This is an optimization exercise on Yosys and OpenROAD, whose aim is small area, a short achievable clock period and few clock cycles, not a production implementation.
Function was checked by simulation only, so behaviour that the tests miss may differ from the original.
Not every run is shown, and edits may drop behaviour that the tests do not exercise.

<file path="flow/run.sh">
#!/bin/bash
# synth_recipe.tcl (not shown) runs the flow's synth.tcl, then flattens the netlist and writes it again
# the make line also repeats each setting of config.mk as NAME=value (left out here)
make -C /OpenROAD-flow-scripts/flow DESIGN_CONFIG=/design/flow/config.mk WORK_HOME=/design/flow/orfs CLKGATE_MAP_FILE= SYNTH_SCRIPT=/design/flow/synth_recipe.tcl finish
</file>
<file path="flow/config.mk">
export PLATFORM = sky130hd
export DESIGN_NAME = mips
export DESIGN_NICKNAME = mips
export VERILOG_FILES = /design/flow/design.v
export SDC_FILE = /design/flow/constraint.sdc
export NUM_CORES = 4
export LEC_CHECK = 0
export CAP_MARGIN = 20
export CORE_MARGIN = 2
export CORE_UTILIZATION = 40
export SLEW_MARGIN = 20
</file>
<file path="flow/constraint.sdc">
create_clock -name core_clock -period 9.0 [get_ports {clk}]
set_input_delay 1.8000 -clock core_clock [delete_from_list [all_inputs] [get_ports {clk}]]
set_output_delay 1.8000 -clock core_clock [all_outputs]
set_load 0.01 [all_outputs]
</file>
<file path="flow/design.v">
`timescale 1ns / 1ps
module ALU(indata1,indata2,aluop,outdata);
	input [31:0] indata1;
	input [31:0] indata2;
	input [1:0] aluop;
	output [31:0] outdata;
	wire [31:0]addu,subu,ori;
	assign addu = indata1+indata2;
	assign subu = indata1-indata2;
	assign ori = indata1|indata2;
	assign outdata = (aluop==2'b00)?addu:
						  (aluop==2'b01)?subu:
						  (aluop==2'b10)?ori:0;
endmodule
`timescale 1ns / 1ps
module EXT(
    input [15:0] inputdata,
    input [1:0] extop,
    output [31:0] outputdata
    );
	 wire [31:0] signdata,highextend,lowextend;
	 assign signdata = {{16{inputdata[15]}},inputdata};
	 assign highextend = {{16{1'b0}},inputdata};
	 assign lowextend = {inputdata,{16{1'b0}}};
	 assign outputdata = (extop==2'b00)?highextend:
								(extop==2'b01)?lowextend:
								(extop==2'b10)?signdata:0;
endmodule
`timescale 1ns / 1ps
module NPC(pc,npc_sel,ra,npc,index,zero,xiao);
	input [31:0] pc;
	input [2:0] npc_sel;
	input zero;
	input xiao;
	input [25:0] index;
	input [31:0] ra;
	output [31:0] npc;
	wire [31:0] npc;
	wire [15:0] offset; 
	assign offset = index[15:0];
	assign npc = ((npc_sel==3'b100)&&xiao)? pc + {{14{offset[15]}},offset,2'b0}:
					 ((npc_sel==3'b100)&&!xiao)? pc + 4:
					 ((npc_sel==3'b001)&&zero)? pc + {{14{offset[15]}},offset,2'b0}:
					 ((npc_sel==3'b001)&&!zero)? pc + 4:
					 (npc_sel==3'b010)?{pc[31:28],index,2'b0}:
					 (npc_sel==3'b011)? ra:pc;
endmodule
`timescale 1ns / 1ps
module M1(A,B,sel,C);
	input [31:0] A;
	input [31:0] B;
	input sel;
	output [31:0] C;
	assign C = (sel==0)?A:B;
endmodule
`timescale 1ns / 1ps
module M2(
    input [31:0] A,
    input [31:0] B,
    input [31:0] C,
    input [1:0] sel,
    output [31:0] D
    );
	 assign D = (sel==0)?A:
					(sel==1)?B:C;
endmodule
`timescale 1ns / 1ps
module M3(
    input [4:0] A,
    input [4:0] B,
    input [4:0] C,
    input [1:0] sel,
    output [4:0] D
    );
	 assign D = (sel==0)?A:
					(sel==1)?B:C;
endmodule
`timescale 1ns / 1ps
module M4(
    input [31:0] A,
    input [31:0] B,
    input [31:0] C,
    input [31:0] D,
    input [1:0] op,
    output [31:0] out
    );
	 assign out = (op==0)?A:
					  (op==1)?B:
					  (op==2)?C:D;
endmodule
`timescale 1ns / 1ps
module MJR(
    input [31:0] A,
    input [31:0] B,
    input [31:0] C,
    input [31:0] D,
    input [31:0] E,
    input [2:0] op,
    output [31:0] out
    );
	 assign out = (op==0)?A:
					  (op==1)?B:
					  (op==2)?C:
					  (op==3)?D:E;
endmodule
`timescale 1ns / 1ps
module PC(clk,reset,inputadd,outputadd,en);
	input clk;
	input reset;
	input en;
	input [31:0]inputadd;
	output reg [31:0]outputadd;
	always @(posedge clk)begin
		if(reset==1)
			outputadd <= 32'h00003000;			
		else
			if(en==1)
				outputadd <= inputadd;
	end
endmodule
`timescale 1ns / 1ps
module add4(
    input [31:0] inputadd,
    output [31:0] outputadd
    );
	 assign outputadd = inputadd + 4;
endmodule
`timescale 1ns / 1ps
module reg1(clk,reset,ird,pc4d,ire,pc4e,pc8d,pc8e,en,pcd,pce);
	input clk;
	input reset;
	input en;
	input [31:0] pcd;
	input [31:0] ird;
	input [31:0] pc4d;
	input [31:0] pc8d;
	output [31:0] pc8e;
	output [31:0] ire;
	output [31:0] pc4e;
	output [31:0] pce;
	reg [31:0] ir;
	reg [31:0] pc4;
	reg [31:0] pc8;
	reg [31:0] pc;
	assign pc4e = pc4;
	assign ire = ir;
	assign pc8e = pc8;
	assign pce = pc;
	always @(posedge clk)begin
		if(reset)begin
			pc4 <= 0;
			ir <= 0;
			pc8 <= 0;
			pc <= 0;
		end
		else begin
			if(en) begin
				pc4 <= pc4d;
				pc8 <= pc8d;
				ir <= ird;
				pc <= pcd;
			end
		end
	end
endmodule
`timescale 1ns / 1ps
module reg2(clk,reset,ire,pc4e,rse,rte,exte,irm,pc4m,rsm,rtm,extm,pc8e,pc8m,pce,pcm);
	input clk,reset;
	input [31:0] ire;
	input [31:0] pce;
	input [31:0] pc4e;
	input [31:0] rse;
	input [31:0] rte;
	input [31:0] exte;
	input [31:0] pc8e;
	output [31:0] pc8m;
	output [31:0] irm;
	output [31:0] pc4m;
	output [31:0] rsm;
	output [31:0] rtm;
	output [31:0] extm;
	output [31:0] pcm;
	reg [31:0] ir,pc4,rs,rt,ext,pc8,pc;
	assign irm = ir;
	assign pc4m = pc4;
	assign pc8m = pc8;
	assign rsm = rs;
	assign rtm = rt;
	assign extm = ext;
	assign pcm = pc;
	always @(posedge clk)begin
		if(reset)begin
			ir <= 0;
			rt <= 0;
			rs <= 0;
			pc4 <= 0;
			pc8 <= 0;
			ext <= 0;
			pc <= 0;
		end
		else begin
			ir <= ire;
			rt <= rte;
			rs <= rse;
			pc4 <= pc4e;
			pc8 <= pc8e;
			ext <= exte;
			pc <= pce;
		end
	end
endmodule
`timescale 1ns / 1ps
module reg3(clk,reset,irm,pc4m,aom,rtm,irw,pc4w,aow,rtw,pc8m,pc8w,pcm,pcw);
	input clk;
	input reset;
	input [31:0] irm,pc4m,aom,rtm,pc8m,pcm;
   output [31:0] irw,pc4w,aow,rtw,pc8w,pcw;
	reg [31:0] ir,pc4,ao,rt,pc8,pc;
	assign irw = ir;
	assign pc4w = pc4;
	assign pc8w = pc8;
	assign aow = ao;
	assign rtw = rt;
	assign pcw = pc;
	always @(posedge clk)begin
		if(reset)begin
			ir <= 0;
			pc4 <= 0;
			ao <= 0;
			rt <= 0;
			pc8 <= 0;
			pc <= 0;
		end
		else begin
			ir <= irm;
			pc4 <= pc4m;
			pc8 <= pc8m;
			ao <= aom;
			pc <= pcm;
			rt <= rtm;
		end
	end
endmodule
`timescale 1ns / 1ps
module reg4(clk,reset,irw,ird,pc4w,pc4d,aow,aod,drw,drd,pc8w,pc8d,pcw,pcd);
	input clk,reset;
	input [31:0] irw,pc4w,aow,drw,pc8w,pcw;
	output [31:0] ird,pc4d,aod,drd,pc8d,pcd;
	reg [31:0] ir,pc4,ao,dr,pc8,pc;
	assign ird = ir;
	assign pc4d = pc4;
	assign pc8d = pc8;
	assign aod = ao;
	assign drd = dr;
	assign pcd = pc;
	always @(posedge clk)begin
		if(reset)begin
			ir <= 0;
			pc4 <= 0;
			pc8 <= 0;
			ao <= 0;
			dr <= 0;
			pc <= 0; 
		end
		else begin
			ir <= irw;
			pc4 <= pc4w;
			pc8 <= pc8w;
			ao <= aow;
			dr <= drw;
			pc <= pcw;
		end
	end
endmodule
`timescale 1ns / 1ps
module control0(op,fun,npc_sel,extop,mu);
	input [5:0] op;
	input [5:0] fun;
	output [2:0] npc_sel;
	output [1:0] extop;
	output mu;
	wire ori,blezals,lw,sw,beq,lui,jal,jr;
	assign blezals = (~op[5])&&op[4]&&op[3]&&(~op[2])&&(~op[1])&&(~op[0]);
	assign ori = (~op[5])&&(~op[4])&&op[3]&&op[2]&&(~op[1])&&op[0];
	assign lw = op[5]&&(~op[4])&&(~op[3])&&(~op[2])&&op[1]&&op[0];
	assign sw = op[5]&&(~op[4])&&op[3]&&(~op[2])&&op[1]&&op[0];
	assign beq = (~op[5])&&(~op[4])&&(~op[3])&&op[2]&&(~op[1])&&(~op[0]);
	assign lui = (~op[5])&&(~op[4])&&op[3]&&op[2]&&op[1]&&op[0];
	assign jal = (~op[5])&&(~op[4])&&(~op[3])&&(~op[2])&&op[1]&&op[0];
	assign j = (~op[5])&&(~op[4])&&(~op[3])&&(~op[2])&&op[1]&&(~op[0]);
	assign jr = (~op[5])&&(~op[4])&&(~op[3])&&(~op[2])&&(~op[1])&&(~op[0])&&(~fun[5])&&(~fun[4])&&fun[3]&&(~fun[2])&&(~fun[1])&&(~fun[0]);
	assign npc_sel = (beq==1)?3'b001:
						  (jal==1||j==1)?3'b010:
						  (jr==1)?3'b011:
						  (blezals==1)?3'b100:3'b000;
	assign extop = (lw||sw)?2'b10:
						(lui)?2'b01:
						(ori)?2'b00:2'b11;
	assign mu = (npc_sel==0)?0:1;
endmodule
`timescale 1ns / 1ps
module control1(
    input [5:0] op,
    input [5:0] fun,
	 output alusrc,
	 output [1:0]aluop
	 );
	 wire addu,subu,ori,lw,sw,lui;
	 assign addu = (~op[5])&&(~op[4])&&(~op[3])&&(~op[2])&&(~op[1])&&(~op[0])&&fun[5]&&(~fun[4])&&(~fun[3])&&(~fun[2])&&(~fun[1])&&fun[0];
	 assign subu = (~op[5])&&(~op[4])&&(~op[3])&&(~op[2])&&(~op[1])&&(~op[0])&&fun[5]&&(~fun[4])&&(~fun[3])&&(~fun[2])&&fun[1]&&fun[0];
	 assign ori = (~op[5])&&(~op[4])&&op[3]&&op[2]&&(~op[1])&&op[0];
	 assign lw = op[5]&&(~op[4])&&(~op[3])&&(~op[2])&&op[1]&&op[0];
	 assign sw = op[5]&&(~op[4])&&op[3]&&(~op[2])&&op[1]&&op[0];
	 assign lui = (~op[5])&&(~op[4])&&op[3]&&op[2]&&op[1]&&op[0];
	 assign alusrc = ori||lw||sw||lui;
	 assign aluop = (subu)?2'b01:
						 (ori)?2'b10:2'b00;
endmodule
`timescale 1ns / 1ps
module control2(
    input [5:0] op,
    input [5:0] fun,
	 output memwrite
	 );
	 wire sw;
	 assign sw = op[5]&&(~op[4])&&op[3]&&(~op[2])&&op[1]&&op[0];
	 assign memwrite = sw;
endmodule
`timescale 1ns / 1ps
module control3(
	input [5:0] op,
   input [5:0] fun,
	output regwrite,
	output [1:0]memtoreg,
	output [1:0]regdst
    );
	wire addu,subu,ori,lw,sw,lui,blezals;
	assign addu = (~op[5])&&(~op[4])&&(~op[3])&&(~op[2])&&(~op[1])&&(~op[0])&&fun[5]&&(~fun[4])&&(~fun[3])&&(~fun[2])&&(~fun[1])&&fun[0];
	assign subu = (~op[5])&&(~op[4])&&(~op[3])&&(~op[2])&&(~op[1])&&(~op[0])&&fun[5]&&(~fun[4])&&(~fun[3])&&(~fun[2])&&fun[1]&&fun[0];
	assign ori = (~op[5])&&(~op[4])&&op[3]&&op[2]&&(~op[1])&&op[0];
	assign lw = op[5]&&(~op[4])&&(~op[3])&&(~op[2])&&op[1]&&op[0];
	assign lui = (~op[5])&&(~op[4])&&op[3]&&op[2]&&op[1]&&op[0];
	assign blezals = (~op[5])&&op[4]&&op[3]&&(~op[2])&&(~op[1])&&(~op[0]);
   assign jal = (~op[5])&&(~op[4])&&(~op[3])&&(~op[2])&&op[1]&&op[0];
	assign regdst = (addu||subu)?2'b01:
						 (jal||blezals)?2'b10:2'b00;
   assign regwrite = addu||subu||ori||lw||lui||jal||blezals;
	assign memtoreg = (lw)?2'b01:
							(jal||blezals)?2'b10:2'b00;
endmodule
`timescale 1ns / 1ps
module GRF(inputadd1,address,inputadd2,outputdata1,outputdata2,regwrite,clk,reset,writeadd,writedata);
	input [4:0] inputadd1;
	input [4:0] inputadd2;
	input clk;
	input reset;
	input regwrite;
	input [4:0] writeadd;
	input [31:0] address;
	input [31:0] writedata;
	output [31:0] outputdata1;
	output [31:0] outputdata2;
	reg [31:0] regfile [31:0];
	integer i;
	always @(posedge clk)begin
		if(reset==1)
			for(i = 0;i<32;i = i+1)
				regfile[i] <= 0;
		else
			if(regwrite==1)begin
				regfile[writeadd] <= writedata;
			end
	end
	assign outputdata1 = (inputadd1==0)?0:
								(inputadd1==writeadd&&regwrite==1)?writedata:regfile[inputadd1];
	assign outputdata2 = (inputadd2==0)?0:
								(inputadd2==writeadd&&regwrite==1)?writedata:regfile[inputadd2];
endmodule
`timescale 1ns / 1ps
module hazard(ird,ire,irm,irw,pcen,irden,ireclr,FORWARDRSD,FORWARDRTD,FORWARDRSE,FORWARDRTE,FORWARDJR,FORWARDRTM,inadd);
	input signed [31:0] ird;
	input [31:0] ire;
	input [31:0] irm;
	input [31:0] irw;
	input [4:0] inadd;
	output pcen;
	output irden;
	output ireclr;
	output [2:0] FORWARDRSD,FORWARDRTD;
	output [1:0] FORWARDRSE,FORWARDRTE;
	output FORWARDRTM;
	output [2:0] FORWARDJR;
	wire [5:0] opd,fund,ope,fune,opm,funm,opw,funw;
	wire calrd,calid,ld,std,beqd,jrd,jald,jd,bld;
	wire calre,calie,le,ste,beqe,jre,jale,je,ble;
	wire calrm,calim,lm,stm,beqm,jrm,jalm,jm,blm;
	wire calrw,caliw,lw,stw,beqw,jrw,jalw,jw,blw;	
	wire stall,stallb,stallcalr,stallcali,stallld,stallsts,stalljr,stallbl;
	wire [1:0] FORWARDRSE,FORWARDRTE;
	wire FORWARDRTM;
	wire [2:0] FORWARDRSD,FORWARDRTD,FORWARDJR;
	assign opd = ird[31:26];
	assign fund = ird[5:0];
	assign ope = ire[31:26];
	assign fune = ire[5:0];
	assign opm = irm[31:26];
	assign funm = irm[5:0];
	assign opw = irw[31:26];
	assign funw = irw[5:0];
	assign calrd = (opd==0&&fund==33)||(opd==0&&fund==35);
	assign calid = (opd==13||opd==15);
	assign ld = opd==35;
 	assign std = opd==43;
	assign beqd = opd==4;
	assign bld = opd==24;
	assign jrd = opd==0&&fund==8;
	assign jald = opd==3;
	assign jd = opd==2;
	assign calre = (ope==0&&fune==33)||(ope==0&&fune==35);
	assign calie = (ope==13||ope==15);
	assign le = ope==35;
	assign ble = ope==24;
 	assign ste = ope==43;
	assign beqe = ope==4;
	assign jre = ope==0&&fune==8;
	assign jale = ope==3;
	assign je = ope==2;
   assign calrm = (opm==0&&funm==33)||(opm==0&&funm==35);
	assign calim = (opm==13||opm==15);
	assign lm = opm==35;
 	assign stm = opm==43;
	assign beqm = opm==4;
	assign blm = opm==24;
	assign jrm = opm==0&&funm==8;
	assign jalm = opm==3;
	assign jm = opm==2;
	assign calrw = (opw==0&&funw==33)||(opw==0&&funw==35);
	assign caliw = (opw==13||opw==15);
	assign lw = opw==35;
 	assign stw = opw==43;
	assign beqw = opw==4;
	assign blw = opw==24;
	assign jrw = opw==0&&funw==8;
	assign jalw = opw==3;
	assign jw = opw==2;
	assign stallb = (beqd&&calre&&((ird[25:21]==ire[15:11]&&ird[25:21]!=0)||(ird[20:16]==ire[15:11]&&ird[20:16]!=0)))||(beqd&&calie&&((ird[25:21]==ire[20:16]&&ird[25:21]!=0)||(ird[20:16]==ire[20:16]&&ird[20:16]!=0)))||(beqd&&le&&((ird[25:21]==ire[20:16]&&ird[25:21]!=0)||(ird[20:16]==ire[20:16]&&ird[20:16]!=0)))||(beqd&&lm&&((ird[25:21]==irm[20:16]&&ird[25:21]!=0)||(ird[20:16]==irm[20:16]&&ird[20:16]!=0)));
	assign stallcalr = calrd&&le&&((ird[25:21]==ire[20:16]&&ird[25:21]!=0)||(ird[20:16]==ire[20:16]&&ird[20:16]!=0));
	assign stallcali = calid&&le&&(ird[25:21]==ire[20:16]&&ird[25:21]!=0);		
	assign stallld = ld&&le&&(ird[25:21]==ire[20:16]&&ird[25:21]!=0);
	assign stallsts = std&&le&&(ird[25:21]==ire[20:16]&&ird[25:21]!=0);
	assign stallbl = (bld&&calre&&((ird[25:21]==ire[15:11]&&ird[25:21]!=0)||(ird[20:16]==ire[15:11]&&ird[20:16]!=0)))||(bld&&calie&&((ird[25:21]==ire[20:16]&&ird[25:21]!=0)||(ird[20:16]==ire[20:16]&&ird[20:16]!=0)))||(bld&&le&&((ird[25:21]==ire[20:16]&&ird[25:21]!=0)||(ird[20:16]==ire[20:16]&&ird[20:16]!=0)))||(bld&&lm&&((ird[25:21]==irm[20:16]&&ird[25:21]!=0)||(ird[20:16]==irm[20:16]&&ird[20:16]!=0)));
	assign stalljr = (jrd&&calre&&((ird[25:21]==ire[15:11]&&ird[25:21]!=0)||(ird[20:16]==ire[15:11]&&ird[20:16]!=0)))||(jrd&&calie&&((ird[25:21]==ire[20:16]&&ird[25:21]!=0)||(ird[20:16]==ire[20:16]&&ird[20:16]!=0)))||(jrd&&le&&((ird[25:21]==ire[20:16]&&ird[25:21]!=0)||(ird[20:16]==ire[20:16]&&ird[20:16]!=0)))||(jrd&&lm&&((ird[25:21]==irm[20:16]&&ird[25:21]!=0)||(ird[20:16]==irm[20:16]&&ird[20:16]!=0)));
	assign stall = stallb||stallcalr||stallcali||stallld||stallsts||stalljr||stallbl;
	assign pcen = ~stall;
	assign irden = ~stall;
	assign ireclr = stall;
	assign FORWARDRSD	= (opd==4||opd==24)&&(jale||ble)&&(ird[25:21]==31)?1:
							  (opd==4||opd==24)&&calrm&&(ird[25:21]==irm[15:11]&&ird[25:21]!=0)?2:
							  (opd==4||opd==24)&&calim&&(ird[25:21]==irm[20:16]&&ird[25:21]!=0)?2:	
							  (opd==4||opd==24)&&(jalm||blm)&&(ird[25:21]==31)?3:	
							  (opd==4||opd==24)&&calrw&&(ird[25:21]==inadd&&ird[25:21]!=0)?4:
							  (opd==4||opd==24)&&caliw&&(ird[25:21]==inadd&&ird[25:21]!=0)?4:
							  (opd==4||opd==24)&&lw&&(ird[25:21]==inadd&&ird[25:21]!=0)?4:
							  (opd==4||opd==24)&&(jalw||blw)&&(ird[25:21]==31)?4:0;
	assign FORWARDJR = jrd&&(jalm||blm)&&(ird[25:21]==31)?0:
							 jrd&&calrm&&(ird[25:21]==irm[15:11]&&ird[25:21]!=0)?1:
							 jrd&&calim&&(ird[25:21]==irm[20:16]&&ird[25:21]!=0)?1:	
							 jrd&&(jalw||blw)&&(ird[25:21]==31)?2:
							 jrd&&calrw&&(ird[25:21]==inadd&&ird[25:21]!=0)?3:
							 jrd&&caliw&&(ird[25:21]==inadd&&ird[25:21]!=0)?3:
							 jrd&&lw&&(ird[25:21]==inadd&&ird[25:21]!=0)?3:4;
	assign FORWARDRTD	= (opd==4)&&(jale||ble)&&(ird[20:16]==31)?1:
							  (opd==4)&&calrm&&(ird[20:16]==irm[15:11]&&ird[20:16]!=0)?2:
							  (opd==4)&&calim&&(ird[20:16]==irm[20:16]&&ird[20:16]!=0)?2:
							  (opd==4)&&(jalm||blm)&&(ird[20:16]==31)?3:	
							  (opd==4)&&calrw&&(ird[20:16]==inadd&&ird[20:16]!=0)?4:
							  (opd==4)&&caliw&&(ird[20:16]==inadd&&ird[20:16]!=0)?4:
							  (opd==4)&&lw&&(ird[20:16]==inadd&&ird[20:16]!=0)?4:
							  (opd==4)&&(jalw||blw)&&(ird[20:16]==31)?4:0;
	assign FORWARDRSE	= ((ope==0&&fune==33)||(ope==0&&fune==35)||(ope==13)||(ope==15)||(ope==35)||(ope==43))&&calrm&&(ire[25:21]==irm[15:11]&&ire[25:21]!=0)?1:
							  ((ope==0&&fune==33)||(ope==0&&fune==35)||(ope==13)||(ope==15)||(ope==35)||(ope==43))&&calim&&(ire[25:21]==irm[20:16]&&ire[25:21]!=0)?1:	
							  ((ope==0&&fune==33)||(ope==0&&fune==35)||(ope==13)||(ope==15)||(ope==35)||(ope==43))&&(jalm||blm)&&(ire[25:21]==31)?3:
							  ((ope==0&&fune==33)||(ope==0&&fune==35)||(ope==13)||(ope==15)||(ope==35)||(ope==43))&&calrw&&(ire[25:21]==irw[15:11]&&ire[25:21]!=0)?2:
							  ((ope==0&&fune==33)||(ope==0&&fune==35)||(ope==13)||(ope==15)||(ope==35)||(ope==43))&&caliw&&(ire[25:21]==irw[20:16]&&ire[25:21]!=0)?2:
							  ((ope==0&&fune==33)||(ope==0&&fune==35)||(ope==13)||(ope==15)||(ope==35)||(ope==43))&&lw&&(ire[25:21]==irw[20:16]&&ire[25:21]!=0)?2:
							  ((ope==0&&fune==33)||(ope==0&&fune==35)||(ope==13)||(ope==15)||(ope==35)||(ope==43))&&(jalw||blw)&&(ire[25:21]==31)?2:0;
	assign FORWARDRTE	= ((ope==0&&fune==33)||(ope==0&&fune==35)||(ope==43))&&calrm&&(ire[20:16]==irm[15:11]&&ire[20:16]!=0)?1:
							  ((ope==0&&fune==33)||(ope==0&&fune==35)||(ope==43))&&calim&&(ire[20:16]==irm[20:16]&&ire[20:16]!=0)?1:
							  ((ope==0&&fune==33)||(ope==0&&fune==35)||(ope==43))&&(jalm||blm)&&(ire[20:16]==31)?3:								  
							  ((ope==0&&fune==33)||(ope==0&&fune==35)||(ope==43))&&calrw&&(ire[20:16]==inadd&&ire[20:16]!=0)?2:
							  ((ope==0&&fune==33)||(ope==0&&fune==35)||(ope==43))&&caliw&&(ire[20:16]==inadd&&ire[20:16]!=0)?2:
							  ((ope==0&&fune==33)||(ope==0&&fune==35)||(ope==43))&&lw&&(ire[20:16]==inadd&&ire[20:16]!=0)?2:
							  ((ope==0&&fune==33)||(ope==0&&fune==35)||(ope==43))&&(jalw||blw)&&(ire[20:16]==31)?2:0;
	assign FORWARDRSM	= ((opm==43)||(ope==35))&&calrw&&(irm[25:21]==inadd&&irm[25:21]!=0)?1:
							  ((opm==43)||(ope==35))&&caliw&&(irm[25:21]==inadd&&irm[25:21]!=0)?1:
							  ((opm==43)||(ope==35))&&lw&&(irm[25:21]==inadd&&irm[25:21]!=0)?1:
							  ((opm==43)||(ope==35))&&(jalw||blw)&&(irm[25:21]==31)?1:0;
	assign FORWARDRTM	= (opm==43)&&calrw&&(irm[20:16]==inadd&&irm[20:16]!=0)?1:
							  (opm==43)&&caliw&&(irm[20:16]==inadd&&irm[20:16]!=0)?1:
							  (opm==43)&&lw&&(irm[20:16]==inadd&&irm[20:16]!=0)?1:
							  (opm==43)&&(jalw||blw)&&(irm[20:16]==31)?1:0;
endmodule
`timescale 1ns / 1ps
module mips(clk,reset,im_addr,im_data,dm_addr,dm_wdata,dm_we,dm_rdata,wb_we,wb_addr,wb_data);
	input clk;
	input reset;
	output [31:0] im_addr;
	input [31:0] im_data;
	output [31:0] dm_addr;
	output [31:0] dm_wdata;
	output dm_we;
	input [31:0] dm_rdata;
	output wb_we;
	output [4:0] wb_addr;
	output [31:0] wb_data;
	wire clk,reset;
	wire [31:0] p1,p2,p3,p4,p5,p6;
	wire d1;
	wire [31:0] r1,r2,r3,r4;
	wire [31:0] re1,re2;
	wire [31:0] se1,se2,se3,se4;
	wire [31:0] t1,t2,t3,t4,t5;
	wire [31:0] ts1;
	wire [4:0] a1;
	wire [31:0] a2;
	wire [31:0] u1,u2,u3,u4,u5;
	wire [31:0] s1,s2,s3,s4;
	wire [31:0] m1,m2,m3,m4;
	wire zero,xiao;
	wire en,en2,clr;
	wire [1:0] h3,h4;
	wire h5;
	wire [2:0] h1,h2,h6,npc_sel;
	wire [31:0] b1,b2,b3,b4,b5,b6;
	wire [1:0]regdst,aluop,extop,memtoreg;
	wire alusrc,regwrite,memwrite;
	assign zero = (b1==b2)?1:0;
	assign xiao = ($signed(b1)<=0)?1:0;
	PC QPC(.clk(clk),.reset(reset),.inputadd(p6),.outputadd(p1),.en(en));
	assign im_addr = p1;
	assign p3 = im_data;
	add4 qadd4(.inputadd(p1),.outputadd(p4));
	add4 qqadd4(.inputadd(p4),.outputadd(p5));
	reg1 qreg1(.clk(clk),.reset(reset),.pcd(p1),.pce(m1),.ird(p3),.pc4d(p4),.ire(r1),.pc4e(r2),.pc8d(p5),.pc8e(r3),.en(en2));
	GRF QGRF(.inputadd1(r1[25:21]),.address(m4),.inputadd2(r1[20:16]),.outputdata1(re1),.outputdata2(re2),.regwrite(regwrite),.clk(clk),.reset(reset),.writeadd(a1),.writedata(a2));
	EXT QEXT(.inputdata(r1[15:0]),.extop(extop),.outputdata(r4));
	NPC QNPC(.pc(r2),.npc_sel(npc_sel),.ra(b6),.npc(p2),.index(r1[25:0]),.zero(zero),.xiao(xiao));
	reg2 qreg2(.clk(clk),.reset(reset||clr),.pce(m1),.pcm(m2),.ire(r1),.pc4e(r2),.rse(re1),.rte(re2),.exte(r4),.irm(s1),.pc4m(s2),.rsm(se1),.rtm(se2),.extm(s4),.pc8e(r3),.pc8m(s3));
	M1 QM1(.A(b4),.B(s4),.sel(alusrc),.C(se3));
	ALU QALU(.indata1(b3),.indata2(se3),.aluop(aluop),.outdata(se4));
	reg3 qreg3(.clk(clk),.reset(reset),.pcm(m2),.pcw(m3),.irm(s1),.pc4m(s2),.aom(se4),.rtm(b4),.irw(t3),.pc4w(t4),.aow(t1),.rtw(t2),.pc8m(s3),.pc8w(t5));
	assign dm_addr = t1;
	assign dm_wdata = b5;
	assign dm_we = memwrite;
	assign ts1 = dm_rdata;
	reg4 qreg4(.clk(clk),.reset(reset),.pcw(m3),.pcd(m4),.irw(t3),.ird(u3),.pc4w(t4),.pc4d(u4),.aow(t1),.aod(u1),.drw(ts1),.drd(u2),.pc8w(t5),.pc8d(u5));
	M2 QM2(.A(u1),.B(u2),.C(u5),.sel(memtoreg),.D(a2));
	M3 QM3(.A(u3[20:16]),.B(u3[15:11]),.C(5'b11111),.sel(regdst),.D(a1));
	hazard qhazard(.ird(r1),.ire(s1),.irm(t3),.irw(u3),.pcen(en),.irden(en2),.ireclr(clr),.FORWARDRSD(h1),.FORWARDRTD(h2),.FORWARDJR(h6),.FORWARDRSE(h3),.FORWARDRTE(h4),.FORWARDRTM(h5),.inadd(a1));
	MJR MRSD(.A(re1),.B(s3),.C(t1),.D(t5),.E(a2),.op(h1),.out(b1));
	MJR MRTD(.A(re2),.B(s3),.C(t1),.D(t5),.E(a2),.op(h2),.out(b2));
	M4 MRSE(.A(se1),.B(t1),.C(a2),.D(t5),.op(h3),.out(b3));
	M4 MRTE(.A(se2),.B(t1),.C(a2),.D(t5),.op(h4),.out(b4));
	MJR MJRE(.A(t5),.B(t1),.C(u5),.E(re1),.D(a2),.op(h6),.out(b6));
	M1 MRTM(.A(t2),.B(a2),.sel(h5),.C(b5));
	M1 pcM1(.A(p4),.B(p2),.sel(d1),.C(p6));
	control0 qcontrol0(.op(r1[31:26]),.fun(r1[5:0]),.npc_sel(npc_sel),.extop(extop),.mu(d1));
	control1 qcontrol1(.op(s1[31:26]),.fun(s1[5:0]),.alusrc(alusrc),.aluop(aluop));
	control2 qcontrol2(.op(t3[31:26]),.fun(t3[5:0]),.memwrite(memwrite));
	control3 qcontrol3(.op(u3[31:26]),.fun(u3[5:0]),.regwrite(regwrite),.memtoreg(memtoreg),.regdst(regdst));
	assign wb_we = regwrite;
	assign wb_addr = a1;
	assign wb_data = a2;
endmodule
</file>
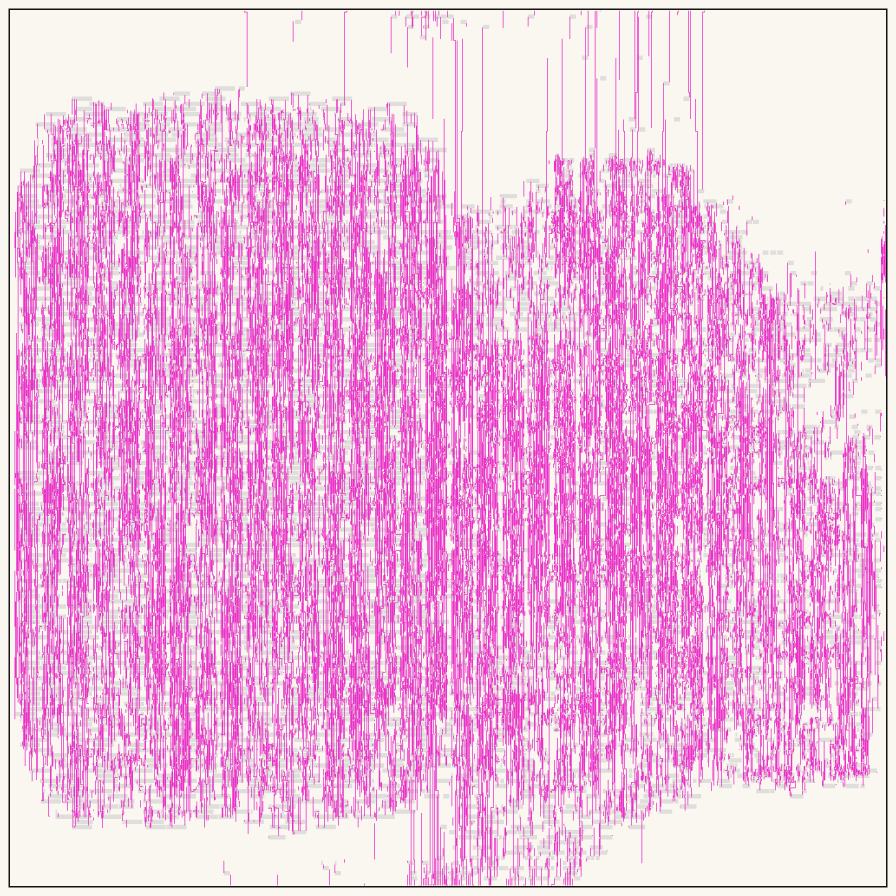
Fig. 1. The metal 2 layer (run 1).
Cells faint in the background.
share of all routed wire: 44%
wire length on this layer: 157 mm
nets with wire on the layer: 6,499
longest straight run: 139 µm
routing usage on met2: 49.0%
Final Routed Wirelength: 356 mm
vias: 67,900

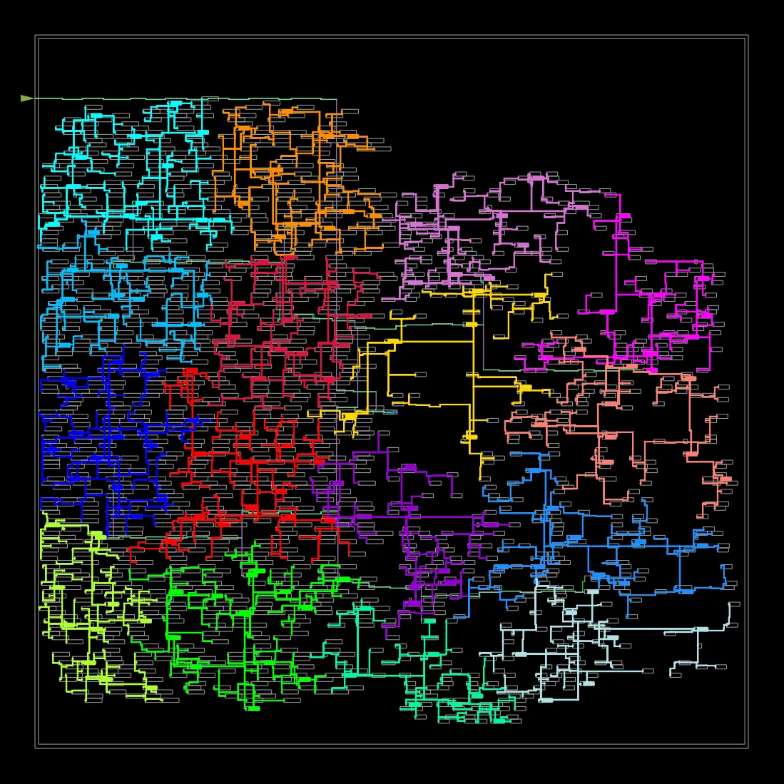
Fig. 2. The clock tree on the layout (run 1).
H-tree depth: 4
CTS Buf Count: 169
Seq cells: 1,549
Clock Sinks: 1,549
Clk Tree Root Cell: clkbuf_16

==> flow_metrics.env, run 1 <==
export IMPL_slowest_stage="a2111oi_0"
export IMPL_buf_share_pct=4.23
export IMPL_min_period_over_period_pct=90.6
export IMPL_max_slew_margin_pct=9.66
export IMPL_grtUsageMet3_pct=8.61
export IMPL_min_path_cells=1
export IMPL_holdWs_ns=0.472
export IMPL_crit_top_cell="o21ai_0"
export IMPL_instances_no_fill=10500
export IMPL_regMostFlops="QGRF.regfile"
export IMPL_ys_seq_area_share_pct=48.6
export IMPL_clock_buffers=214
export IMPL_setup_viol=0
export IMPL_drive_above_1_share_pct=17.3
export IMPL_synth_adder_area_share_pct=1.93
export IMPL_initial_utilization_pct=40.1
export IMPL_critical_path_max_stage_delay_ns=0.73
export IMPL_coreArea_um2=211000
export IMPL_gr_max_usage_layer="met2"
export IMPL_buffers_excl_clock=444
export IMPL_synthToLayoutAreaGrowth_pct=12.9
export IMPL_viasPerCell=6.47
export IMPL_regToRegSetupSlack_ns=0.85
export IMPL_wl_met2_mm=157
export IMPL_multi_input_area_share_pct=42.5
export IMPL_first_pass_iters=7
export IMPL_post_cts_buffers=0
export IMPL_postPlaceCellArea_um2=90100
export IMPL_drt_met1_wl_mm=127
export IMPL_io_buffers=200
export IMPL_setup_worst_path_start="qreg4.ir[30]"
export IMPL_yosys_warnings=9
export IMPL_avgSynthCellArea_um2=11.1
export IMPL_dr_max_layer_used="met5"
export IMPL_postCtsHoldBufs=0
export IMPL_drt_iter0_drc=10000
export IMPL_core_rowCount=169
export IMPL_multi_input_area_um2=40700
export IMPL_pre_cts_ws_ns=1.11
export IMPL_fp_dieH_um=465
export IMPL_status="finished clean"
export IMPL_cts_tree="yes"
export IMPL_finalSetupTns_ns=0
export IMPL_num_io_pins=201
export IMPL_n_antenna_cell=6
export IMPL_insertion_delay_ns=0.86
export IMPL_clk_path_buf_depth=3
export IMPL_fin_ws_ns=0.847
export IMPL_grt_ovfl_total=0
export IMPL_grt_max_degree=174
export IMPL_synthArstFlopShare_pct=0
export IMPL_syn_area_um2=84900
export IMPL_critical_path_top_delay_family="compound AO/OA/AOI/OAI gates"
export IMPL_worstSetupEndpointType="register"
export IMPL_slew_violations=0
export IMPL_dieWidth_um=465
export IMPL_hold_class="reg -> reg"
export IMPL_netlist_instances=7632
export IMPL_path_class="reg -> reg"
export IMPL_final_common_cell="nor2_1"
export IMPL_max_freq_mhz=123
export IMPL_synthSimpleGateAreaFrac_pct=14.5
export IMPL_endpoint="qreg3.ao[30]"
export IMPL_clk_pin_slew_ns=0.07
export IMPL_rr_startpoint="qreg4.ir[30]"
export IMPL_track_usage_pct=32.2
export IMPL_worst_pin_slew_ns=1.35
export IMPL_crit_fanout=38
Testbench counts for the RTL of run 1, summed over its fixed seeds: cycles 61,699.
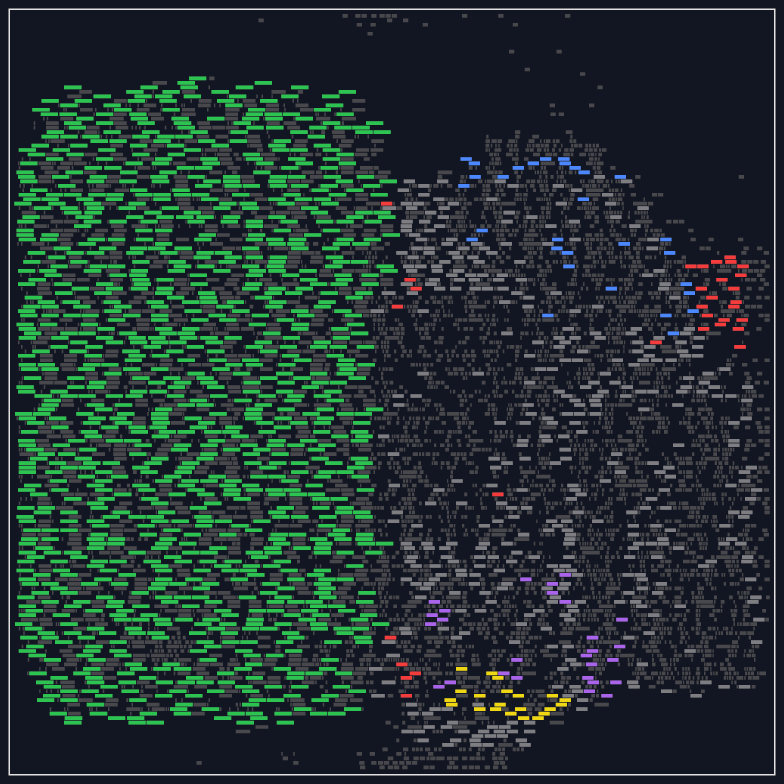
Fig. 3. Where the registers sit (run 1).
Other sequential cells in the stronger gray, the rest of the logic in the fainter gray.
[`qreg4.ir`] yellow | sequential cells: 21
[`qreg2.ir`] purple | sequential cells: 27 | where: south-east
[`QGRF.regfile`] green | sequential cells: 1,024
[`qreg1.ir`] red | sequential cells: 32
[`qreg1.pc4`] blue | sequential cells: 30
Seq area share: 43.1%
Core Util, Final: 45.3%
FF/Latch Area: 41,300 µm²

run 1: synthesized netlist by cell type (14+ instances only):
library cell / instances / share of area, %
o21ai_0: 299 / 1.8
and3_1: 110 / 0.81
or3_1: 19 / 0.14
nand2b_1: 23 / 0.17
clkbuf_1: 539 / 2.4
xor2_1: 83 / 0.86
mux2_2: 26 / 0.35
xnor2_1: 147 / 1.5
o21a_1: 50 / 0.44
a31o_2: 18 / 0.19
nand2_1: 498 / 2.2
nor4_1: 39 / 0.29
and2_1: 37 / 0.27
a21o_1: 39 / 0.35
a31oi_1: 37 / 0.27
o21bai_1: 18 / 0.16
a21oi_1: 335 / 2.0
nor2b_1: 184 / 1.4
ha_1: 126 / 1.9
edfxtp_1: 1024 / 36
o31ai_1: 14 / 0.12
o221ai_1: 15 / 0.15
inv_1: 123 / 0.54
nor3_1: 89 / 0.52
nor2_1: 1584 / 7.0
buf_1: 96 / 0.42
a211oi_1: 118 / 1.0
nand4_1: 26 / 0.19
mux2i_1: 129 / 1.5
o22ai_1: 48 / 0.35
o211ai_1: 123 / 1.1
dfxtp_1: 525 / 12
nand3_1: 111 / 0.65
mux4_2: 640 / 17
buf_2: 57 / 0.34
a221oi_1: 30 / 0.31
--- run 2 (changed files replaced; the others as in run 1) ---
==> flow/design.v <==
module mips(clk,reset,im_addr,im_data,dm_addr,dm_wdata,dm_we,dm_rdata,wb_we,wb_addr,wb_data);
	input clk;
	input reset;
	output [31:0] im_addr;
	input [31:0] im_data;
	output [31:0] dm_addr;
	output [31:0] dm_wdata;
	output dm_we;
	input [31:0] dm_rdata;
	output wb_we;
	output [4:0] wb_addr;
	output [31:0] wb_data;
	reg [31:2] pc_f;
	wire [31:2] pc_f4 = pc_f + 30'd1;
	assign im_addr = {pc_f, 2'b00};
	reg [31:0] ir_d;
	reg [31:0] a_e, b_e, sd_e;
	reg        sub_e, or_e, wr_e, ld_e, st_e;
	reg [4:0]  dst_e;
	reg [31:0] r_m, sd_m;
	reg        wr_m, ld_m, st_m;
	reg [4:0]  dst_m;
	reg [31:0] d_w;
	reg        wr_w;
	reg [4:0]  a_w;
	wire [5:0] op = ir_d[31:26];
	wire [5:0] fn = ir_d[5:0];
	wire [4:0] rs = ir_d[25:21];
	wire [4:0] rt = ir_d[20:16];
	wire [4:0] rd = ir_d[15:11];
	wire [15:0] imm = ir_d[15:0];
	wire is_r    = (op == 6'd0);
	wire is_alur = is_r & fn[5];
	wire is_sub  = fn[1];
	wire is_jr   = is_r & fn[3];
	wire is_ori  = (op == 6'd13);
	wire is_lui  = (op == 6'd15);
	wire is_lw   = (op == 6'd35);
	wire is_sw   = (op == 6'd43);
	wire is_beq  = (op == 6'd4);
	wire is_bl   = (op == 6'd24);
	wire is_j    = (op == 6'd2);
	wire is_jal  = (op == 6'd3);
	wire is_link = is_jal | is_bl;
	wire use_rs = is_alur | is_ori | is_lw | is_sw | is_beq | is_bl | is_jr;
	wire use_rt = is_alur | is_sw | is_beq;
	wire br_rs  = is_beq | is_bl | is_jr;
	wire br_rt  = is_beq;
	wire [4:0] dst = is_alur ? rd : is_link ? 5'd31 : rt;
	wire writes = (is_alur | is_ori | is_lui | is_lw | is_link) & (dst != 5'd0);
	reg [31:0] rf [1:31];
	reg [31:1] rv;
	wire [31:0] val_m = ld_m ? dm_rdata : r_m;
	always @(posedge clk) begin
		if (reset) rv <= 31'd0;
		else if (wr_m) rv[dst_m] <= 1'b1;
	end
	always @(posedge clk) begin
		if (wr_m) rf[dst_m] <= val_m;
	end
	reg [31:1] ohs_d, oht_d;
	wire [31:1] ss = ohs_d & rv;
	wire [31:1] st = oht_d & rv;
	reg [31:0] rf_rs, rf_rt;
	integer i;
	always @* begin
		rf_rs = 32'd0;
		rf_rt = 32'd0;
		for (i = 1; i < 32; i = i + 1) begin
			rf_rs = rf_rs | ({32{ss[i]}} & rf[i]);
			rf_rt = rf_rt | ({32{st[i]}} & rf[i]);
		end
	end
	wire e_rs = wr_e & (dst_e == rs);
	wire e_rt = wr_e & (dst_e == rt);
	wire m_rs = wr_m & (dst_m == rs);
	wire m_rt = wr_m & (dst_m == rt);
	wire [31:0] res_e;
	wire [31:0] rs_mr = m_rs ? val_m : rf_rs;
	wire [31:0] rt_mr = m_rt ? val_m : rf_rt;
	wire [31:0] rs_v = e_rs ? res_e : rs_mr;
	wire [31:0] rt_v = e_rt ? res_e : rt_mr;
	wire [31:0] rs_b = e_rs ? res_e : m_rs ? r_m : rf_rs;
	wire [31:0] rt_b = e_rt ? res_e : m_rt ? r_m : rf_rt;
	wire stall = (ld_e & ((use_rs & e_rs) | (use_rt & e_rt))) |
	             (ld_e & ((br_rs & e_rs) | (br_rt & e_rt))) |
	             (ld_m & ((br_rs & m_rs) | (br_rt & m_rt)));
	wire eq = (rs_b == rt_b);
	wire le = rs_b[31] | (rs_b == 32'd0);
	wire taken = (is_beq & eq) | (is_bl & le);
	wire [31:2] br_tgt = pc_f + {{14{imm[15]}}, imm};
	wire [31:2] pc_next = taken ? br_tgt :
	                      (is_j | is_jal) ? {pc_f[31:28], ir_d[25:0]} :
	                      is_jr ? rs_b[31:2] : pc_f4;
	always @(posedge clk) begin
		if (reset) begin
			pc_f <= 30'h00000c00;
			ir_d <= 32'd0;
		end else if (!stall) begin
			pc_f <= pc_next;
			ir_d <= im_data;
		end
	end
	always @(posedge clk) begin
		if (!stall) begin
			ohs_d <= 31'd1 << (im_data[25:21] - 5'd1);
			oht_d <= 31'd1 << (im_data[20:16] - 5'd1);
		end
	end
	wire [31:0] imm_x = is_lui ? {imm, 16'd0} :
	                    is_ori ? {16'd0, imm} :
	                    is_link ? 32'd0 : {{16{imm[15]}}, imm};
	wire [31:0] a_n = is_link ? {pc_f4, 2'b00} : is_lui ? 32'd0 : rs_v;
	wire [31:0] b_n = is_alur ? rt_v : imm_x;
	always @(posedge clk) begin
		a_e <= a_n;
		b_e <= b_n;
		sd_e <= rt_v;
		sub_e <= is_alur & is_sub;
		or_e <= is_ori;
		dst_e <= dst;
	end
	always @(posedge clk) begin
		if (reset || stall) begin
			wr_e <= 1'b0;
			ld_e <= 1'b0;
			st_e <= 1'b0;
		end else begin
			wr_e <= writes;
			ld_e <= is_lw;
			st_e <= is_sw;
		end
	end
	wire [31:0] sum = a_e + (sub_e ? ~b_e : b_e) + {31'd0, sub_e};
	assign res_e = or_e ? (a_e | b_e) : sum;
	always @(posedge clk) begin
		r_m <= res_e;
		sd_m <= sd_e;
		dst_m <= dst_e;
	end
	always @(posedge clk) begin
		if (reset) begin
			wr_m <= 1'b0;
			ld_m <= 1'b0;
			st_m <= 1'b0;
		end else begin
			wr_m <= wr_e;
			ld_m <= ld_e;
			st_m <= st_e;
		end
	end
	assign dm_addr = r_m;
	assign dm_wdata = sd_m;
	assign dm_we = st_m;
	always @(posedge clk) begin
		d_w <= val_m;
		a_w <= dst_m;
	end
	always @(posedge clk) begin
		if (reset) wr_w <= 1'b0;
		else wr_w <= wr_m;
	end
	assign wb_we = wr_w;
	assign wb_addr = a_w;
	assign wb_data = d_w;
endmodule
==> flow/config.mk <==
export PLATFORM = sky130hd
export DESIGN_NAME = mips
export DESIGN_NICKNAME = mips
export VERILOG_FILES = /design/flow/design.v
export SDC_FILE = /design/flow/constraint.sdc
export NUM_CORES = 4
export LEC_CHECK = 0
export CAP_MARGIN = 20
export CORE_MARGIN = 2
export CORE_UTILIZATION = 40
export SETUP_SLACK_MARGIN = 5
export SLEW_MARGIN = 20
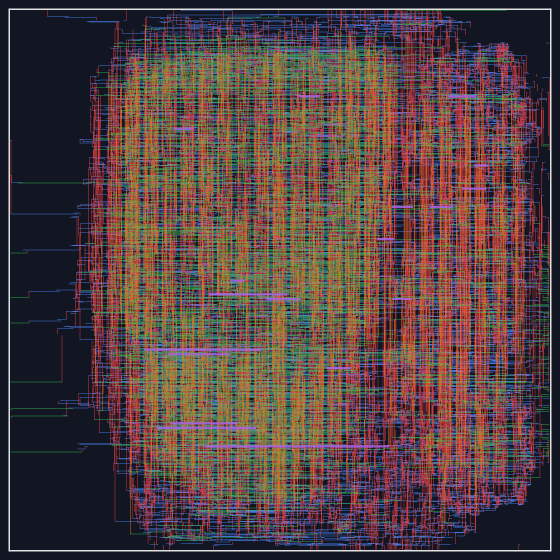
Fig. 4. Wiring by layer (run 2).
[metal 2] red | wire length: 135 mm
[metal 5] purple | wire length: 612 µm
[metal 3] green | wire length: 58.6 mm
[metal 1] blue | wire length: 111 mm
[metal 4] orange | wire length: 34.7 mm
Final Routed Wirelength: 340 mm
GRT Total Usage: 41.5%
vias: 58,700

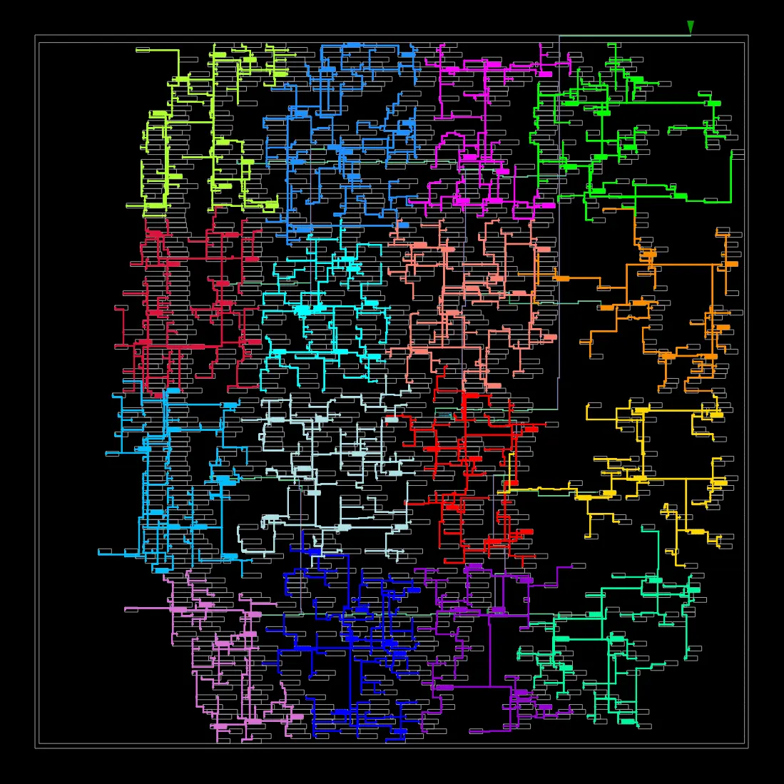
Fig. 5. The clock tree on the layout (run 2).
CTS Buf Count: 146
Clock Sinks: 1,363
Seq cells: 1,363

==> run 2 against run 1 <==
Still clean on timing, DRC and antenna. Maximum frequency is 46% higher. First-iteration DRC count up 34%. Register-to-register slack improved by 2.6 ns. Utilization grew 3.4 points. Sequential share of layout area increased by 7.2 points. Non-clock buffer count is 104 higher. Area after synthesis fell by 27%.
==> flow_metrics.env, run 2 <==
export IMPL_cts_max_level=4
export IMPL_initial_utilization_pct=40.3
export IMPL_io_buffers=198
export IMPL_dr_max_layer_used="met5"
export IMPL_regMostFlops="rf"
export IMPL_grt_pass1_wl_mm=452
export IMPL_dieWidth_um=399
export IMPL_clock_root_buffer="clkbuf_16"
export IMPL_synth_xor_area_share_pct=2.00
export IMPL_rsz0062_at_grt="true"
export IMPL_worst_pin_slew_ns=1.26
export IMPL_startpoint_type="register"
export IMPL_clk_pin_slew_ns=0.06
export IMPL_viasPerCell=7.47
export IMPL_multi_input_area_um2=24700
export IMPL_worstSetupEndpointType="register"
export IMPL_grt_ovfl_total=0
export IMPL_crit_fanout=14
export IMPL_seq_share_pct=50.3
export IMPL_max_freq_mhz=179
export IMPL_ys_seq_elements=1363
export IMPL_buf_share_pct=6.61
export IMPL_grt_max_degree=85
export IMPL_ys_types=92
export IMPL_gr_max_usage_layer="met2"
export IMPL_avgSynthCellArea_um2=11.6
export IMPL_finClkSkew_ns=0.0442
export IMPL_buffers_excl_clock=548
export IMPL_synthToLayoutAreaGrowth_pct=20.8
export IMPL_seqCellArea_um2=37900
export IMPL_nNonClkInverters=53
export IMPL_postPlaceCellArea_um2=67400
export IMPL_drt_iter0_drc=13400
export IMPL_holdWs_ns=0.324
export IMPL_clock_buffers=188
export IMPL_hold_class="reg -> reg"
export IMPL_multi_input_area_share_pct=32.8
export IMPL_wl_met3_mm=58.6
export IMPL_first_pass_iters=12
export IMPL_slew_violations=0
export IMPL_dieArea_um2=159000
export IMPL_cts_tree="yes"
export IMPL_status="finished clean"
export IMPL_largest_reg_flops=992
export IMPL_clk_path_buf_depth=3
export IMPL_insertion_delay_ns=0.85
export IMPL_postCtsHoldBufs=0
export IMPL_final_area_um2=75300
export IMPL_yosysTopAreaCell="edfxtp_1"
export IMPL_netlist_instances=5369
export IMPL_synth_adder_area_share_pct=1.51
export IMPL_synth_area_mux_share_pct=0.781
export IMPL_finalSetupTns_ns=0
export IMPL_synthTopCellsByCount="1,054 x edfxtp_1, 617 x a22oi_1, 416 x nand3_1"
export IMPL_instances_no_fill=7869
export IMPL_antenna_left=0
export IMPL_synth_top_area_share_pct=50.8
export IMPL_clkCellAreaFrac_pct=6.57
export IMPL_grtUsageMet3_pct=20.2
export IMPL_synth_compound_area_share_pct=18.2
export IMPL_num_io_pins=201
export IMPL_drc=0
export IMPL_coreArea_um2=154000
export IMPL_drt_met1_wl_mm=111
export IMPL_met1_usage_pct=48.8
export IMPL_yosys_top_cells_area="edfxtp_1 51%, dfxtp_1 9.9%, a22oi_1 7.4%, nand3_1 3.3%, nand4_1 2.3%"
export IMPL_min_period_over_period_pct=62.2
export IMPL_synth_most_common_cell="edfxtp_1"
export IMPL_ys_seq_area_share_pct=60.7
export IMPL_syn_area_um2=62300
export IMPL_yosys_warnings=1
export IMPL_core_rowCount=144
export IMPL_drive_above_1_share_pct=16.7
export IMPL_max_slew_margin_pct=15.6
export IMPL_final_common_cell="edfxtp_1"
export IMPL_post_cts_buffers=110
export IMPL_fin_ws_ns=3.40
export IMPL_taps=2044
export IMPL_fp_dieH_um=399
export IMPL_pre_cts_ws_ns=1.40
export IMPL_wl_per_cell_um=43.2
export IMPL_synthArstFlopShare_pct=0
export IMPL_finish_utilization_pct=48.7
export IMPL_fin_crit_ns=5.60
export IMPL_path_class="reg -> reg"
export IMPL_wl_met2_mm=135
export IMPL_synth_edff_count=1054
export IMPL_setup_viol=0
export IMPL_synthSimpleGateAreaFrac_pct=14.1
export IMPL_n_antenna_cell=16
Testbench counts for the RTL of run 2, summed over its fixed seeds: cycles 58,287.
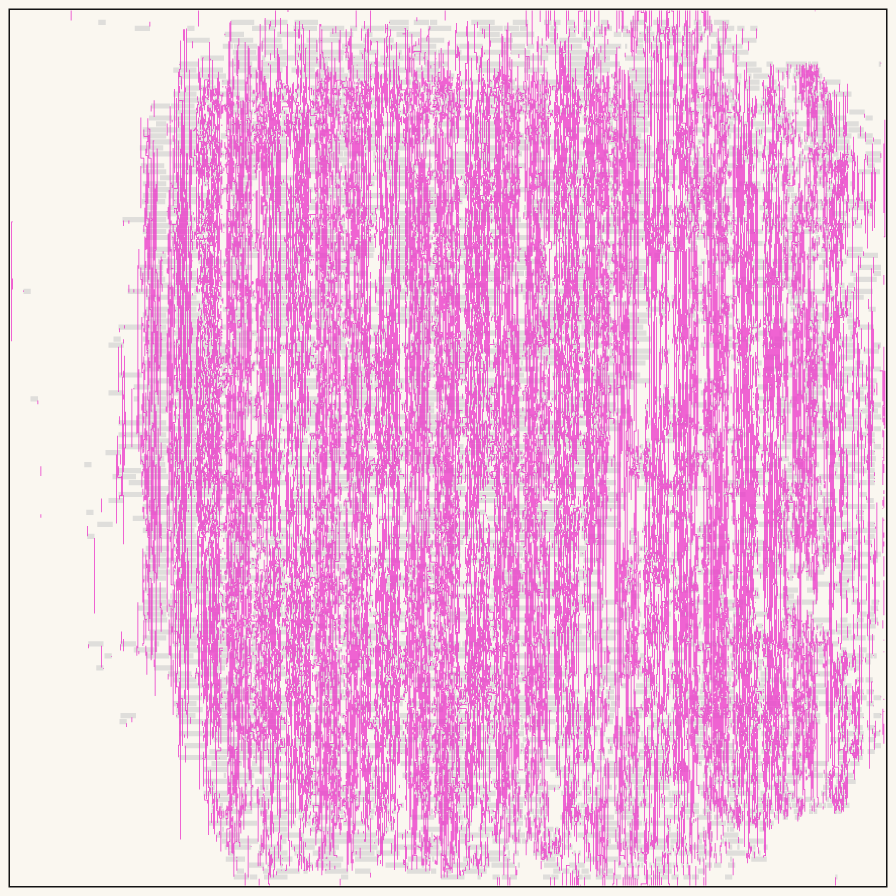
Fig. 6. The metal 2 layer (run 2).
Cells faint in the background.
share of all routed wire: 40%
wire length on this layer: 135 mm
longest straight run: 188 µm
routing usage on met2: 58.2%

[run 2: cell count changes after synthesis, sizes merged, moves of 113 or more]
cell | before | now
mux2i | 129 | 16
mux4 | 640 | 0
o21ai | 307 | 193
nand2 | 500 | 324
dfxtp | 525 | 309
clkbuf | 540 | 325
nor2b | 184 | 17
a22oi | 12 | 617
nor2 | 1585 | 310
nand4 | 27 | 230
nand3 | 113 | 416
[run 2: path summary, 6_finish.rpt]
check,startpoint,to,slack [ns],cells past startpoint
max,oht_d[13],pc_f[4],3.40,15
min,sd_e[6],sd_m[6],0.32,0
max reg2reg,oht_d[13],pc_f[4],3.40,15
min reg2reg,sd_e[6],sd_m[6],0.32,0
[run 2: worst max-delay path, stage by stage, from the launching register on]
cell       delay [ns]
edfxtp_1         0.52
and2_4           0.39
a221o_1          0.39
nor4_1           0.60
buf_4            0.28
a31oi_1          0.15
xnor2_1          0.19
o211a_1          0.30
a2111oi_2        0.35
nand4_1          0.23
or4_4            0.58
or4_4            0.65
o21ai_4          0.22
buf_12           0.15
nor2_4           0.07
a2111oi_4        0.37
## Run 3: files that changed since run 2, shown whole
==> flow/design.v <==
module mips(clk,reset,im_addr,im_data,dm_addr,dm_wdata,dm_we,dm_rdata,wb_we,wb_addr,wb_data);
	input clk;
	input reset;
	output [31:0] im_addr;
	input [31:0] im_data;
	output [31:0] dm_addr;
	output [31:0] dm_wdata;
	output dm_we;
	input [31:0] dm_rdata;
	output wb_we;
	output [4:0] wb_addr;
	output [31:0] wb_data;
	reg [31:2] pc_f;
	reg [25:0] ir_d;
	reg        d_alur, d_sub, d_jr, d_ori, d_lui, d_lw, d_sw, d_beq, d_bl, d_j, d_link, d_writes;
	reg        d_urs, d_urt, d_same;
	reg [4:0]  d_dst;
	reg [31:0] raw_rs, raw_rt;             
	reg        fe_rs, fm_rs, fw_rs, fr_rs, fe_rt, fm_rt, fw_rt, fr_rt;
	reg [31:0] a_e, b_e, sd_e;
	reg        sub_e, or_e, wr_e, ld_e, st_e;
	reg [4:0]  dst_e;
	reg [31:0] r_m, sd_m;
	reg        wr_m, ld_m, st_m;
	reg [4:0]  dst_m;
	reg [31:0] d_w;
	reg        wr_w;
	reg [4:0]  a_w;
	wire [4:0] rs = ir_d[25:21];
	wire [4:0] rt = ir_d[20:16];
	wire [15:0] imm = ir_d[15:0];
	assign im_addr = {pc_f, 2'b00};
	wire [5:0] f_op = im_data[31:26];
	wire [5:0] f_fn = im_data[5:0];
	wire f_r    = (f_op == 6'd0);
	wire f_alur = f_r & f_fn[5];
	wire f_jr   = f_r & f_fn[3];
	wire f_ori  = (f_op == 6'd13);
	wire f_lui  = (f_op == 6'd15);
	wire f_lw   = (f_op == 6'd35);
	wire f_sw   = (f_op == 6'd43);
	wire f_beq  = (f_op == 6'd4);
	wire f_bl   = (f_op == 6'd24);
	wire f_j    = (f_op == 6'd2) | (f_op == 6'd3);
	wire f_link = (f_op == 6'd3) | f_bl;
	wire [4:0] f_dst = f_alur ? im_data[15:11] : f_link ? 5'd31 : im_data[20:16];
	reg [31:0] rf [1:31];
	wire [31:0] val_m = ld_m ? dm_rdata : r_m;
	wire [31:0] rf_wd = val_m & {32{~reset}};
	wire [31:1] rf_we = ({30'd0, wr_m} << (dst_m - 5'd1)) | {31{reset}};
	genvar gi;
	generate
		for (gi = 1; gi < 32; gi = gi + 1) begin : g_rf
			always @(posedge clk) begin
				if (rf_we[gi]) rf[gi] <= rf_wd;
			end
		end
	endgenerate
	wire stall = (ld_e & ((d_urs & fe_rs) | (d_urt & fe_rt))) |
	             (ld_m & (((d_beq | d_bl | d_jr) & fm_rs) | (d_beq & fm_rt))) |
	             (d_beq & ~d_same & (fe_rs | fe_rt)) |
	             (d_jr & fe_rs);
	wire [4:0] n_rs = stall ? rs : im_data[25:21];
	wire [4:0] n_rt = stall ? rt : im_data[20:16];
	wire [31:1] sel_rs = 31'd1 << (n_rs - 5'd1);
	wire [31:1] sel_rt = 31'd1 << (n_rt - 5'd1);
	reg [31:0] rd_rs, rd_rt;
	integer i;
	always @* begin
		rd_rs = 32'd0;
		rd_rt = 32'd0;
		for (i = 1; i < 32; i = i + 1) begin
			rd_rs = rd_rs | ({32{sel_rs[i]}} & rf[i]);
			rd_rt = rd_rt | ({32{sel_rt[i]}} & rf[i]);
		end
	end
	wire d_wrnz = d_writes & (d_dst != 5'd0);
	wire n_fe_rs = ~stall & d_wrnz & (d_dst == n_rs);
	wire n_fe_rt = ~stall & d_wrnz & (d_dst == n_rt);
	wire n_fm_rs = ~n_fe_rs & wr_e & (dst_e == n_rs);
	wire n_fm_rt = ~n_fe_rt & wr_e & (dst_e == n_rt);
	wire n_fw_rs = ~n_fe_rs & ~n_fm_rs & wr_m & (dst_m == n_rs);
	wire n_fw_rt = ~n_fe_rt & ~n_fm_rt & wr_m & (dst_m == n_rt);
	always @(posedge clk) begin
		raw_rs <= rd_rs;
		raw_rt <= rd_rt;
		fe_rs <= n_fe_rs;
		fm_rs <= n_fm_rs;
		fw_rs <= n_fw_rs;
		fr_rs <= ~(n_fe_rs | n_fm_rs | n_fw_rs);
		fe_rt <= n_fe_rt;
		fm_rt <= n_fm_rt;
		fw_rt <= n_fw_rt;
		fr_rt <= ~(n_fe_rt | n_fm_rt | n_fw_rt);
	end
	wire [31:0] res_e;
	wire [31:0] rs_x = ({32{fr_rs}} & raw_rs) | ({32{fm_rs}} & r_m) | ({32{fw_rs}} & d_w);
	wire [31:0] rt_x = ({32{fr_rt}} & raw_rt) | ({32{fm_rt}} & r_m) | ({32{fw_rt}} & d_w);
	wire [31:0] rs_v = ({32{fr_rs}} & raw_rs) | ({32{fm_rs}} & val_m) | ({32{fw_rs}} & d_w) | ({32{fe_rs}} & res_e);
	wire [31:0] rt_v = ({32{fr_rt}} & raw_rt) | ({32{fm_rt}} & val_m) | ({32{fw_rt}} & d_w) | ({32{fe_rt}} & res_e);
	wire [31:0] sum;
	add32 u_add(.a(a_e), .b(b_e), .ci(sub_e), .s(sum));
	wire [31:0] orv = a_e | b_e;
	assign res_e = or_e ? orv : sum;
	wire [31:0] pe = a_e ^ b_e;
	wire [31:0] oe = a_e | b_e;
	wire [31:0] ge = a_e & b_e;
	wire zero_e = or_e ? ~|orv : ~|(pe ^ {oe[30:0], sub_e});
	wire c31;
	carry31 u_c31(.g(ge[30:0]), .o(oe[30:0]), .ci(sub_e), .co(c31));
	wire sign_e = or_e ? orv[31] : pe[31] ^ c31;
	wire le_e = sign_e | zero_e;
	wire eq = d_same | (rs_x == rt_x);
	wire le = fe_rs ? le_e : rs_x[31] | (rs_x == 32'd0);
	wire taken = ~stall & ((d_beq & eq) | (d_bl & le));
	wire [31:2] seq = pc_f + 30'd1;
	wire [31:2] brt = pc_f + {{14{imm[15]}}, imm};
	wire [31:2] alt = stall ? pc_f :
	                  d_j ? {pc_f[31:28], ir_d[25:0]} :
	                  d_jr ? rs_x[31:2] : seq;
	always @(posedge clk) begin
		if (reset) pc_f <= 30'h00000c00;
		else pc_f <= taken ? brt : alt;
	end
	always @(posedge clk) begin
		if (reset) begin
			d_jr <= 1'b0;
			d_lw <= 1'b0;
			d_sw <= 1'b0;
			d_beq <= 1'b0;
			d_bl <= 1'b0;
			d_j <= 1'b0;
			d_writes <= 1'b0;
			d_urs <= 1'b0;
			d_urt <= 1'b0;
		end else if (!stall) begin
			d_jr <= f_jr;
			d_lw <= f_lw;
			d_sw <= f_sw;
			d_beq <= f_beq;
			d_bl <= f_bl;
			d_j <= f_j;
			d_writes <= f_alur | f_ori | f_lui | f_lw | f_link;
			d_urs <= f_alur | f_ori | f_lw | f_sw | f_beq | f_bl | f_jr;
			d_urt <= f_alur | f_sw | f_beq;
		end
	end
	always @(posedge clk) begin
		if (!stall) begin
			ir_d <= im_data[25:0];
			d_alur <= f_alur;
			d_sub <= f_fn[1];
			d_ori <= f_ori;
			d_lui <= f_lui;
			d_link <= f_link;
			d_dst <= f_dst;
			d_same <= (im_data[25:21] == im_data[20:16]);
		end
	end
	wire [31:0] imm_x = d_lui ? {imm, 16'd0} :
	                    d_ori ? {16'd0, imm} :
	                    d_link ? 32'd0 : {{16{imm[15]}}, imm};
	always @(posedge clk) begin
		a_e <= d_link ? {seq, 2'b00} : rs_v;
		b_e <= (d_alur ? rt_v : imm_x) ^ {32{d_alur & d_sub}};
		sd_e <= rt_v;
		sub_e <= d_alur & d_sub;
		or_e <= d_ori;
		dst_e <= d_dst;
	end
	always @(posedge clk) begin
		if (reset || stall) begin
			wr_e <= 1'b0;
			ld_e <= 1'b0;
			st_e <= 1'b0;
		end else begin
			wr_e <= d_wrnz;
			ld_e <= d_lw;
			st_e <= d_sw;
		end
	end
	always @(posedge clk) begin
		r_m <= res_e;
		sd_m <= sd_e;
		dst_m <= dst_e;
	end
	always @(posedge clk) begin
		if (reset) begin
			wr_m <= 1'b0;
			ld_m <= 1'b0;
			st_m <= 1'b0;
		end else begin
			wr_m <= wr_e;
			ld_m <= ld_e;
			st_m <= st_e;
		end
	end
	assign dm_addr = r_m;
	assign dm_wdata = sd_m;
	assign dm_we = st_m;
	always @(posedge clk) begin
		d_w <= val_m;
		a_w <= dst_m;
	end
	always @(posedge clk) begin
		if (reset) wr_w <= 1'b0;
		else wr_w <= wr_m;
	end
	assign wb_we = wr_w;
	assign wb_addr = a_w;
	assign wb_data = d_w;
endmodule
module add32(a, b, ci, s);
	input [31:0] a, b;
	input ci;
	output [31:0] s;
	wire [31:0] p = a ^ b;
	wire [31:0] g0 = a & b;
	wire [31:0] g1, p1, g2, p2, g3, p3, g4, p4, g5, p5;
	genvar k;
	generate
		for (k = 0; k < 32; k = k + 1) begin : lv
			if ((k & 1) != 0) begin
				assign g1[k] = g0[k] | (p[k] & g0[k-1]);
				assign p1[k] = p[k] & p[k-1];
			end else begin
				assign g1[k] = g0[k];
				assign p1[k] = p[k];
			end
			if ((k & 2) != 0) begin
				assign g2[k] = g1[k] | (p1[k] & g1[(k & ~1) - 1]);
				assign p2[k] = p1[k] & p1[(k & ~1) - 1];
			end else begin
				assign g2[k] = g1[k];
				assign p2[k] = p1[k];
			end
			if ((k & 4) != 0) begin
				assign g3[k] = g2[k] | (p2[k] & g2[(k & ~3) - 1]);
				assign p3[k] = p2[k] & p2[(k & ~3) - 1];
			end else begin
				assign g3[k] = g2[k];
				assign p3[k] = p2[k];
			end
			if ((k & 8) != 0) begin
				assign g4[k] = g3[k] | (p3[k] & g3[(k & ~7) - 1]);
				assign p4[k] = p3[k] & p3[(k & ~7) - 1];
			end else begin
				assign g4[k] = g3[k];
				assign p4[k] = p3[k];
			end
			if ((k & 16) != 0) begin
				assign g5[k] = g4[k] | (p4[k] & g4[(k & ~15) - 1]);
				assign p5[k] = p4[k] & p4[(k & ~15) - 1];
			end else begin
				assign g5[k] = g4[k];
				assign p5[k] = p4[k];
			end
		end
	endgenerate
	wire [32:0] c = {g5 | (p5 & {32{ci}}), ci};
	assign s = p ^ c[31:0];
endmodule
module carry31(g, o, ci, co);
	input [30:0] g, o;
	input ci;
	output co;
	wire [31:0] g0 = {g, ci};
	wire [31:0] o0 = {o, 1'b0};
	wire [15:0] g1, o1;
	wire [7:0] g2, o2;
	wire [3:0] g3, o3;
	wire [1:0] g4, o4;
	genvar k;
	generate
		for (k = 0; k < 16; k = k + 1) begin : l1
			assign g1[k] = g0[2*k+1] | (o0[2*k+1] & g0[2*k]);
			assign o1[k] = o0[2*k+1] & o0[2*k];
		end
		for (k = 0; k < 8; k = k + 1) begin : l2
			assign g2[k] = g1[2*k+1] | (o1[2*k+1] & g1[2*k]);
			assign o2[k] = o1[2*k+1] & o1[2*k];
		end
		for (k = 0; k < 4; k = k + 1) begin : l3
			assign g3[k] = g2[2*k+1] | (o2[2*k+1] & g2[2*k]);
			assign o3[k] = o2[2*k+1] & o2[2*k];
		end
		for (k = 0; k < 2; k = k + 1) begin : l4
			assign g4[k] = g3[2*k+1] | (o3[2*k+1] & g3[2*k]);
			assign o4[k] = o3[2*k+1] & o3[2*k];
		end
	endgenerate
	assign co = g4[1] | (o4[1] & g4[0]);
endmodule
==> flow/config.mk <==
export PLATFORM = sky130hd
export DESIGN_NAME = mips
export DESIGN_NICKNAME = mips
export VERILOG_FILES = /design/flow/design.v
export SDC_FILE = /design/flow/constraint.sdc
export NUM_CORES = 4
export LEC_CHECK = 0
export CAP_MARGIN = 20
export CORE_MARGIN = 2
export CORE_UTILIZATION = 50
export SETUP_SLACK_MARGIN = 5
export SLEW_MARGIN = 20
==> run 3 against run 2 <==
Flip-flop and latch count is 8 lower. Maximum frequency is 37% higher. Area after synthesis is 1.6% lower. Clock skew is 0.0093 ns lower. Critical endpoint is now raw_rt[14]. Die area is 21% lower. Setup slack better by 1.5 ns. Via count is 9.0% lower. Critical path type unchanged. Final area is 4.6% lower. Still clean.
==> flow_metrics.env, run 3 <==
export IMPL_synth_adder_area_share_pct=1.98
export IMPL_ys_seq_elements=1355
export IMPL_regToRegSetupSlack_ns=4.92
export IMPL_netlist_instances=4903
export IMPL_slowest_stage="nand4_1"
export IMPL_drc=0
export IMPL_hp_start="sd_e[9]"
export IMPL_cts_max_level=4
export IMPL_crit_chain="buf_8 -> a22oi_1 -> o21ai_2 -> a211o_4 -> inv_16 -> buf_16 -> nand3_1 -> nand2_2 -> buf_4 -> a22oi_1 -> nand4_1 -> nor3_1 -> nand4_1"
export IMPL_clk_path_buf_depth=3
export IMPL_rr_startpoint="fe_rs"
export IMPL_critical_path_top_delay_family="simple AND/OR/NAND/NOR gates"
export IMPL_regMostFlops="rf"
export IMPL_min_period_over_period_pct=45.3
export IMPL_setup_worst_path_start="fe_rs"
export IMPL_pre_cts_ws_ns=2.91
export IMPL_fp_dieH_um=354
export IMPL_wl_met2_mm=123
export IMPL_synth_most_common_cell="edfxtp_1"
export IMPL_grtUsageMet3_pct=20.4
export IMPL_grt_pass1_wl_mm=397
export IMPL_startpoint_type="register"
export IMPL_fin_ws_ns=4.92
export IMPL_hold_end="sd_m[9]"
export IMPL_yosys_warnings=2
export IMPL_drt_iter0_drc=12300
export IMPL_cts_tree="yes"
export IMPL_grt_max_degree=68
export IMPL_synth_compound_area_share_pct=19.4
export IMPL_synthSimpleGateAreaFrac_pct=8.93
export IMPL_max_freq_mhz=245
export IMPL_grtUsageMet2_pct=65.3
export IMPL_rsz0062_at_grt="true"
export IMPL_num_io_pins=201
export IMPL_first_pass_iters=14
export IMPL_synth_area_mux_share_pct=2.67
export IMPL_gr_max_usage_layer="met2"
export IMPL_cp_num_cells=13
export IMPL_r2r_end="raw_rt[14]"
export IMPL_path_class="reg -> reg"
export IMPL_yosysTopAreaCell="edfxtp_1"
export IMPL_worstSetupEndpointType="register"
export IMPL_final_common_cell="edfxtp_1"
export IMPL_status="finished clean"
export IMPL_slew_violations=0
export IMPL_avgSynthCellArea_um2=12.5
export IMPL_initial_utilization_pct=50.4
export IMPL_endpoint="raw_rt[14]"
export IMPL_dieWidth_um=354
export IMPL_min_path_cells=0
export IMPL_r2r_cells=13
export IMPL_largest_reg_flops=992
export IMPL_wl_met3_mm=49.1
export IMPL_grt_ovfl_total=0
export IMPL_synth_top_area_share_pct=50.4
export IMPL_postCtsHoldBufs=0
export IMPL_clock_root_buffer="clkbuf_16"
export IMPL_instances_no_fill=6870
export IMPL_drt_met1_wl_mm=97.4
export IMPL_viasPerCell=7.79
export IMPL_synth_xor_area_share_pct=2.87
Testbench counts for the RTL of run 3, summed over its fixed seeds: cycles 58,753.
[run 3: cell count changes after synthesis, moves of 100 or more]
cell      delta
a221oi_1   +112
a222oi_1   +156
nor2_1     -149
a22oi_1    -227
mux2i_1    +100
nand3_1    -273
[run 3: repair_timing]
action | 4_1_cts | 5_1_grt
endpoints found under the setup margin | 85 | 45
buffers inserted | 29 | 9
gates resized for setup | 95 | 32
gates cloned | 2 | 4
pin swaps | 12 | 5
endpoints found under the hold margin | 0 | 0
[run 3: metrics by stage]
stage               area (µm²)
detailed placement       65700
floorplan                61300
global route             71700
finish                   71800
global placement         65700
CTS                      71300
[run 3: final cells by class]
cell class	count	area, µm²	area share, %
clock buffers	192	4000	5.57
multi-input cells	3074	23100	32.1
inverters	133	518	0.722
clock inverters	72	940	1.31
flip-flops and latches	1355	37400	52.2
well taps	1625	2030	2.83
diodes	32	80.1	0.112
repair buffers	387	3700	5.16
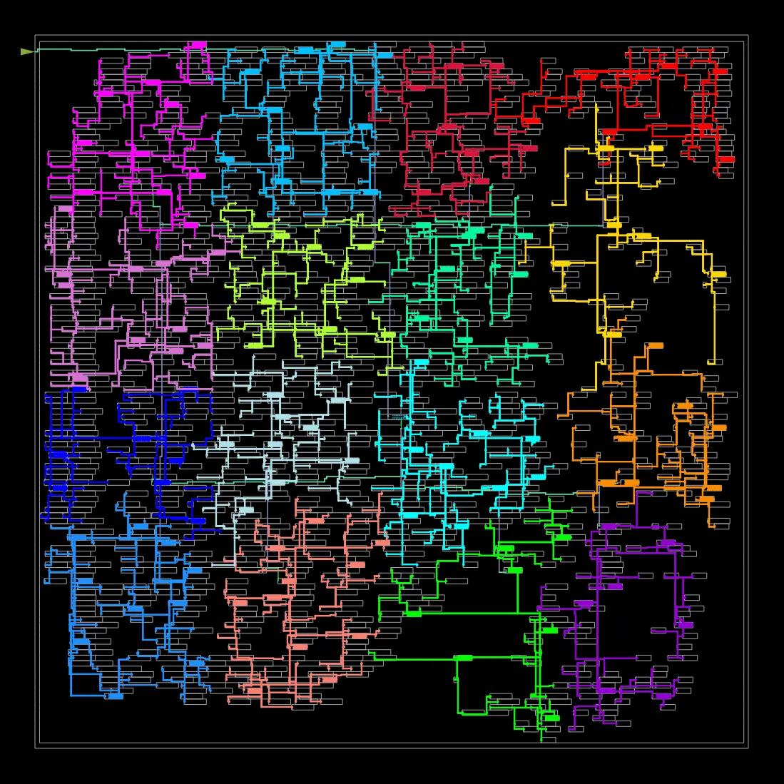
Fig. 7. The clock tree on the layout (run 3).
CTS Buf Count: 143
Clock Sinks: 1,355
Seq cells: 1,355

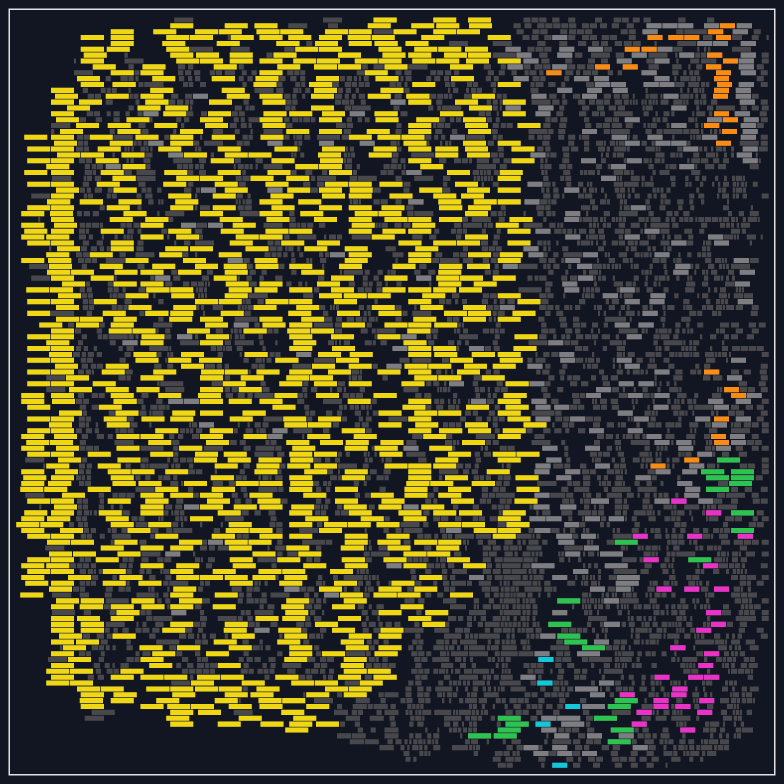
Fig. 8. Where the registers sit (run 3).
Other sequential cells in the stronger gray, the rest of the logic in the fainter gray.
[`pc_f`] magenta | sequential cells: 30 | where: south-east
[`ir_d`] green | sequential cells: 26 | where: south-east
[`sd_e`] orange | sequential cells: 32
[`rf`] yellow | sequential cells: 992
[`dst_m`] cyan | sequential cells: 5
Core Util, Final: 59.0%
FF/Latch Area: 37,400 µm²
Seq area share: 52.2%

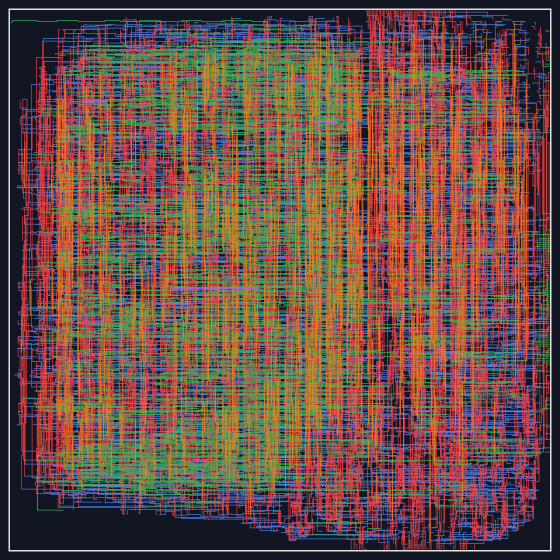
Fig. 9. Wiring by layer (run 3).
GRT Total Usage: 45.7%
vias: 53,500
DR WL/cell: 43.2 µm
Final Routed Wirelength: 297 mm

==> run 4, diff against run 3 <==
--- a/flow/design.v
+++ b/flow/design.v
@@ -48,10 +48,9 @@
 	wire [31:0] val_m = ld_m ? dm_rdata : r_m;
 	wire [31:0] rf_wd = val_m & {32{~reset}};
-	wire [31:1] rf_we = ({30'd0, wr_m} << (dst_m - 5'd1)) | {31{reset}};
 	genvar gi;
 	generate
 		for (gi = 1; gi < 32; gi = gi + 1) begin : g_rf
 			always @(posedge clk) begin
-				if (rf_we[gi]) rf[gi] <= rf_wd;
+				if ((wr_m && dst_m == gi) || reset) rf[gi] <= rf_wd;
 			end
 		end
@@ -61,8 +60,6 @@
 	             (d_beq & ~d_same & (fe_rs | fe_rt)) |
 	             (d_jr & fe_rs);
-	wire [4:0] n_rs = stall ? rs : im_data[25:21];
-	wire [4:0] n_rt = stall ? rt : im_data[20:16];
-	wire [31:1] sel_rs = 31'd1 << (n_rs - 5'd1);
-	wire [31:1] sel_rt = 31'd1 << (n_rt - 5'd1);
+	wire [4:0] f_rs = im_data[25:21];
+	wire [4:0] f_rt = im_data[20:16];
 	reg [31:0] rd_rs, rd_rt;
 	integer i;
@@ -71,26 +68,43 @@
 		rd_rt = 32'd0;
 		for (i = 1; i < 32; i = i + 1) begin
-			rd_rs = rd_rs | ({32{sel_rs[i]}} & rf[i]);
-			rd_rt = rd_rt | ({32{sel_rt[i]}} & rf[i]);
+			rd_rs = rd_rs | ({32{f_rs == i}} & rf[i]);
+			rd_rt = rd_rt | ({32{f_rt == i}} & rf[i]);
 		end
 	end
 	wire d_wrnz = d_writes & (d_dst != 5'd0);
-	wire n_fe_rs = ~stall & d_wrnz & (d_dst == n_rs);
-	wire n_fe_rt = ~stall & d_wrnz & (d_dst == n_rt);
-	wire n_fm_rs = ~n_fe_rs & wr_e & (dst_e == n_rs);
-	wire n_fm_rt = ~n_fe_rt & wr_e & (dst_e == n_rt);
-	wire n_fw_rs = ~n_fe_rs & ~n_fm_rs & wr_m & (dst_m == n_rs);
-	wire n_fw_rt = ~n_fe_rt & ~n_fm_rt & wr_m & (dst_m == n_rt);
+	wire f_fe_rs = d_wrnz & (d_dst == f_rs);
+	wire f_fe_rt = d_wrnz & (d_dst == f_rt);
+	wire f_fm_rs = ~f_fe_rs & wr_e & (dst_e == f_rs);
+	wire f_fm_rt = ~f_fe_rt & wr_e & (dst_e == f_rt);
+	wire f_fw_rs = ~f_fe_rs & ~f_fm_rs & wr_m & (dst_m == f_rs);
+	wire f_fw_rt = ~f_fe_rt & ~f_fm_rt & wr_m & (dst_m == f_rt);
+	wire s_fm_rs = wr_e & (dst_e == rs);
+	wire s_fm_rt = wr_e & (dst_e == rt);
+	wire s_fw_rs = ~s_fm_rs & wr_m & (dst_m == rs);
+	wire s_fw_rt = ~s_fm_rt & wr_m & (dst_m == rt);
 	always @(posedge clk) begin
-		raw_rs <= rd_rs;
-		raw_rt <= rd_rt;
-		fe_rs <= n_fe_rs;
-		fm_rs <= n_fm_rs;
-		fw_rs <= n_fw_rs;
-		fr_rs <= ~(n_fe_rs | n_fm_rs | n_fw_rs);
-		fe_rt <= n_fe_rt;
-		fm_rt <= n_fm_rt;
-		fw_rt <= n_fw_rt;
-		fr_rt <= ~(n_fe_rt | n_fm_rt | n_fw_rt);
+		if (stall) begin
+			raw_rs <= fw_rs ? d_w : raw_rs;
+			raw_rt <= fw_rt ? d_w : raw_rt;
+			fe_rs <= 1'b0;
+			fm_rs <= s_fm_rs;
+			fw_rs <= s_fw_rs;
+			fr_rs <= ~(s_fm_rs | s_fw_rs);
+			fe_rt <= 1'b0;
+			fm_rt <= s_fm_rt;
+			fw_rt <= s_fw_rt;
+			fr_rt <= ~(s_fm_rt | s_fw_rt);
+		end else begin
+			raw_rs <= rd_rs;
+			raw_rt <= rd_rt;
+			fe_rs <= f_fe_rs;
+			fm_rs <= f_fm_rs;
+			fw_rs <= f_fw_rs;
+			fr_rs <= ~(f_fe_rs | f_fm_rs | f_fw_rs);
+			fe_rt <= f_fe_rt;
+			fm_rt <= f_fm_rt;
+			fw_rt <= f_fw_rt;
+			fr_rt <= ~(f_fe_rt | f_fm_rt | f_fw_rt);
+		end
 	end
 	wire [31:0] res_e;
@@ -155,5 +169,5 @@
 			d_link <= f_link;
 			d_dst <= f_dst;
-			d_same <= (im_data[25:21] == im_data[20:16]);
+			d_same <= (f_rs == f_rt);
 		end
 	end
--- a/flow/config.mk
+++ b/flow/config.mk
@@ -9,4 +9,7 @@
 export CORE_MARGIN = 2
 export CORE_UTILIZATION = 50
+export CTS_BUF_LIST = sky130_fd_sc_hd__clkbuf_16
+export CTS_CLUSTER_DIAMETER = 80
+export CTS_CLUSTER_SIZE = 25
 export SETUP_SLACK_MARGIN = 5
 export SLEW_MARGIN = 20
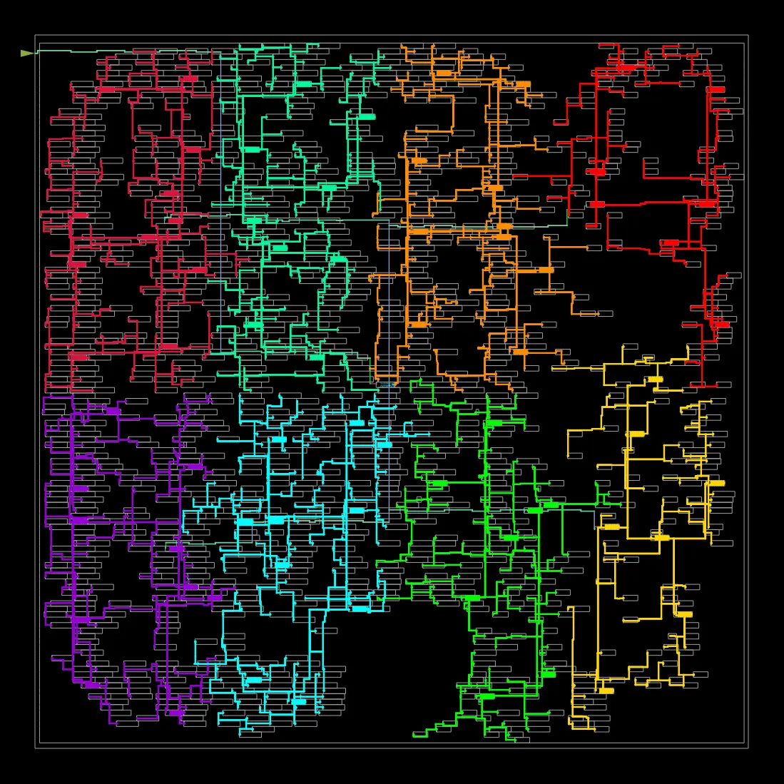
Fig. 10. The clock tree on the layout (run 4).
H-tree depth: 3
CTS Buf Count: 73

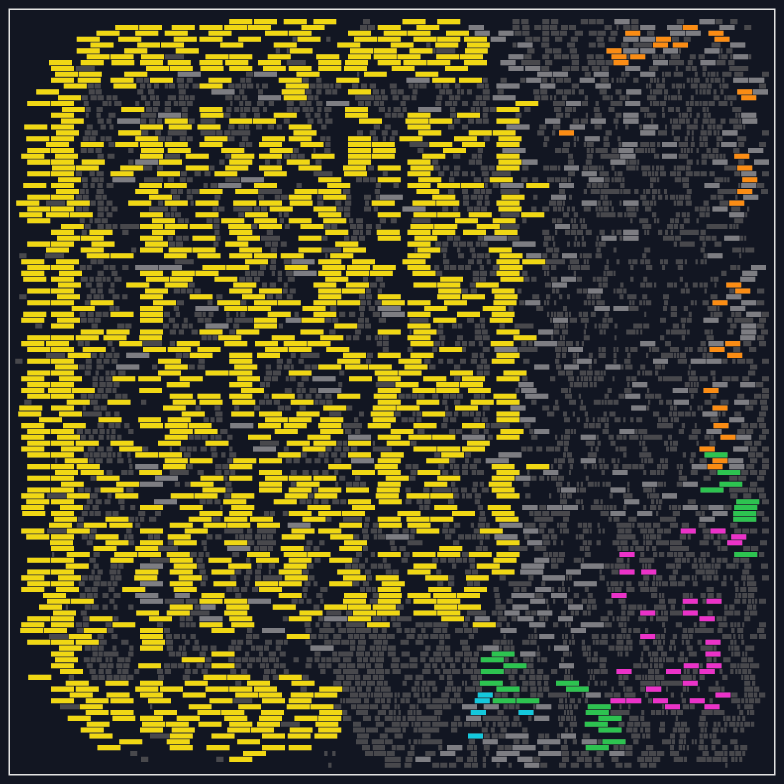
Fig. 11. Where the registers sit (run 4).
Other sequential cells in the stronger gray, the rest of the logic in the fainter gray.
[`sd_e`] orange | sequential cells: 32
[`rf`] yellow | sequential cells: 992
[`dst_m`] cyan | sequential cells: 5
[`pc_f`] magenta | sequential cells: 30 | where: south-east
[`ir_d`] green | sequential cells: 26 | where: south-east
Core Util, Final: 56.9%
Seq area share: 54.9%
FF/Latch Area: 38,100 µm²

==> run 4 against run 3 <==
Flip-flop and latch count stayed put. Sequential share of layout area rose by 2.7 points. Maximum frequency is 2.4% higher. Critical path type is now reg -> out. Largest cell class unchanged. Highest routed layer unchanged.
==> flow_metrics.env, run 4 <==
export IMPL_clock_root_buffer="clkbuf_16"
export IMPL_synth_area_mux_share_pct=1.41
export IMPL_fin_ws_ns=5.02
export IMPL_multi_input_area_um2=22700
export IMPL_synth_most_common_cell="edfxtp_1"
export IMPL_cts_tree="yes"
export IMPL_grt_max_degree=93
export IMPL_worstSetupEndpointType="primary output"
export IMPL_n_antenna_cell=18
export IMPL_final_area_um2=69400
export IMPL_regMostFlops="rf"
export IMPL_first_pass_iters=17
export IMPL_drt_total_wl_mm=309
export IMPL_postPlaceCellArea_um2=66000
export IMPL_rsz0062_at_grt="true"
export IMPL_slowest_stage="dfxtp_1"
export IMPL_clkCellAreaFrac_pct=3.47
export IMPL_grt_ovfl_total=0
export IMPL_largest_reg_flops=992
export IMPL_clk_path_buf_depth=3
export IMPL_grt_pass1_wl_mm=411
export IMPL_buffers_excl_clock=383
export IMPL_hold_end="sd_m[11]"
export IMPL_yosysTopAreaCell="edfxtp_1"
export IMPL_r2r_end="pc_f[13]"
export IMPL_cts_sinks=1355
export IMPL_hp_start="sd_e[11]"
export IMPL_postCtsHoldBufs=0
export IMPL_track_usage_pct=47.8
export IMPL_dieWidth_um=355
export IMPL_r2r_cells=9
export IMPL_status="finished clean"
export IMPL_max_freq_mhz=251
export IMPL_final_common_cell="edfxtp_1"
export IMPL_wl_per_cell_um=47.2
export IMPL_multi_input_cells=2939
export IMPL_regToRegSetupSlack_ns=5.06
export IMPL_buf_share_pct=5.29
export IMPL_design_seq_count=1355
export IMPL_clock_buffers=77
export IMPL_min_period_over_period_pct=44.3
export IMPL_viasPerCell=8.11
export IMPL_pre_cts_ws_ns=3.48
export IMPL_num_io_pins=201
export IMPL_synth_compound_area_share_pct=21.7
export IMPL_largest_cell_class="flip-flops and latches"
export IMPL_crit_chain="clkdlybuf4s50_1"
export IMPL_ys_seq_elements=1355
export IMPL_slew_violations=0
export IMPL_initial_utilization_pct=50.5
export IMPL_fp_dieH_um=355
Testbench counts for the RTL of run 4, summed over its fixed seeds: cycles 58,753.
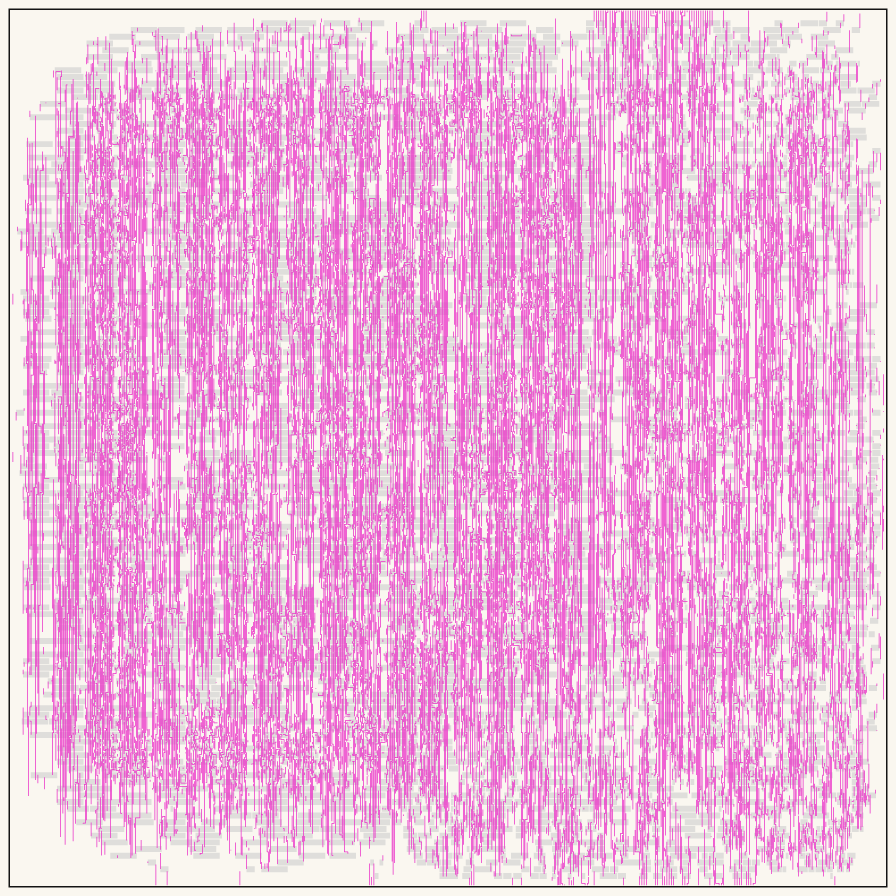
Fig. 12. The metal 2 layer (run 4).
Cells faint in the background.
routing usage on met2: 67.1%
vias: 53,200

run 4: cell count changes in the layout (fill, tap and decap cells not counted), sizes merged, moves of 42 or more:
cell	previous run	this run
dfxtp	327	263
a22oi	390	300
edfxtp	1028	1092
nand2	330	182
nor2b	60	18
o32a	0	62
mux2i	117	40
clkbuf	201	86
a222oi	202	101
a221oi	177	329
a22o	171	344
run 4: worst max path at each step:
stage                     cells past startpoint           to
after CTS                                     9   raw_rt[30]
final                                         1  wb_data[15]
after global placement                        8   raw_rs[12]
after floorplan                               4    rf[21][0]
after detailed placement                      8   raw_rt[19]
after global routing                         10     pc_f[31]
run 4: repair_timing:
action                                   CTS  global route
cloned                                     1             0
pin swaps                                 25             4
buffers inserted                          41             7
resized for setup                         92            41
endpoints found under the setup margin  1393           650
run 4: routing by layer:
| metal | track usage [%] | part of all wire (%) | vias to the layer above |
|---|---|---|---|
| li1 | - | - | 19800 |
| met1 | 57.1 | 33 | 25500 |
| met2 | 67.1 | 40 | 5973 |
| met3 | 21.8 | 17 | 1864 |
| met4 | 36.2 | 11 | 6 |
| met5 | 1.02 | 0.045 | - |
Fig. 13: run 4, wiring by layer
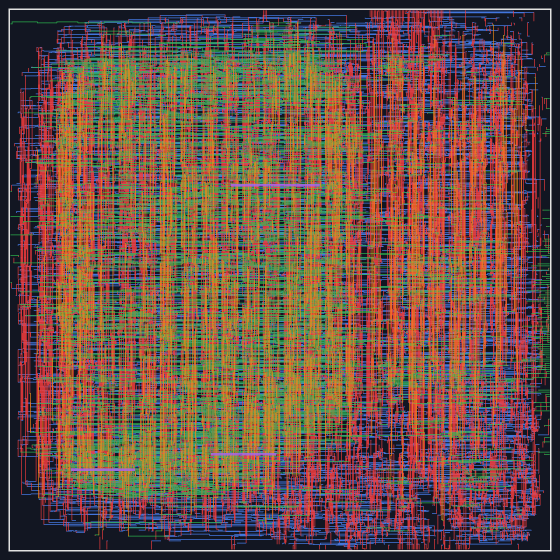

==> run 5, diff against run 4 <==
==> flow/flow/run.sh (new file) <==
#!/bin/bash
set -euo pipefail
cd "$(dirname "$0")/.."
bash standard.sh SETUP_SLACK_MARGIN=5.6 finish > flow_make.log 2>&1
==> flow/standard.sh (new file) <==
#!/bin/bash
# synth_recipe.tcl (not shown) runs the flow's synth.tcl, then flattens the netlist and writes it again
# the make line also repeats each setting of config.mk as NAME=value (left out here)
make -C /OpenROAD-flow-scripts/flow DESIGN_CONFIG=/design/flow/config.mk WORK_HOME=/design/flow/orfs CLKGATE_MAP_FILE= SYNTH_SCRIPT=/design/flow/synth_recipe.tcl "${@:-finish}"
--- a/flow/config.mk
+++ b/flow/config.mk
@@ -12,4 +12,3 @@
 export CTS_CLUSTER_DIAMETER = 80
 export CTS_CLUSTER_SIZE = 25
-export SETUP_SLACK_MARGIN = 5
 export SLEW_MARGIN = 20
removed: flow/run.sh
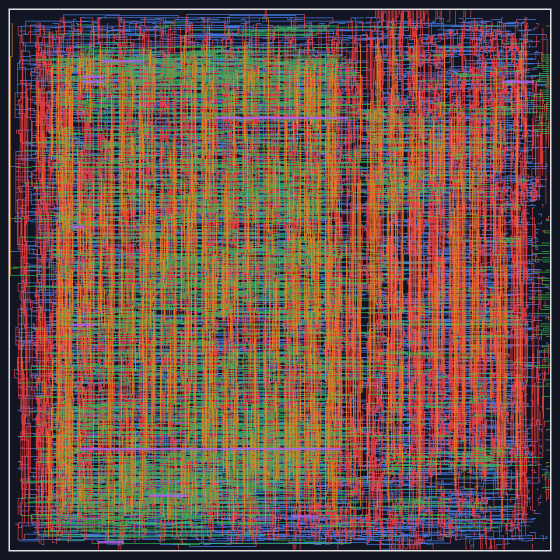
Fig. 14. Wiring by layer (run 5).
[metal 1] blue | wire length: 106 mm
[metal 2] red | wire length: 131 mm
[metal 4] orange | wire length: 34.2 mm
[metal 3] green | wire length: 53.7 mm
[metal 5] purple | wire length: 401 µm
GRT Total Usage: 50.0%
DR WL/cell: 48.8 µm
Final Routed Wirelength: 326 mm
vias: 54,400

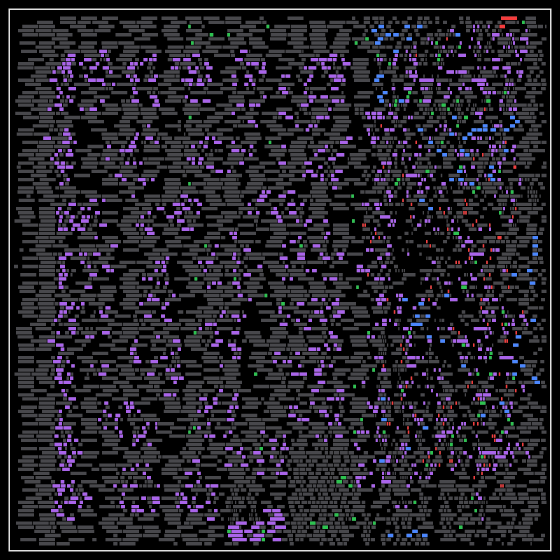
Fig. 15. Selected gate families (run 5).
[AND and OR gates] green | cells: 99
[inverting AOI/OAI gates] purple | cells: 1,146 | where: widely spread
[multiplexers] blue | cells: 81
[inverters] red | cells: 112
final non-filler cell total: 6,678
commonest non-fill, non-tap cell in the layout: edfxtp_1
multi-input combinational area share: 33.6%

==> run 5 against run 4 <==
Setup slack improved by 0.36 ns. Critical endpoint is now pc_f[30]. Maximum frequency increased by 10%. Flip-flop and latch count is the same. Count of clock-buffer cells in the layout did not move. Global-route usage grew 2.2 points. Highest routed layer unchanged. Critical path type is now reg -> reg. Cell count up 1.8%. Sequential share of layout area fell by 2.6 points. Utilization increased by 3.3 points. Still clean on timing, DRC and antenna.
==> flow_metrics.env, run 5 <==
export IMPL_setup_viol=0
export IMPL_synth_most_common_cell="edfxtp_1"
export IMPL_cts_max_level=3
export IMPL_grt_pass1_wl_mm=427
export IMPL_grt_max_degree=65
export IMPL_path_class="reg -> reg"
export IMPL_postPlaceCellArea_um2=67400
export IMPL_finish_utilization_pct=60.2
export IMPL_regToRegSetupSlack_ns=5.38
export IMPL_cts_sinks=1355
export IMPL_synthTopCellsByCount="1,092 x edfxtp_1, 344 x a22o_1, 328 x a221oi_1"
export IMPL_fp_dieH_um=355
export IMPL_status="finished clean"
export IMPL_r2r_end="pc_f[30]"
export IMPL_dr_max_layer_used="met5"
export IMPL_finClkSkew_ns=0.0622
export IMPL_synthToLayoutAreaGrowth_pct=19.3
export IMPL_min_period_over_period_pct=40.3
export IMPL_endpoint="pc_f[30]"
export IMPL_fin_ws_ns=5.38
export IMPL_slew_violations=0
export IMPL_num_io_pins=201
export IMPL_core_rowCount=128
export IMPL_cp_arrival_ns=4.23
export IMPL_yosysTopAreaCell="edfxtp_1"
export IMPL_wl_met3_mm=53.7
export IMPL_coreArea_um2=122000
export IMPL_max_freq_mhz=276
export IMPL_rsz0062_at_grt="true"
export IMPL_first_global_vias=49600
export IMPL_synth_area_mux_share_pct=1.41
export IMPL_gp_congestion=1.03
export IMPL_yosys_top_cells_area="edfxtp_1 53%, dfxtp_1 8.6%, a22o_1 4.9%, a221oi_1 4.7%, a22oi_1 3.7%"
export IMPL_wl_met2_mm=131
export IMPL_ys_types=88
export IMPL_clock_root_buffer="clkbuf_16"
export IMPL_viasPerCell=8.15
export IMPL_pre_cts_ws_ns=3.47
export IMPL_post_cts_buffers=110
export IMPL_hold_end="sd_m[21]"
export IMPL_netlist_instances=4750
export IMPL_postCtsHoldBufs=0
export IMPL_cts_tree="yes"
export IMPL_holdWs_ns=0.332
export IMPL_synth_edff_count=1092
export IMPL_drc=0
export IMPL_insertion_delay_ns=0.75
export IMPL_startpoint_type="register"
export IMPL_final_area_um2=73500
export IMPL_syn_area_um2=61600
export IMPL_synth_adder_area_share_pct=1.95
export IMPL_io_buffers=198
export IMPL_met1_usage_pct=60.5
export IMPL_clk_pin_slew_ns=0.10
export IMPL_placed_cells_incl_taps=6371
export IMPL_synthArstFlopShare_pct=0
export IMPL_grtUsageMet3_pct=21.2
export IMPL_synth_top_area_share_pct=53.3
export IMPL_largest_reg_flops=992
export IMPL_worstSetupEndpointType="register"
export IMPL_setup_worst_path_start="fm_rs"
export IMPL_dieWidth_um=355
export IMPL_clk_path_buf_depth=3
export IMPL_grt_ovfl_total=0
export IMPL_worst_pin_slew_ns=1.32
export IMPL_gr_max_usage_layer="met2"
export IMPL_critPathRequiredTime_ns=9.61
export IMPL_ys_seq_area_share_pct=61.8
export IMPL_first_pass_iters=17
export IMPL_synth_xor_area_share_pct=2.85
export IMPL_drt_met1_wl_mm=106
export IMPL_ys_seq_elements=1355
export IMPL_fin_nets=5154
export IMPL_cts_buffers=73
export IMPL_synthSimpleGateAreaFrac_pct=7.39
export IMPL_synth_compound_area_share_pct=21.7
export IMPL_hp_start="sd_e[21]"
export IMPL_layout_common_cells="1,092 x edfxtp_1, 344 x a22o_1, 284 x a22oi_1"
export IMPL_antenna_left=0
export IMPL_yosys_warnings=2
export IMPL_hold_class="reg -> reg"
export IMPL_cts_resized=549
export IMPL_rr_startpoint="fm_rs"
export IMPL_r2r_cells=10
export IMPL_regMostFlops="rf"
export IMPL_antenna_found_initial=22
export IMPL_initial_utilization_pct=50.5
export IMPL_avgSynthCellArea_um2=13.0
export IMPL_maxCapViolCount=0
export IMPL_dieArea_um2=126000
export IMPL_min_path_cells=0
export IMPL_crit_fanout=53
export IMPL_synth_main_ff_cell="edfxtp_1"
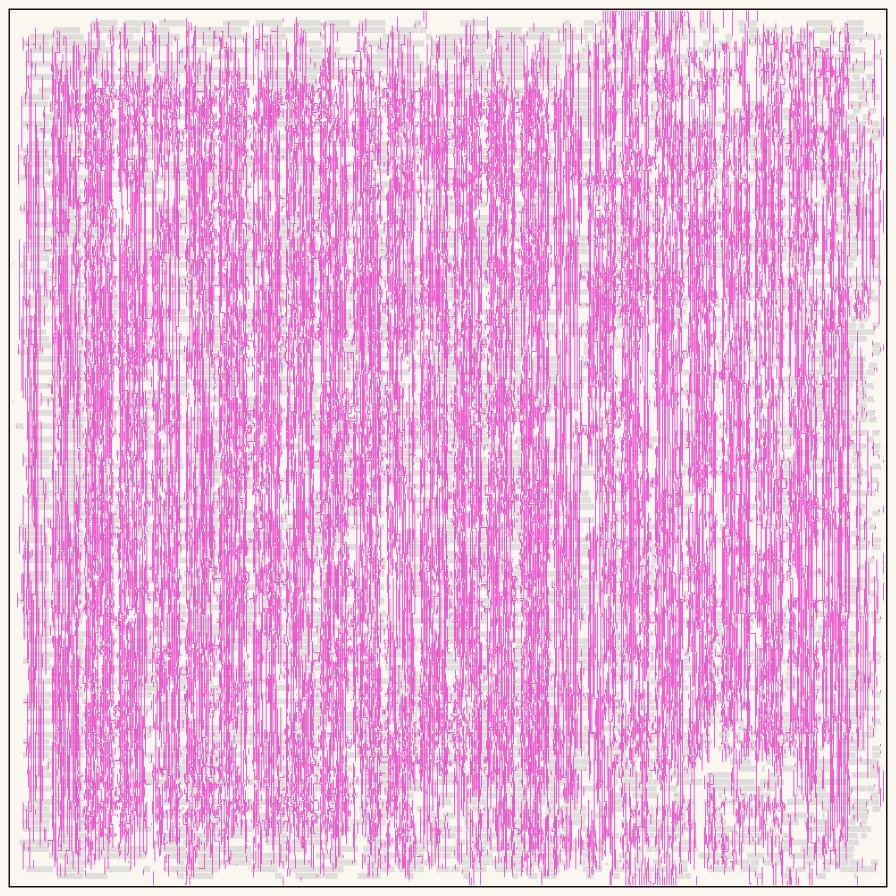
Fig. 16. The metal 2 layer (run 5).
Cells faint in the background.
routing usage on met2: 70.4%

[run 5: worst max-delay path, stage by stage (launching register included)]
cell	delay [ns]
dfxtp_2	0.44
buf_12	0.22
a222oi_1	0.68
xnor2_1	0.33
nand4_1	0.25
nor4_4	0.41
a41o_1	0.33
and2_4	0.22
nor2_2	0.06
buf_12	0.17
a221o_1	0.32
[run 5: logic make-up (layout without fill, tap and decap cells)]
group,after synthesis,after routing
DFF,1355,1355
xor gates and xnor gates,200,200
AOI/OAI and AO/OA,1663,1664
buffers and inverters,458,741
other,1,20
muxes,81,81
and+or+nand+nor,897,897
adders and majority gates,95,95
[run 5: layout make-up]
cell class	instances	area [µm²]
diodes	18	45.0
clock buffers	77	1930
clock inverters	40	468
fillers	9625	48600
inverters	111	453
multi-input cells	2939	24700
flip-flops and latches	1355	38400
well taps	1625	2030
repair buffers	512	5500
repair inverters	1	8.76
==> run 6, diff against run 5 <==
--- a/flow/config.mk
+++ b/flow/config.mk
@@ -8,5 +8,5 @@
 export CAP_MARGIN = 20
 export CORE_MARGIN = 2
-export CORE_UTILIZATION = 50
+export CORE_UTILIZATION = 58
 export CTS_BUF_LIST = sky130_fd_sc_hd__clkbuf_16
 export CTS_CLUSTER_DIAMETER = 80
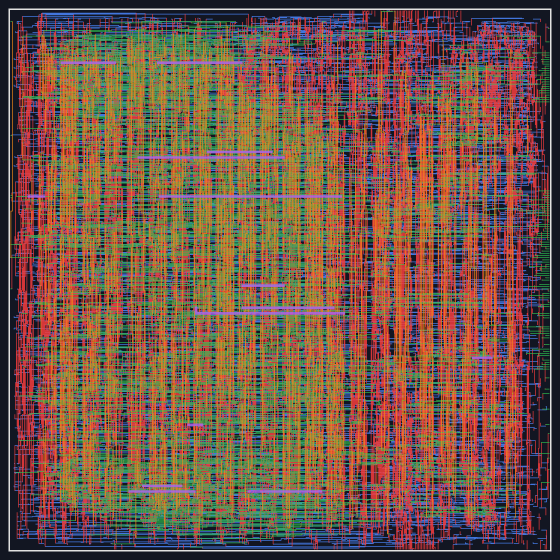
Fig. 17. Wiring by layer (run 6).
[metal 1] blue | wire length: 93.9 mm
[metal 4] orange | wire length: 34.0 mm
[metal 5] purple | wire length: 629 µm
[metal 2] red | wire length: 118 mm
[metal 3] green | wire length: 55.4 mm
vias: 54,600
Final Routed Wirelength: 301 mm

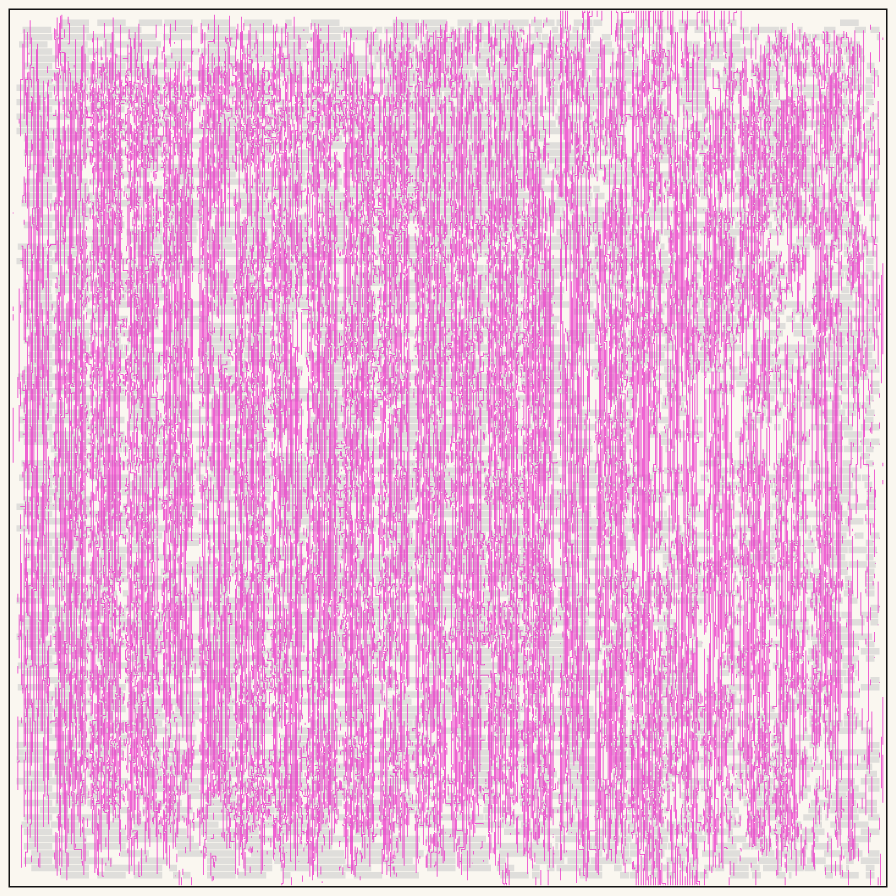
Fig. 18. The metal 2 layer (run 6).
Cells faint in the background.
share of all routed wire: 39%
longest straight run: 152 µm
nets with wire on the layer: 4,454
wire length on this layer: 118 mm
main direction: vertical
routing usage on met2: 73.2%

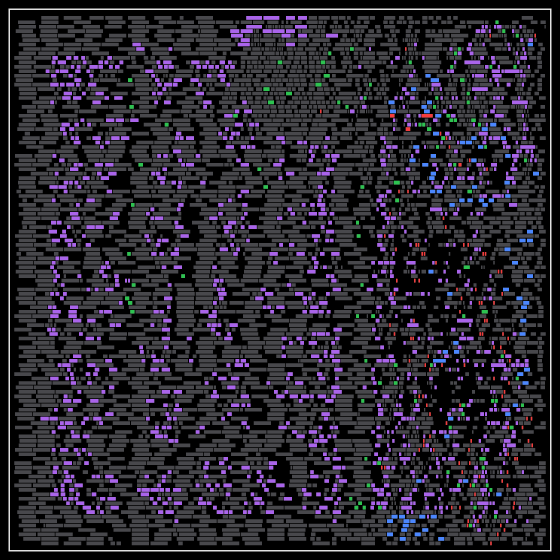
Fig. 19. Selected gate families (run 6).
[multiplexers] blue | cells: 81 | where: a column on the right
[AND and OR gates] green | cells: 100
[inverters] red | cells: 112 | where: a column on the right
[inverting AOI/OAI gates] purple | cells: 1,146 | where: widely spread
final non-filler cell total: 6,417
multi-input combinational area share: 34.1%

==> run 6 against run 5 <==
Die area shrank 14%. Global-route usage up 3.8 points. Still clean on timing, DRC and antenna. Area after synthesis unchanged. Cell count fell by 3.9%. Non-clock buffer count down 12. Sequential share of layout area increased by 0.69 points. Hold slack got worse by 0.0039 ns.
==> flow_metrics.env, run 6 <==
export IMPL_dr_max_layer_used="met5"
export IMPL_cts_sinks=1355
export IMPL_synthToLayoutAreaGrowth_pct=17.7
export IMPL_first_global_vias=49800
export IMPL_placed_cells_incl_taps=6126
export IMPL_seqCellArea_um2=38300
export IMPL_cp_arrival_ns=4.13
export IMPL_postPlaceCellArea_um2=67000
export IMPL_antenna_left=0
export IMPL_num_io_pins=201
export IMPL_wl_met2_mm=118
export IMPL_final_common_cell="edfxtp_1"
export IMPL_r2r_cells=12
export IMPL_clk_pin_slew_ns=0.10
export IMPL_syn_area_um2=61600
export IMPL_synth_main_ff_cell="edfxtp_1"
export IMPL_hold_end="sd_m[25]"
export IMPL_coreArea_um2=105000
export IMPL_yosys_warnings=2
export IMPL_gr_max_usage_layer="met2"
export IMPL_regToRegSetupSlack_ns=5.47
export IMPL_viasPerCell=8.51
export IMPL_gp_congestion=1.02
export IMPL_slew_violations=0
export IMPL_layout_common_cells="1,092 x edfxtp_1, 344 x a22o_1, 282 x a22oi_1"
export IMPL_min_period_over_period_pct=39.5
export IMPL_synth_compound_area_share_pct=21.7
export IMPL_fill_cells=7340
export IMPL_cts_max_level=3
export IMPL_final_area_um2=72500
export IMPL_clock_root_buffer="clkbuf_16"
export IMPL_first_pass_iters=17
export IMPL_ys_seq_area_share_pct=61.8
export IMPL_synthArstFlopShare_pct=0
export IMPL_cts_buffers=68
export IMPL_antenna_found_initial=25
export IMPL_maxCapViolCount=0
export IMPL_netlist_instances=4750
export IMPL_max_freq_mhz=282
export IMPL_finClkSkew_ns=0.0527
export IMPL_status="finished clean"
export IMPL_synth_adder_area_share_pct=1.95
export IMPL_synthSimpleGateAreaFrac_pct=7.39
export IMPL_worstSetupEndpointType="register"
export IMPL_drt_met1_wl_mm=93.9
export IMPL_met1_usage_pct=63.2
export IMPL_wl_per_cell_um=47.0
export IMPL_crit_fanout=22
export IMPL_synth_area_mux_share_pct=1.41
export IMPL_hold_class="reg -> reg"
export IMPL_grt_max_degree=81
export IMPL_drc=0
export IMPL_synth_edff_count=1092
export IMPL_core_rowCount=119
export IMPL_synth_most_common_cell="edfxtp_1"
export IMPL_fin_ws_ns=5.45
export IMPL_wl_met3_mm=55.4
export IMPL_dieWidth_um=330
export IMPL_holdWs_ns=0.328
export IMPL_startpoint_type="input port"
export IMPL_finish_utilization_pct=68.9
export IMPL_synth_top_area_share_pct=53.3
export IMPL_io_buffers=198
export IMPL_synth_xor_area_share_pct=2.85
export IMPL_regMostFlops="rf"
export IMPL_insertion_delay_ns=0.73
export IMPL_r2r_end="pc_f[9]"
run 6: critical path, cell delays in order:
cell      delay (ns)
clkbuf_4        0.24
nand3_2         0.27
nor2_4          0.62
buf_6           0.50
a22o_1          0.25
a221oi_1        0.06
nand4_1         0.14
o32a_1          0.18
run 6: logic make-up (layout without fill, tap and decap cells):
logic type | count (synthesis) | in the layout
compound gates | 1663 | 1663
xor+xnor | 200 | 200
fa+ha+maj | 95 | 95
buf+inv | 458 | 708
flops | 1355 | 1355
mux | 81 | 81
other cells | 1 | 24
simple gates | 897 | 900
run 6: final cells by class:
class                           instances  share of cell area (%)
Timing Repair inverter                  1                  0.0121
Antenna cell                           22                  0.0759
Clock buffer                           69                    2.38
Inverter                              111                   0.608
Tap cell                             1391                    2.40
Sequential cell                      1355                    52.9
Multi-Input combinational cell       2941                    34.1
Clock inverter                         27                   0.335
Timing Repair Buffer                  500                    7.19
run 6: what timing repair did:
item | CTS | global route
buffers inserted | 109 | 54
gates resized for setup | 548 | 150
cloned | 3 | 7
pin swaps | 49 | 48
setup endpoints to repair | 1863 | 964
==> run 7, diff against run 6 <==
==> flow/flow/run.sh (replaced) <==
#!/bin/bash
set -euo pipefail
cd "$(dirname "$0")/.."
bash standard.sh SETUP_SLACK_MARGIN=5.45 finish > flow_make.log 2>&1
--- a/flow/config.mk
+++ b/flow/config.mk
@@ -8,5 +8,5 @@
 export CAP_MARGIN = 20
 export CORE_MARGIN = 2
-export CORE_UTILIZATION = 58
+export CORE_UTILIZATION = 50
 export CTS_BUF_LIST = sky130_fd_sc_hd__clkbuf_16
 export CTS_CLUSTER_DIAMETER = 80
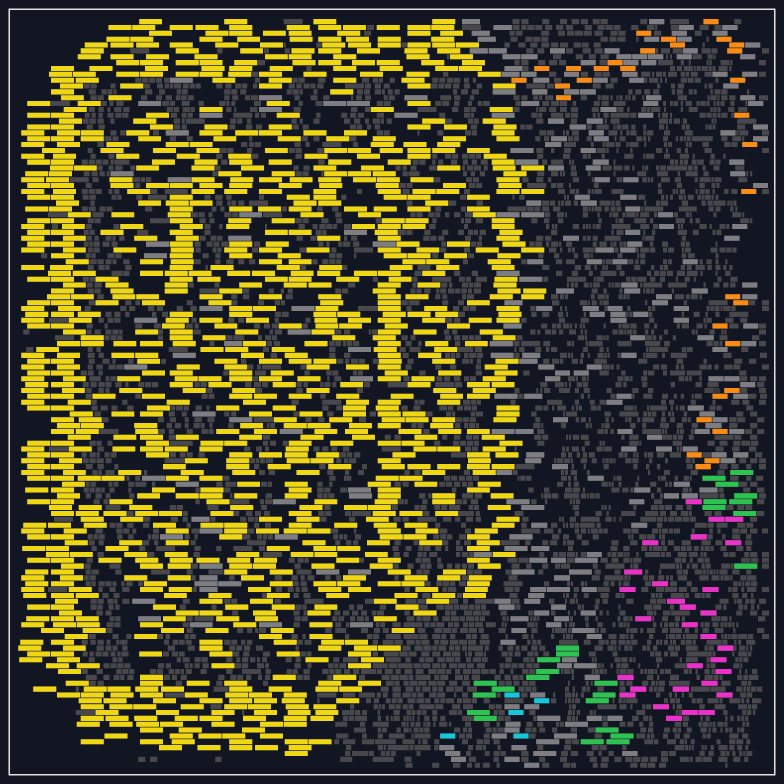
Fig. 20. Where the registers sit (run 7).
Other sequential cells in the stronger gray, the rest of the logic in the fainter gray.
Seq area share: 54.1%
FF/Latch Area: 38,300 µm²

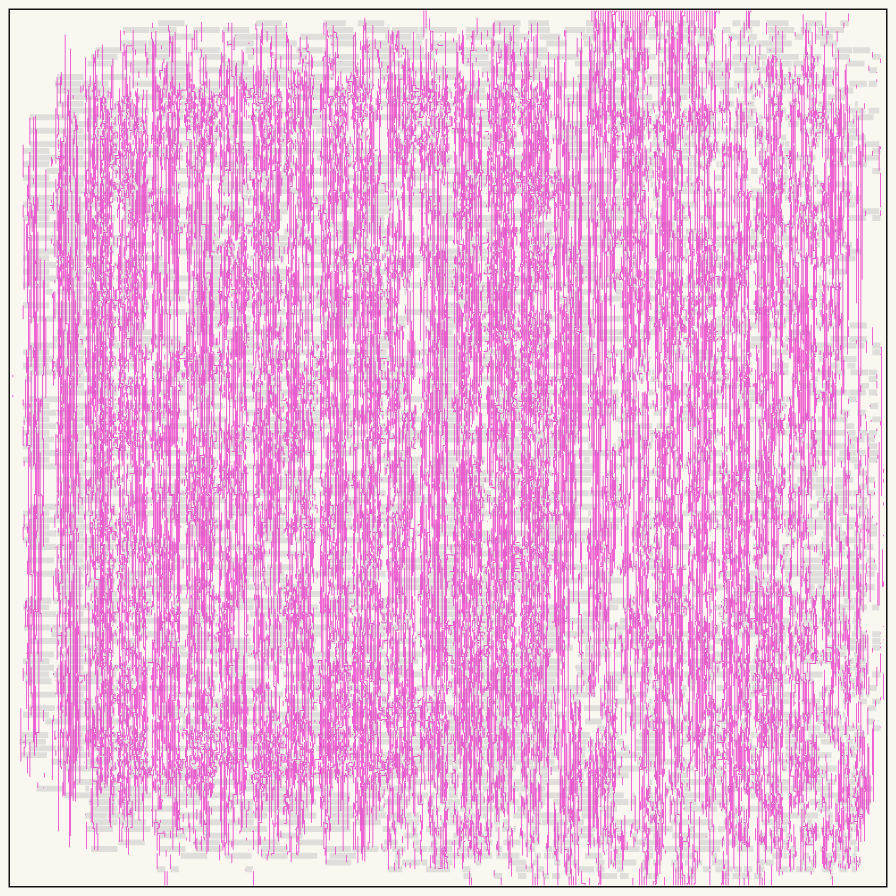
Fig. 21. The metal 2 layer (run 7).
Cells faint in the background.
vias: 53,400
Final Routed Wirelength: 306 mm
routing usage on met2: 66.4%

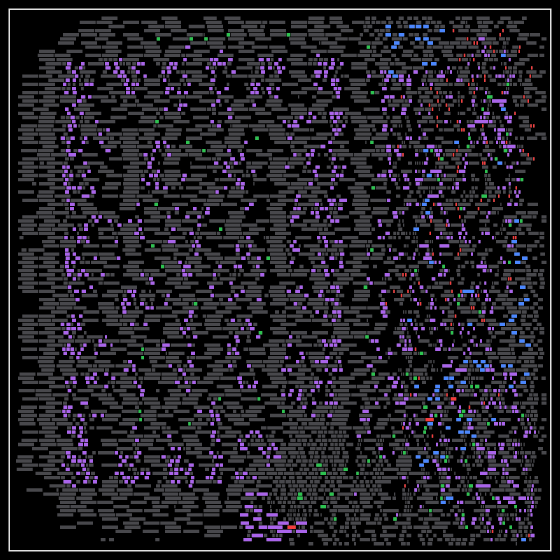
Fig. 22. Selected gate families (run 7).
multi-input combinational area share: 32.8%
final non-filler cell total: 6,631

==> run 7 against run 6 <==
Global-route usage decreased by 6.6 points. Count of clock-buffer cells in the layout increased by 7. Maximum frequency fell by 2.0%. Synthesized cell count unchanged. Routed wire length increased by 1.6%. Critical path type unchanged. Critical endpoint is now raw_rs[13]. Largest cell class unchanged.
==> flow_metrics.env, run 7 <==
export IMPL_num_io_pins=201
export IMPL_crit_fanout=18
export IMPL_grt_max_degree=83
export IMPL_wl_per_cell_um=46.2
export IMPL_slowest_stage="o32a_1"
export IMPL_first_global_vias=48700
export IMPL_final_common_cell="edfxtp_1"
export IMPL_synthToLayoutAreaGrowth_pct=15.0
export IMPL_critical_path_top_delay_family="compound AO/OA/AOI/OAI gates"
export IMPL_cp_arrival_ns=4.08
export IMPL_final_area_um2=70800
export IMPL_cts_max_level=3
export IMPL_clk_pin_slew_ns=0.09
export IMPL_wl_met2_mm=123
export IMPL_postPlaceCellArea_um2=66200
export IMPL_startpoint_type="input port"
export IMPL_gp_congestion=1.03
export IMPL_drc=0
export IMPL_status="finished clean"
export IMPL_slew_violations=0
export IMPL_cts_buffers=73
export IMPL_cts_sinks=1355
export IMPL_coreArea_um2=122000
export IMPL_max_freq_mhz=276
export IMPL_netlist_instances=4750
export IMPL_ys_seq_area_share_pct=61.8
export IMPL_synth_most_common_cell="edfxtp_1"
export IMPL_syn_area_um2=61600
export IMPL_antenna_found_initial=15
export IMPL_drt_met1_wl_mm=101
export IMPL_synth_edff_count=1092
export IMPL_first_pass_iters=15
export IMPL_io_buffers=198
export IMPL_hold_class="reg -> reg"
export IMPL_crit_chain="buf_2 -> or3b_4 -> nor2_4 -> buf_4 -> buf_8 -> a22o_1 -> a221oi_1 -> nand4_1 -> o32a_1"
export IMPL_post_cts_buffers=81
export IMPL_dr_max_layer_used="met5"
export IMPL_insertion_delay_ns=0.72
export IMPL_r2r_end="pc_f[30]"
export IMPL_viasPerCell=8.05
export IMPL_layout_common_cells="1,092 x edfxtp_1, 344 x a22o_1, 309 x a221oi_1"
export IMPL_met1_usage_pct=57.0
export IMPL_gr_max_usage_layer="met2"
export IMPL_antenna_left=0
export IMPL_r2r_cells=11
export IMPL_critical_path_max_stage_delay_ns=0.41
export IMPL_regToRegSetupSlack_ns=5.41
export IMPL_crit_buf_inv=3
export IMPL_synthArstFlopShare_pct=0
export IMPL_dieWidth_um=355
export IMPL_core_rowCount=128
export IMPL_cts_resized=302
export IMPL_wl_met3_mm=51.6
-- run 7: layout make-up --
type	count	share of cell area [%]
well taps	1625	2.87
repair buffers	461	6.25
flip-flops and latches	1355	54.1
inverters	111	0.635
multi-input cells	2940	32.8
diodes	16	0.0566
clock inverters	47	0.628
clock buffers	76	2.69
-- run 7: through the flow --
stage | setup slack [ns] | hold WS, ns | util (%) | std cells
global placement | 3.64 | 0.311 | 54.2 | 6368
detailed placement | 3.61 | 0.312 | 54.2 | 6369
finish | 5.38 | 0.331 | 58.0 | 6631
global route | 5.41 | 0.337 | 58.0 | 6617
floorplan | 4.87 | 0.310 | - | 4751
CTS | 5.34 | 0.334 | 57.4 | 6576
-- run 7: cells by family (layout without fill, tap and decap cells) --
| group | Yosys count | count (layout) | synth area share, % |
|---|---|---|---|
| AND/OR/NAND/NOR | 897 | 898 | 7.39 |
| other | 1 | 18 | 0.00609 |
| flip-flops | 1355 | 1355 | 61.8 |
| adder cells (fa/ha/maj) | 95 | 95 | 1.95 |
| buffers and inverters | 458 | 695 | 2.87 |
| XOR/XNOR | 200 | 200 | 2.85 |
| multiplexers | 81 | 81 | 1.41 |
| AO/OA/AOI/OAI | 1663 | 1664 | 21.7 |

==> gallery <==
Selected gate families.
panel A
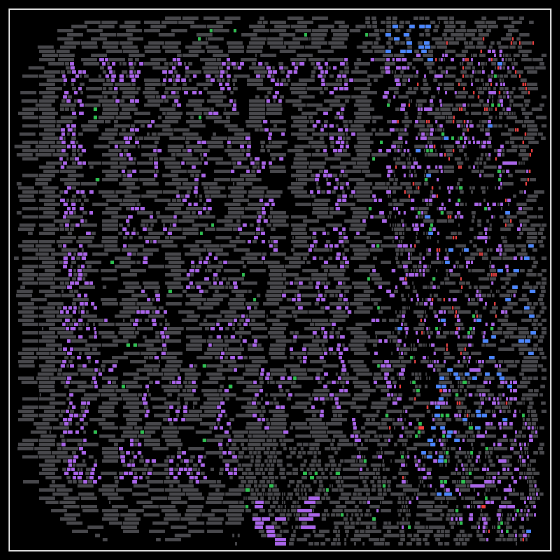
panel B
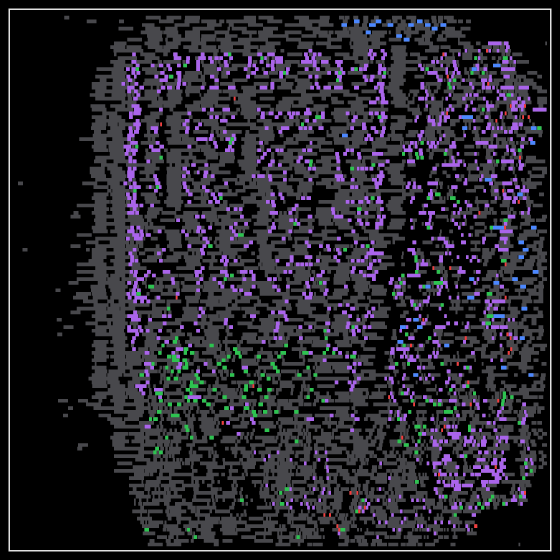
Of these, most cells: panel B
panel A: run 4
panel B: run 2

static timing again, ports no longer ideal:
No port has a modelled driver above. Below, the same layouts with a new extraction and two added sets of constraints. Step 1 assumes that a clkbuf_16 drives the clock port and a buf_2 every other input. Step 2 times the ports against the registers' clock, not the clock port: input delays grow and output delays shrink by t, the midpoint of the rising clock arrivals with the driver on. Three values: ideal ports, drivers, drivers and shift; two values: the first two.
run | shift t [ns] | setup slack, ns | hold WS [ns] | worst slew at a driven data input, ns | pins driven straight from the clock port
run 1 | 0.931 | 0.847 / 0.847 / 0.847 | 0.472 / 0.472 / 0.472 | 0.06 | 1
run 2 | 0.919 | 3.401 / 3.401 / 3.401 | 0.324 / 0.324 / 0.324 | 0.07 | 1
run 3 | 0.861 | 4.921 / 4.921 / 4.169 | 0.323 / 0.323 / 0.323 | 0.09 | 1
run 4 | 0.786 | 5.015 / 4.934 / 4.289 | 0.331 / 0.331 / 0.331 | 0.06 | 1
run 5 | 0.794 | 5.376 / 5.376 / 4.762 | 0.332 / 0.332 / 0.332 | 0.06 | 1
run 6 | 0.771 | 5.449 / 5.468 / 4.718 | 0.328 / 0.328 / 0.328 | 0.05 | 1
run 7 | 0.778 | 5.377 / 5.369 / 4.654 | 0.331 / 0.331 / 0.331 | 0.05 | 1
After both steps setup and hold are still met in every run listed. The setup slack of run 3, which loses most, moves by 0.000 ns with the drivers and by -0.752 ns with both steps.
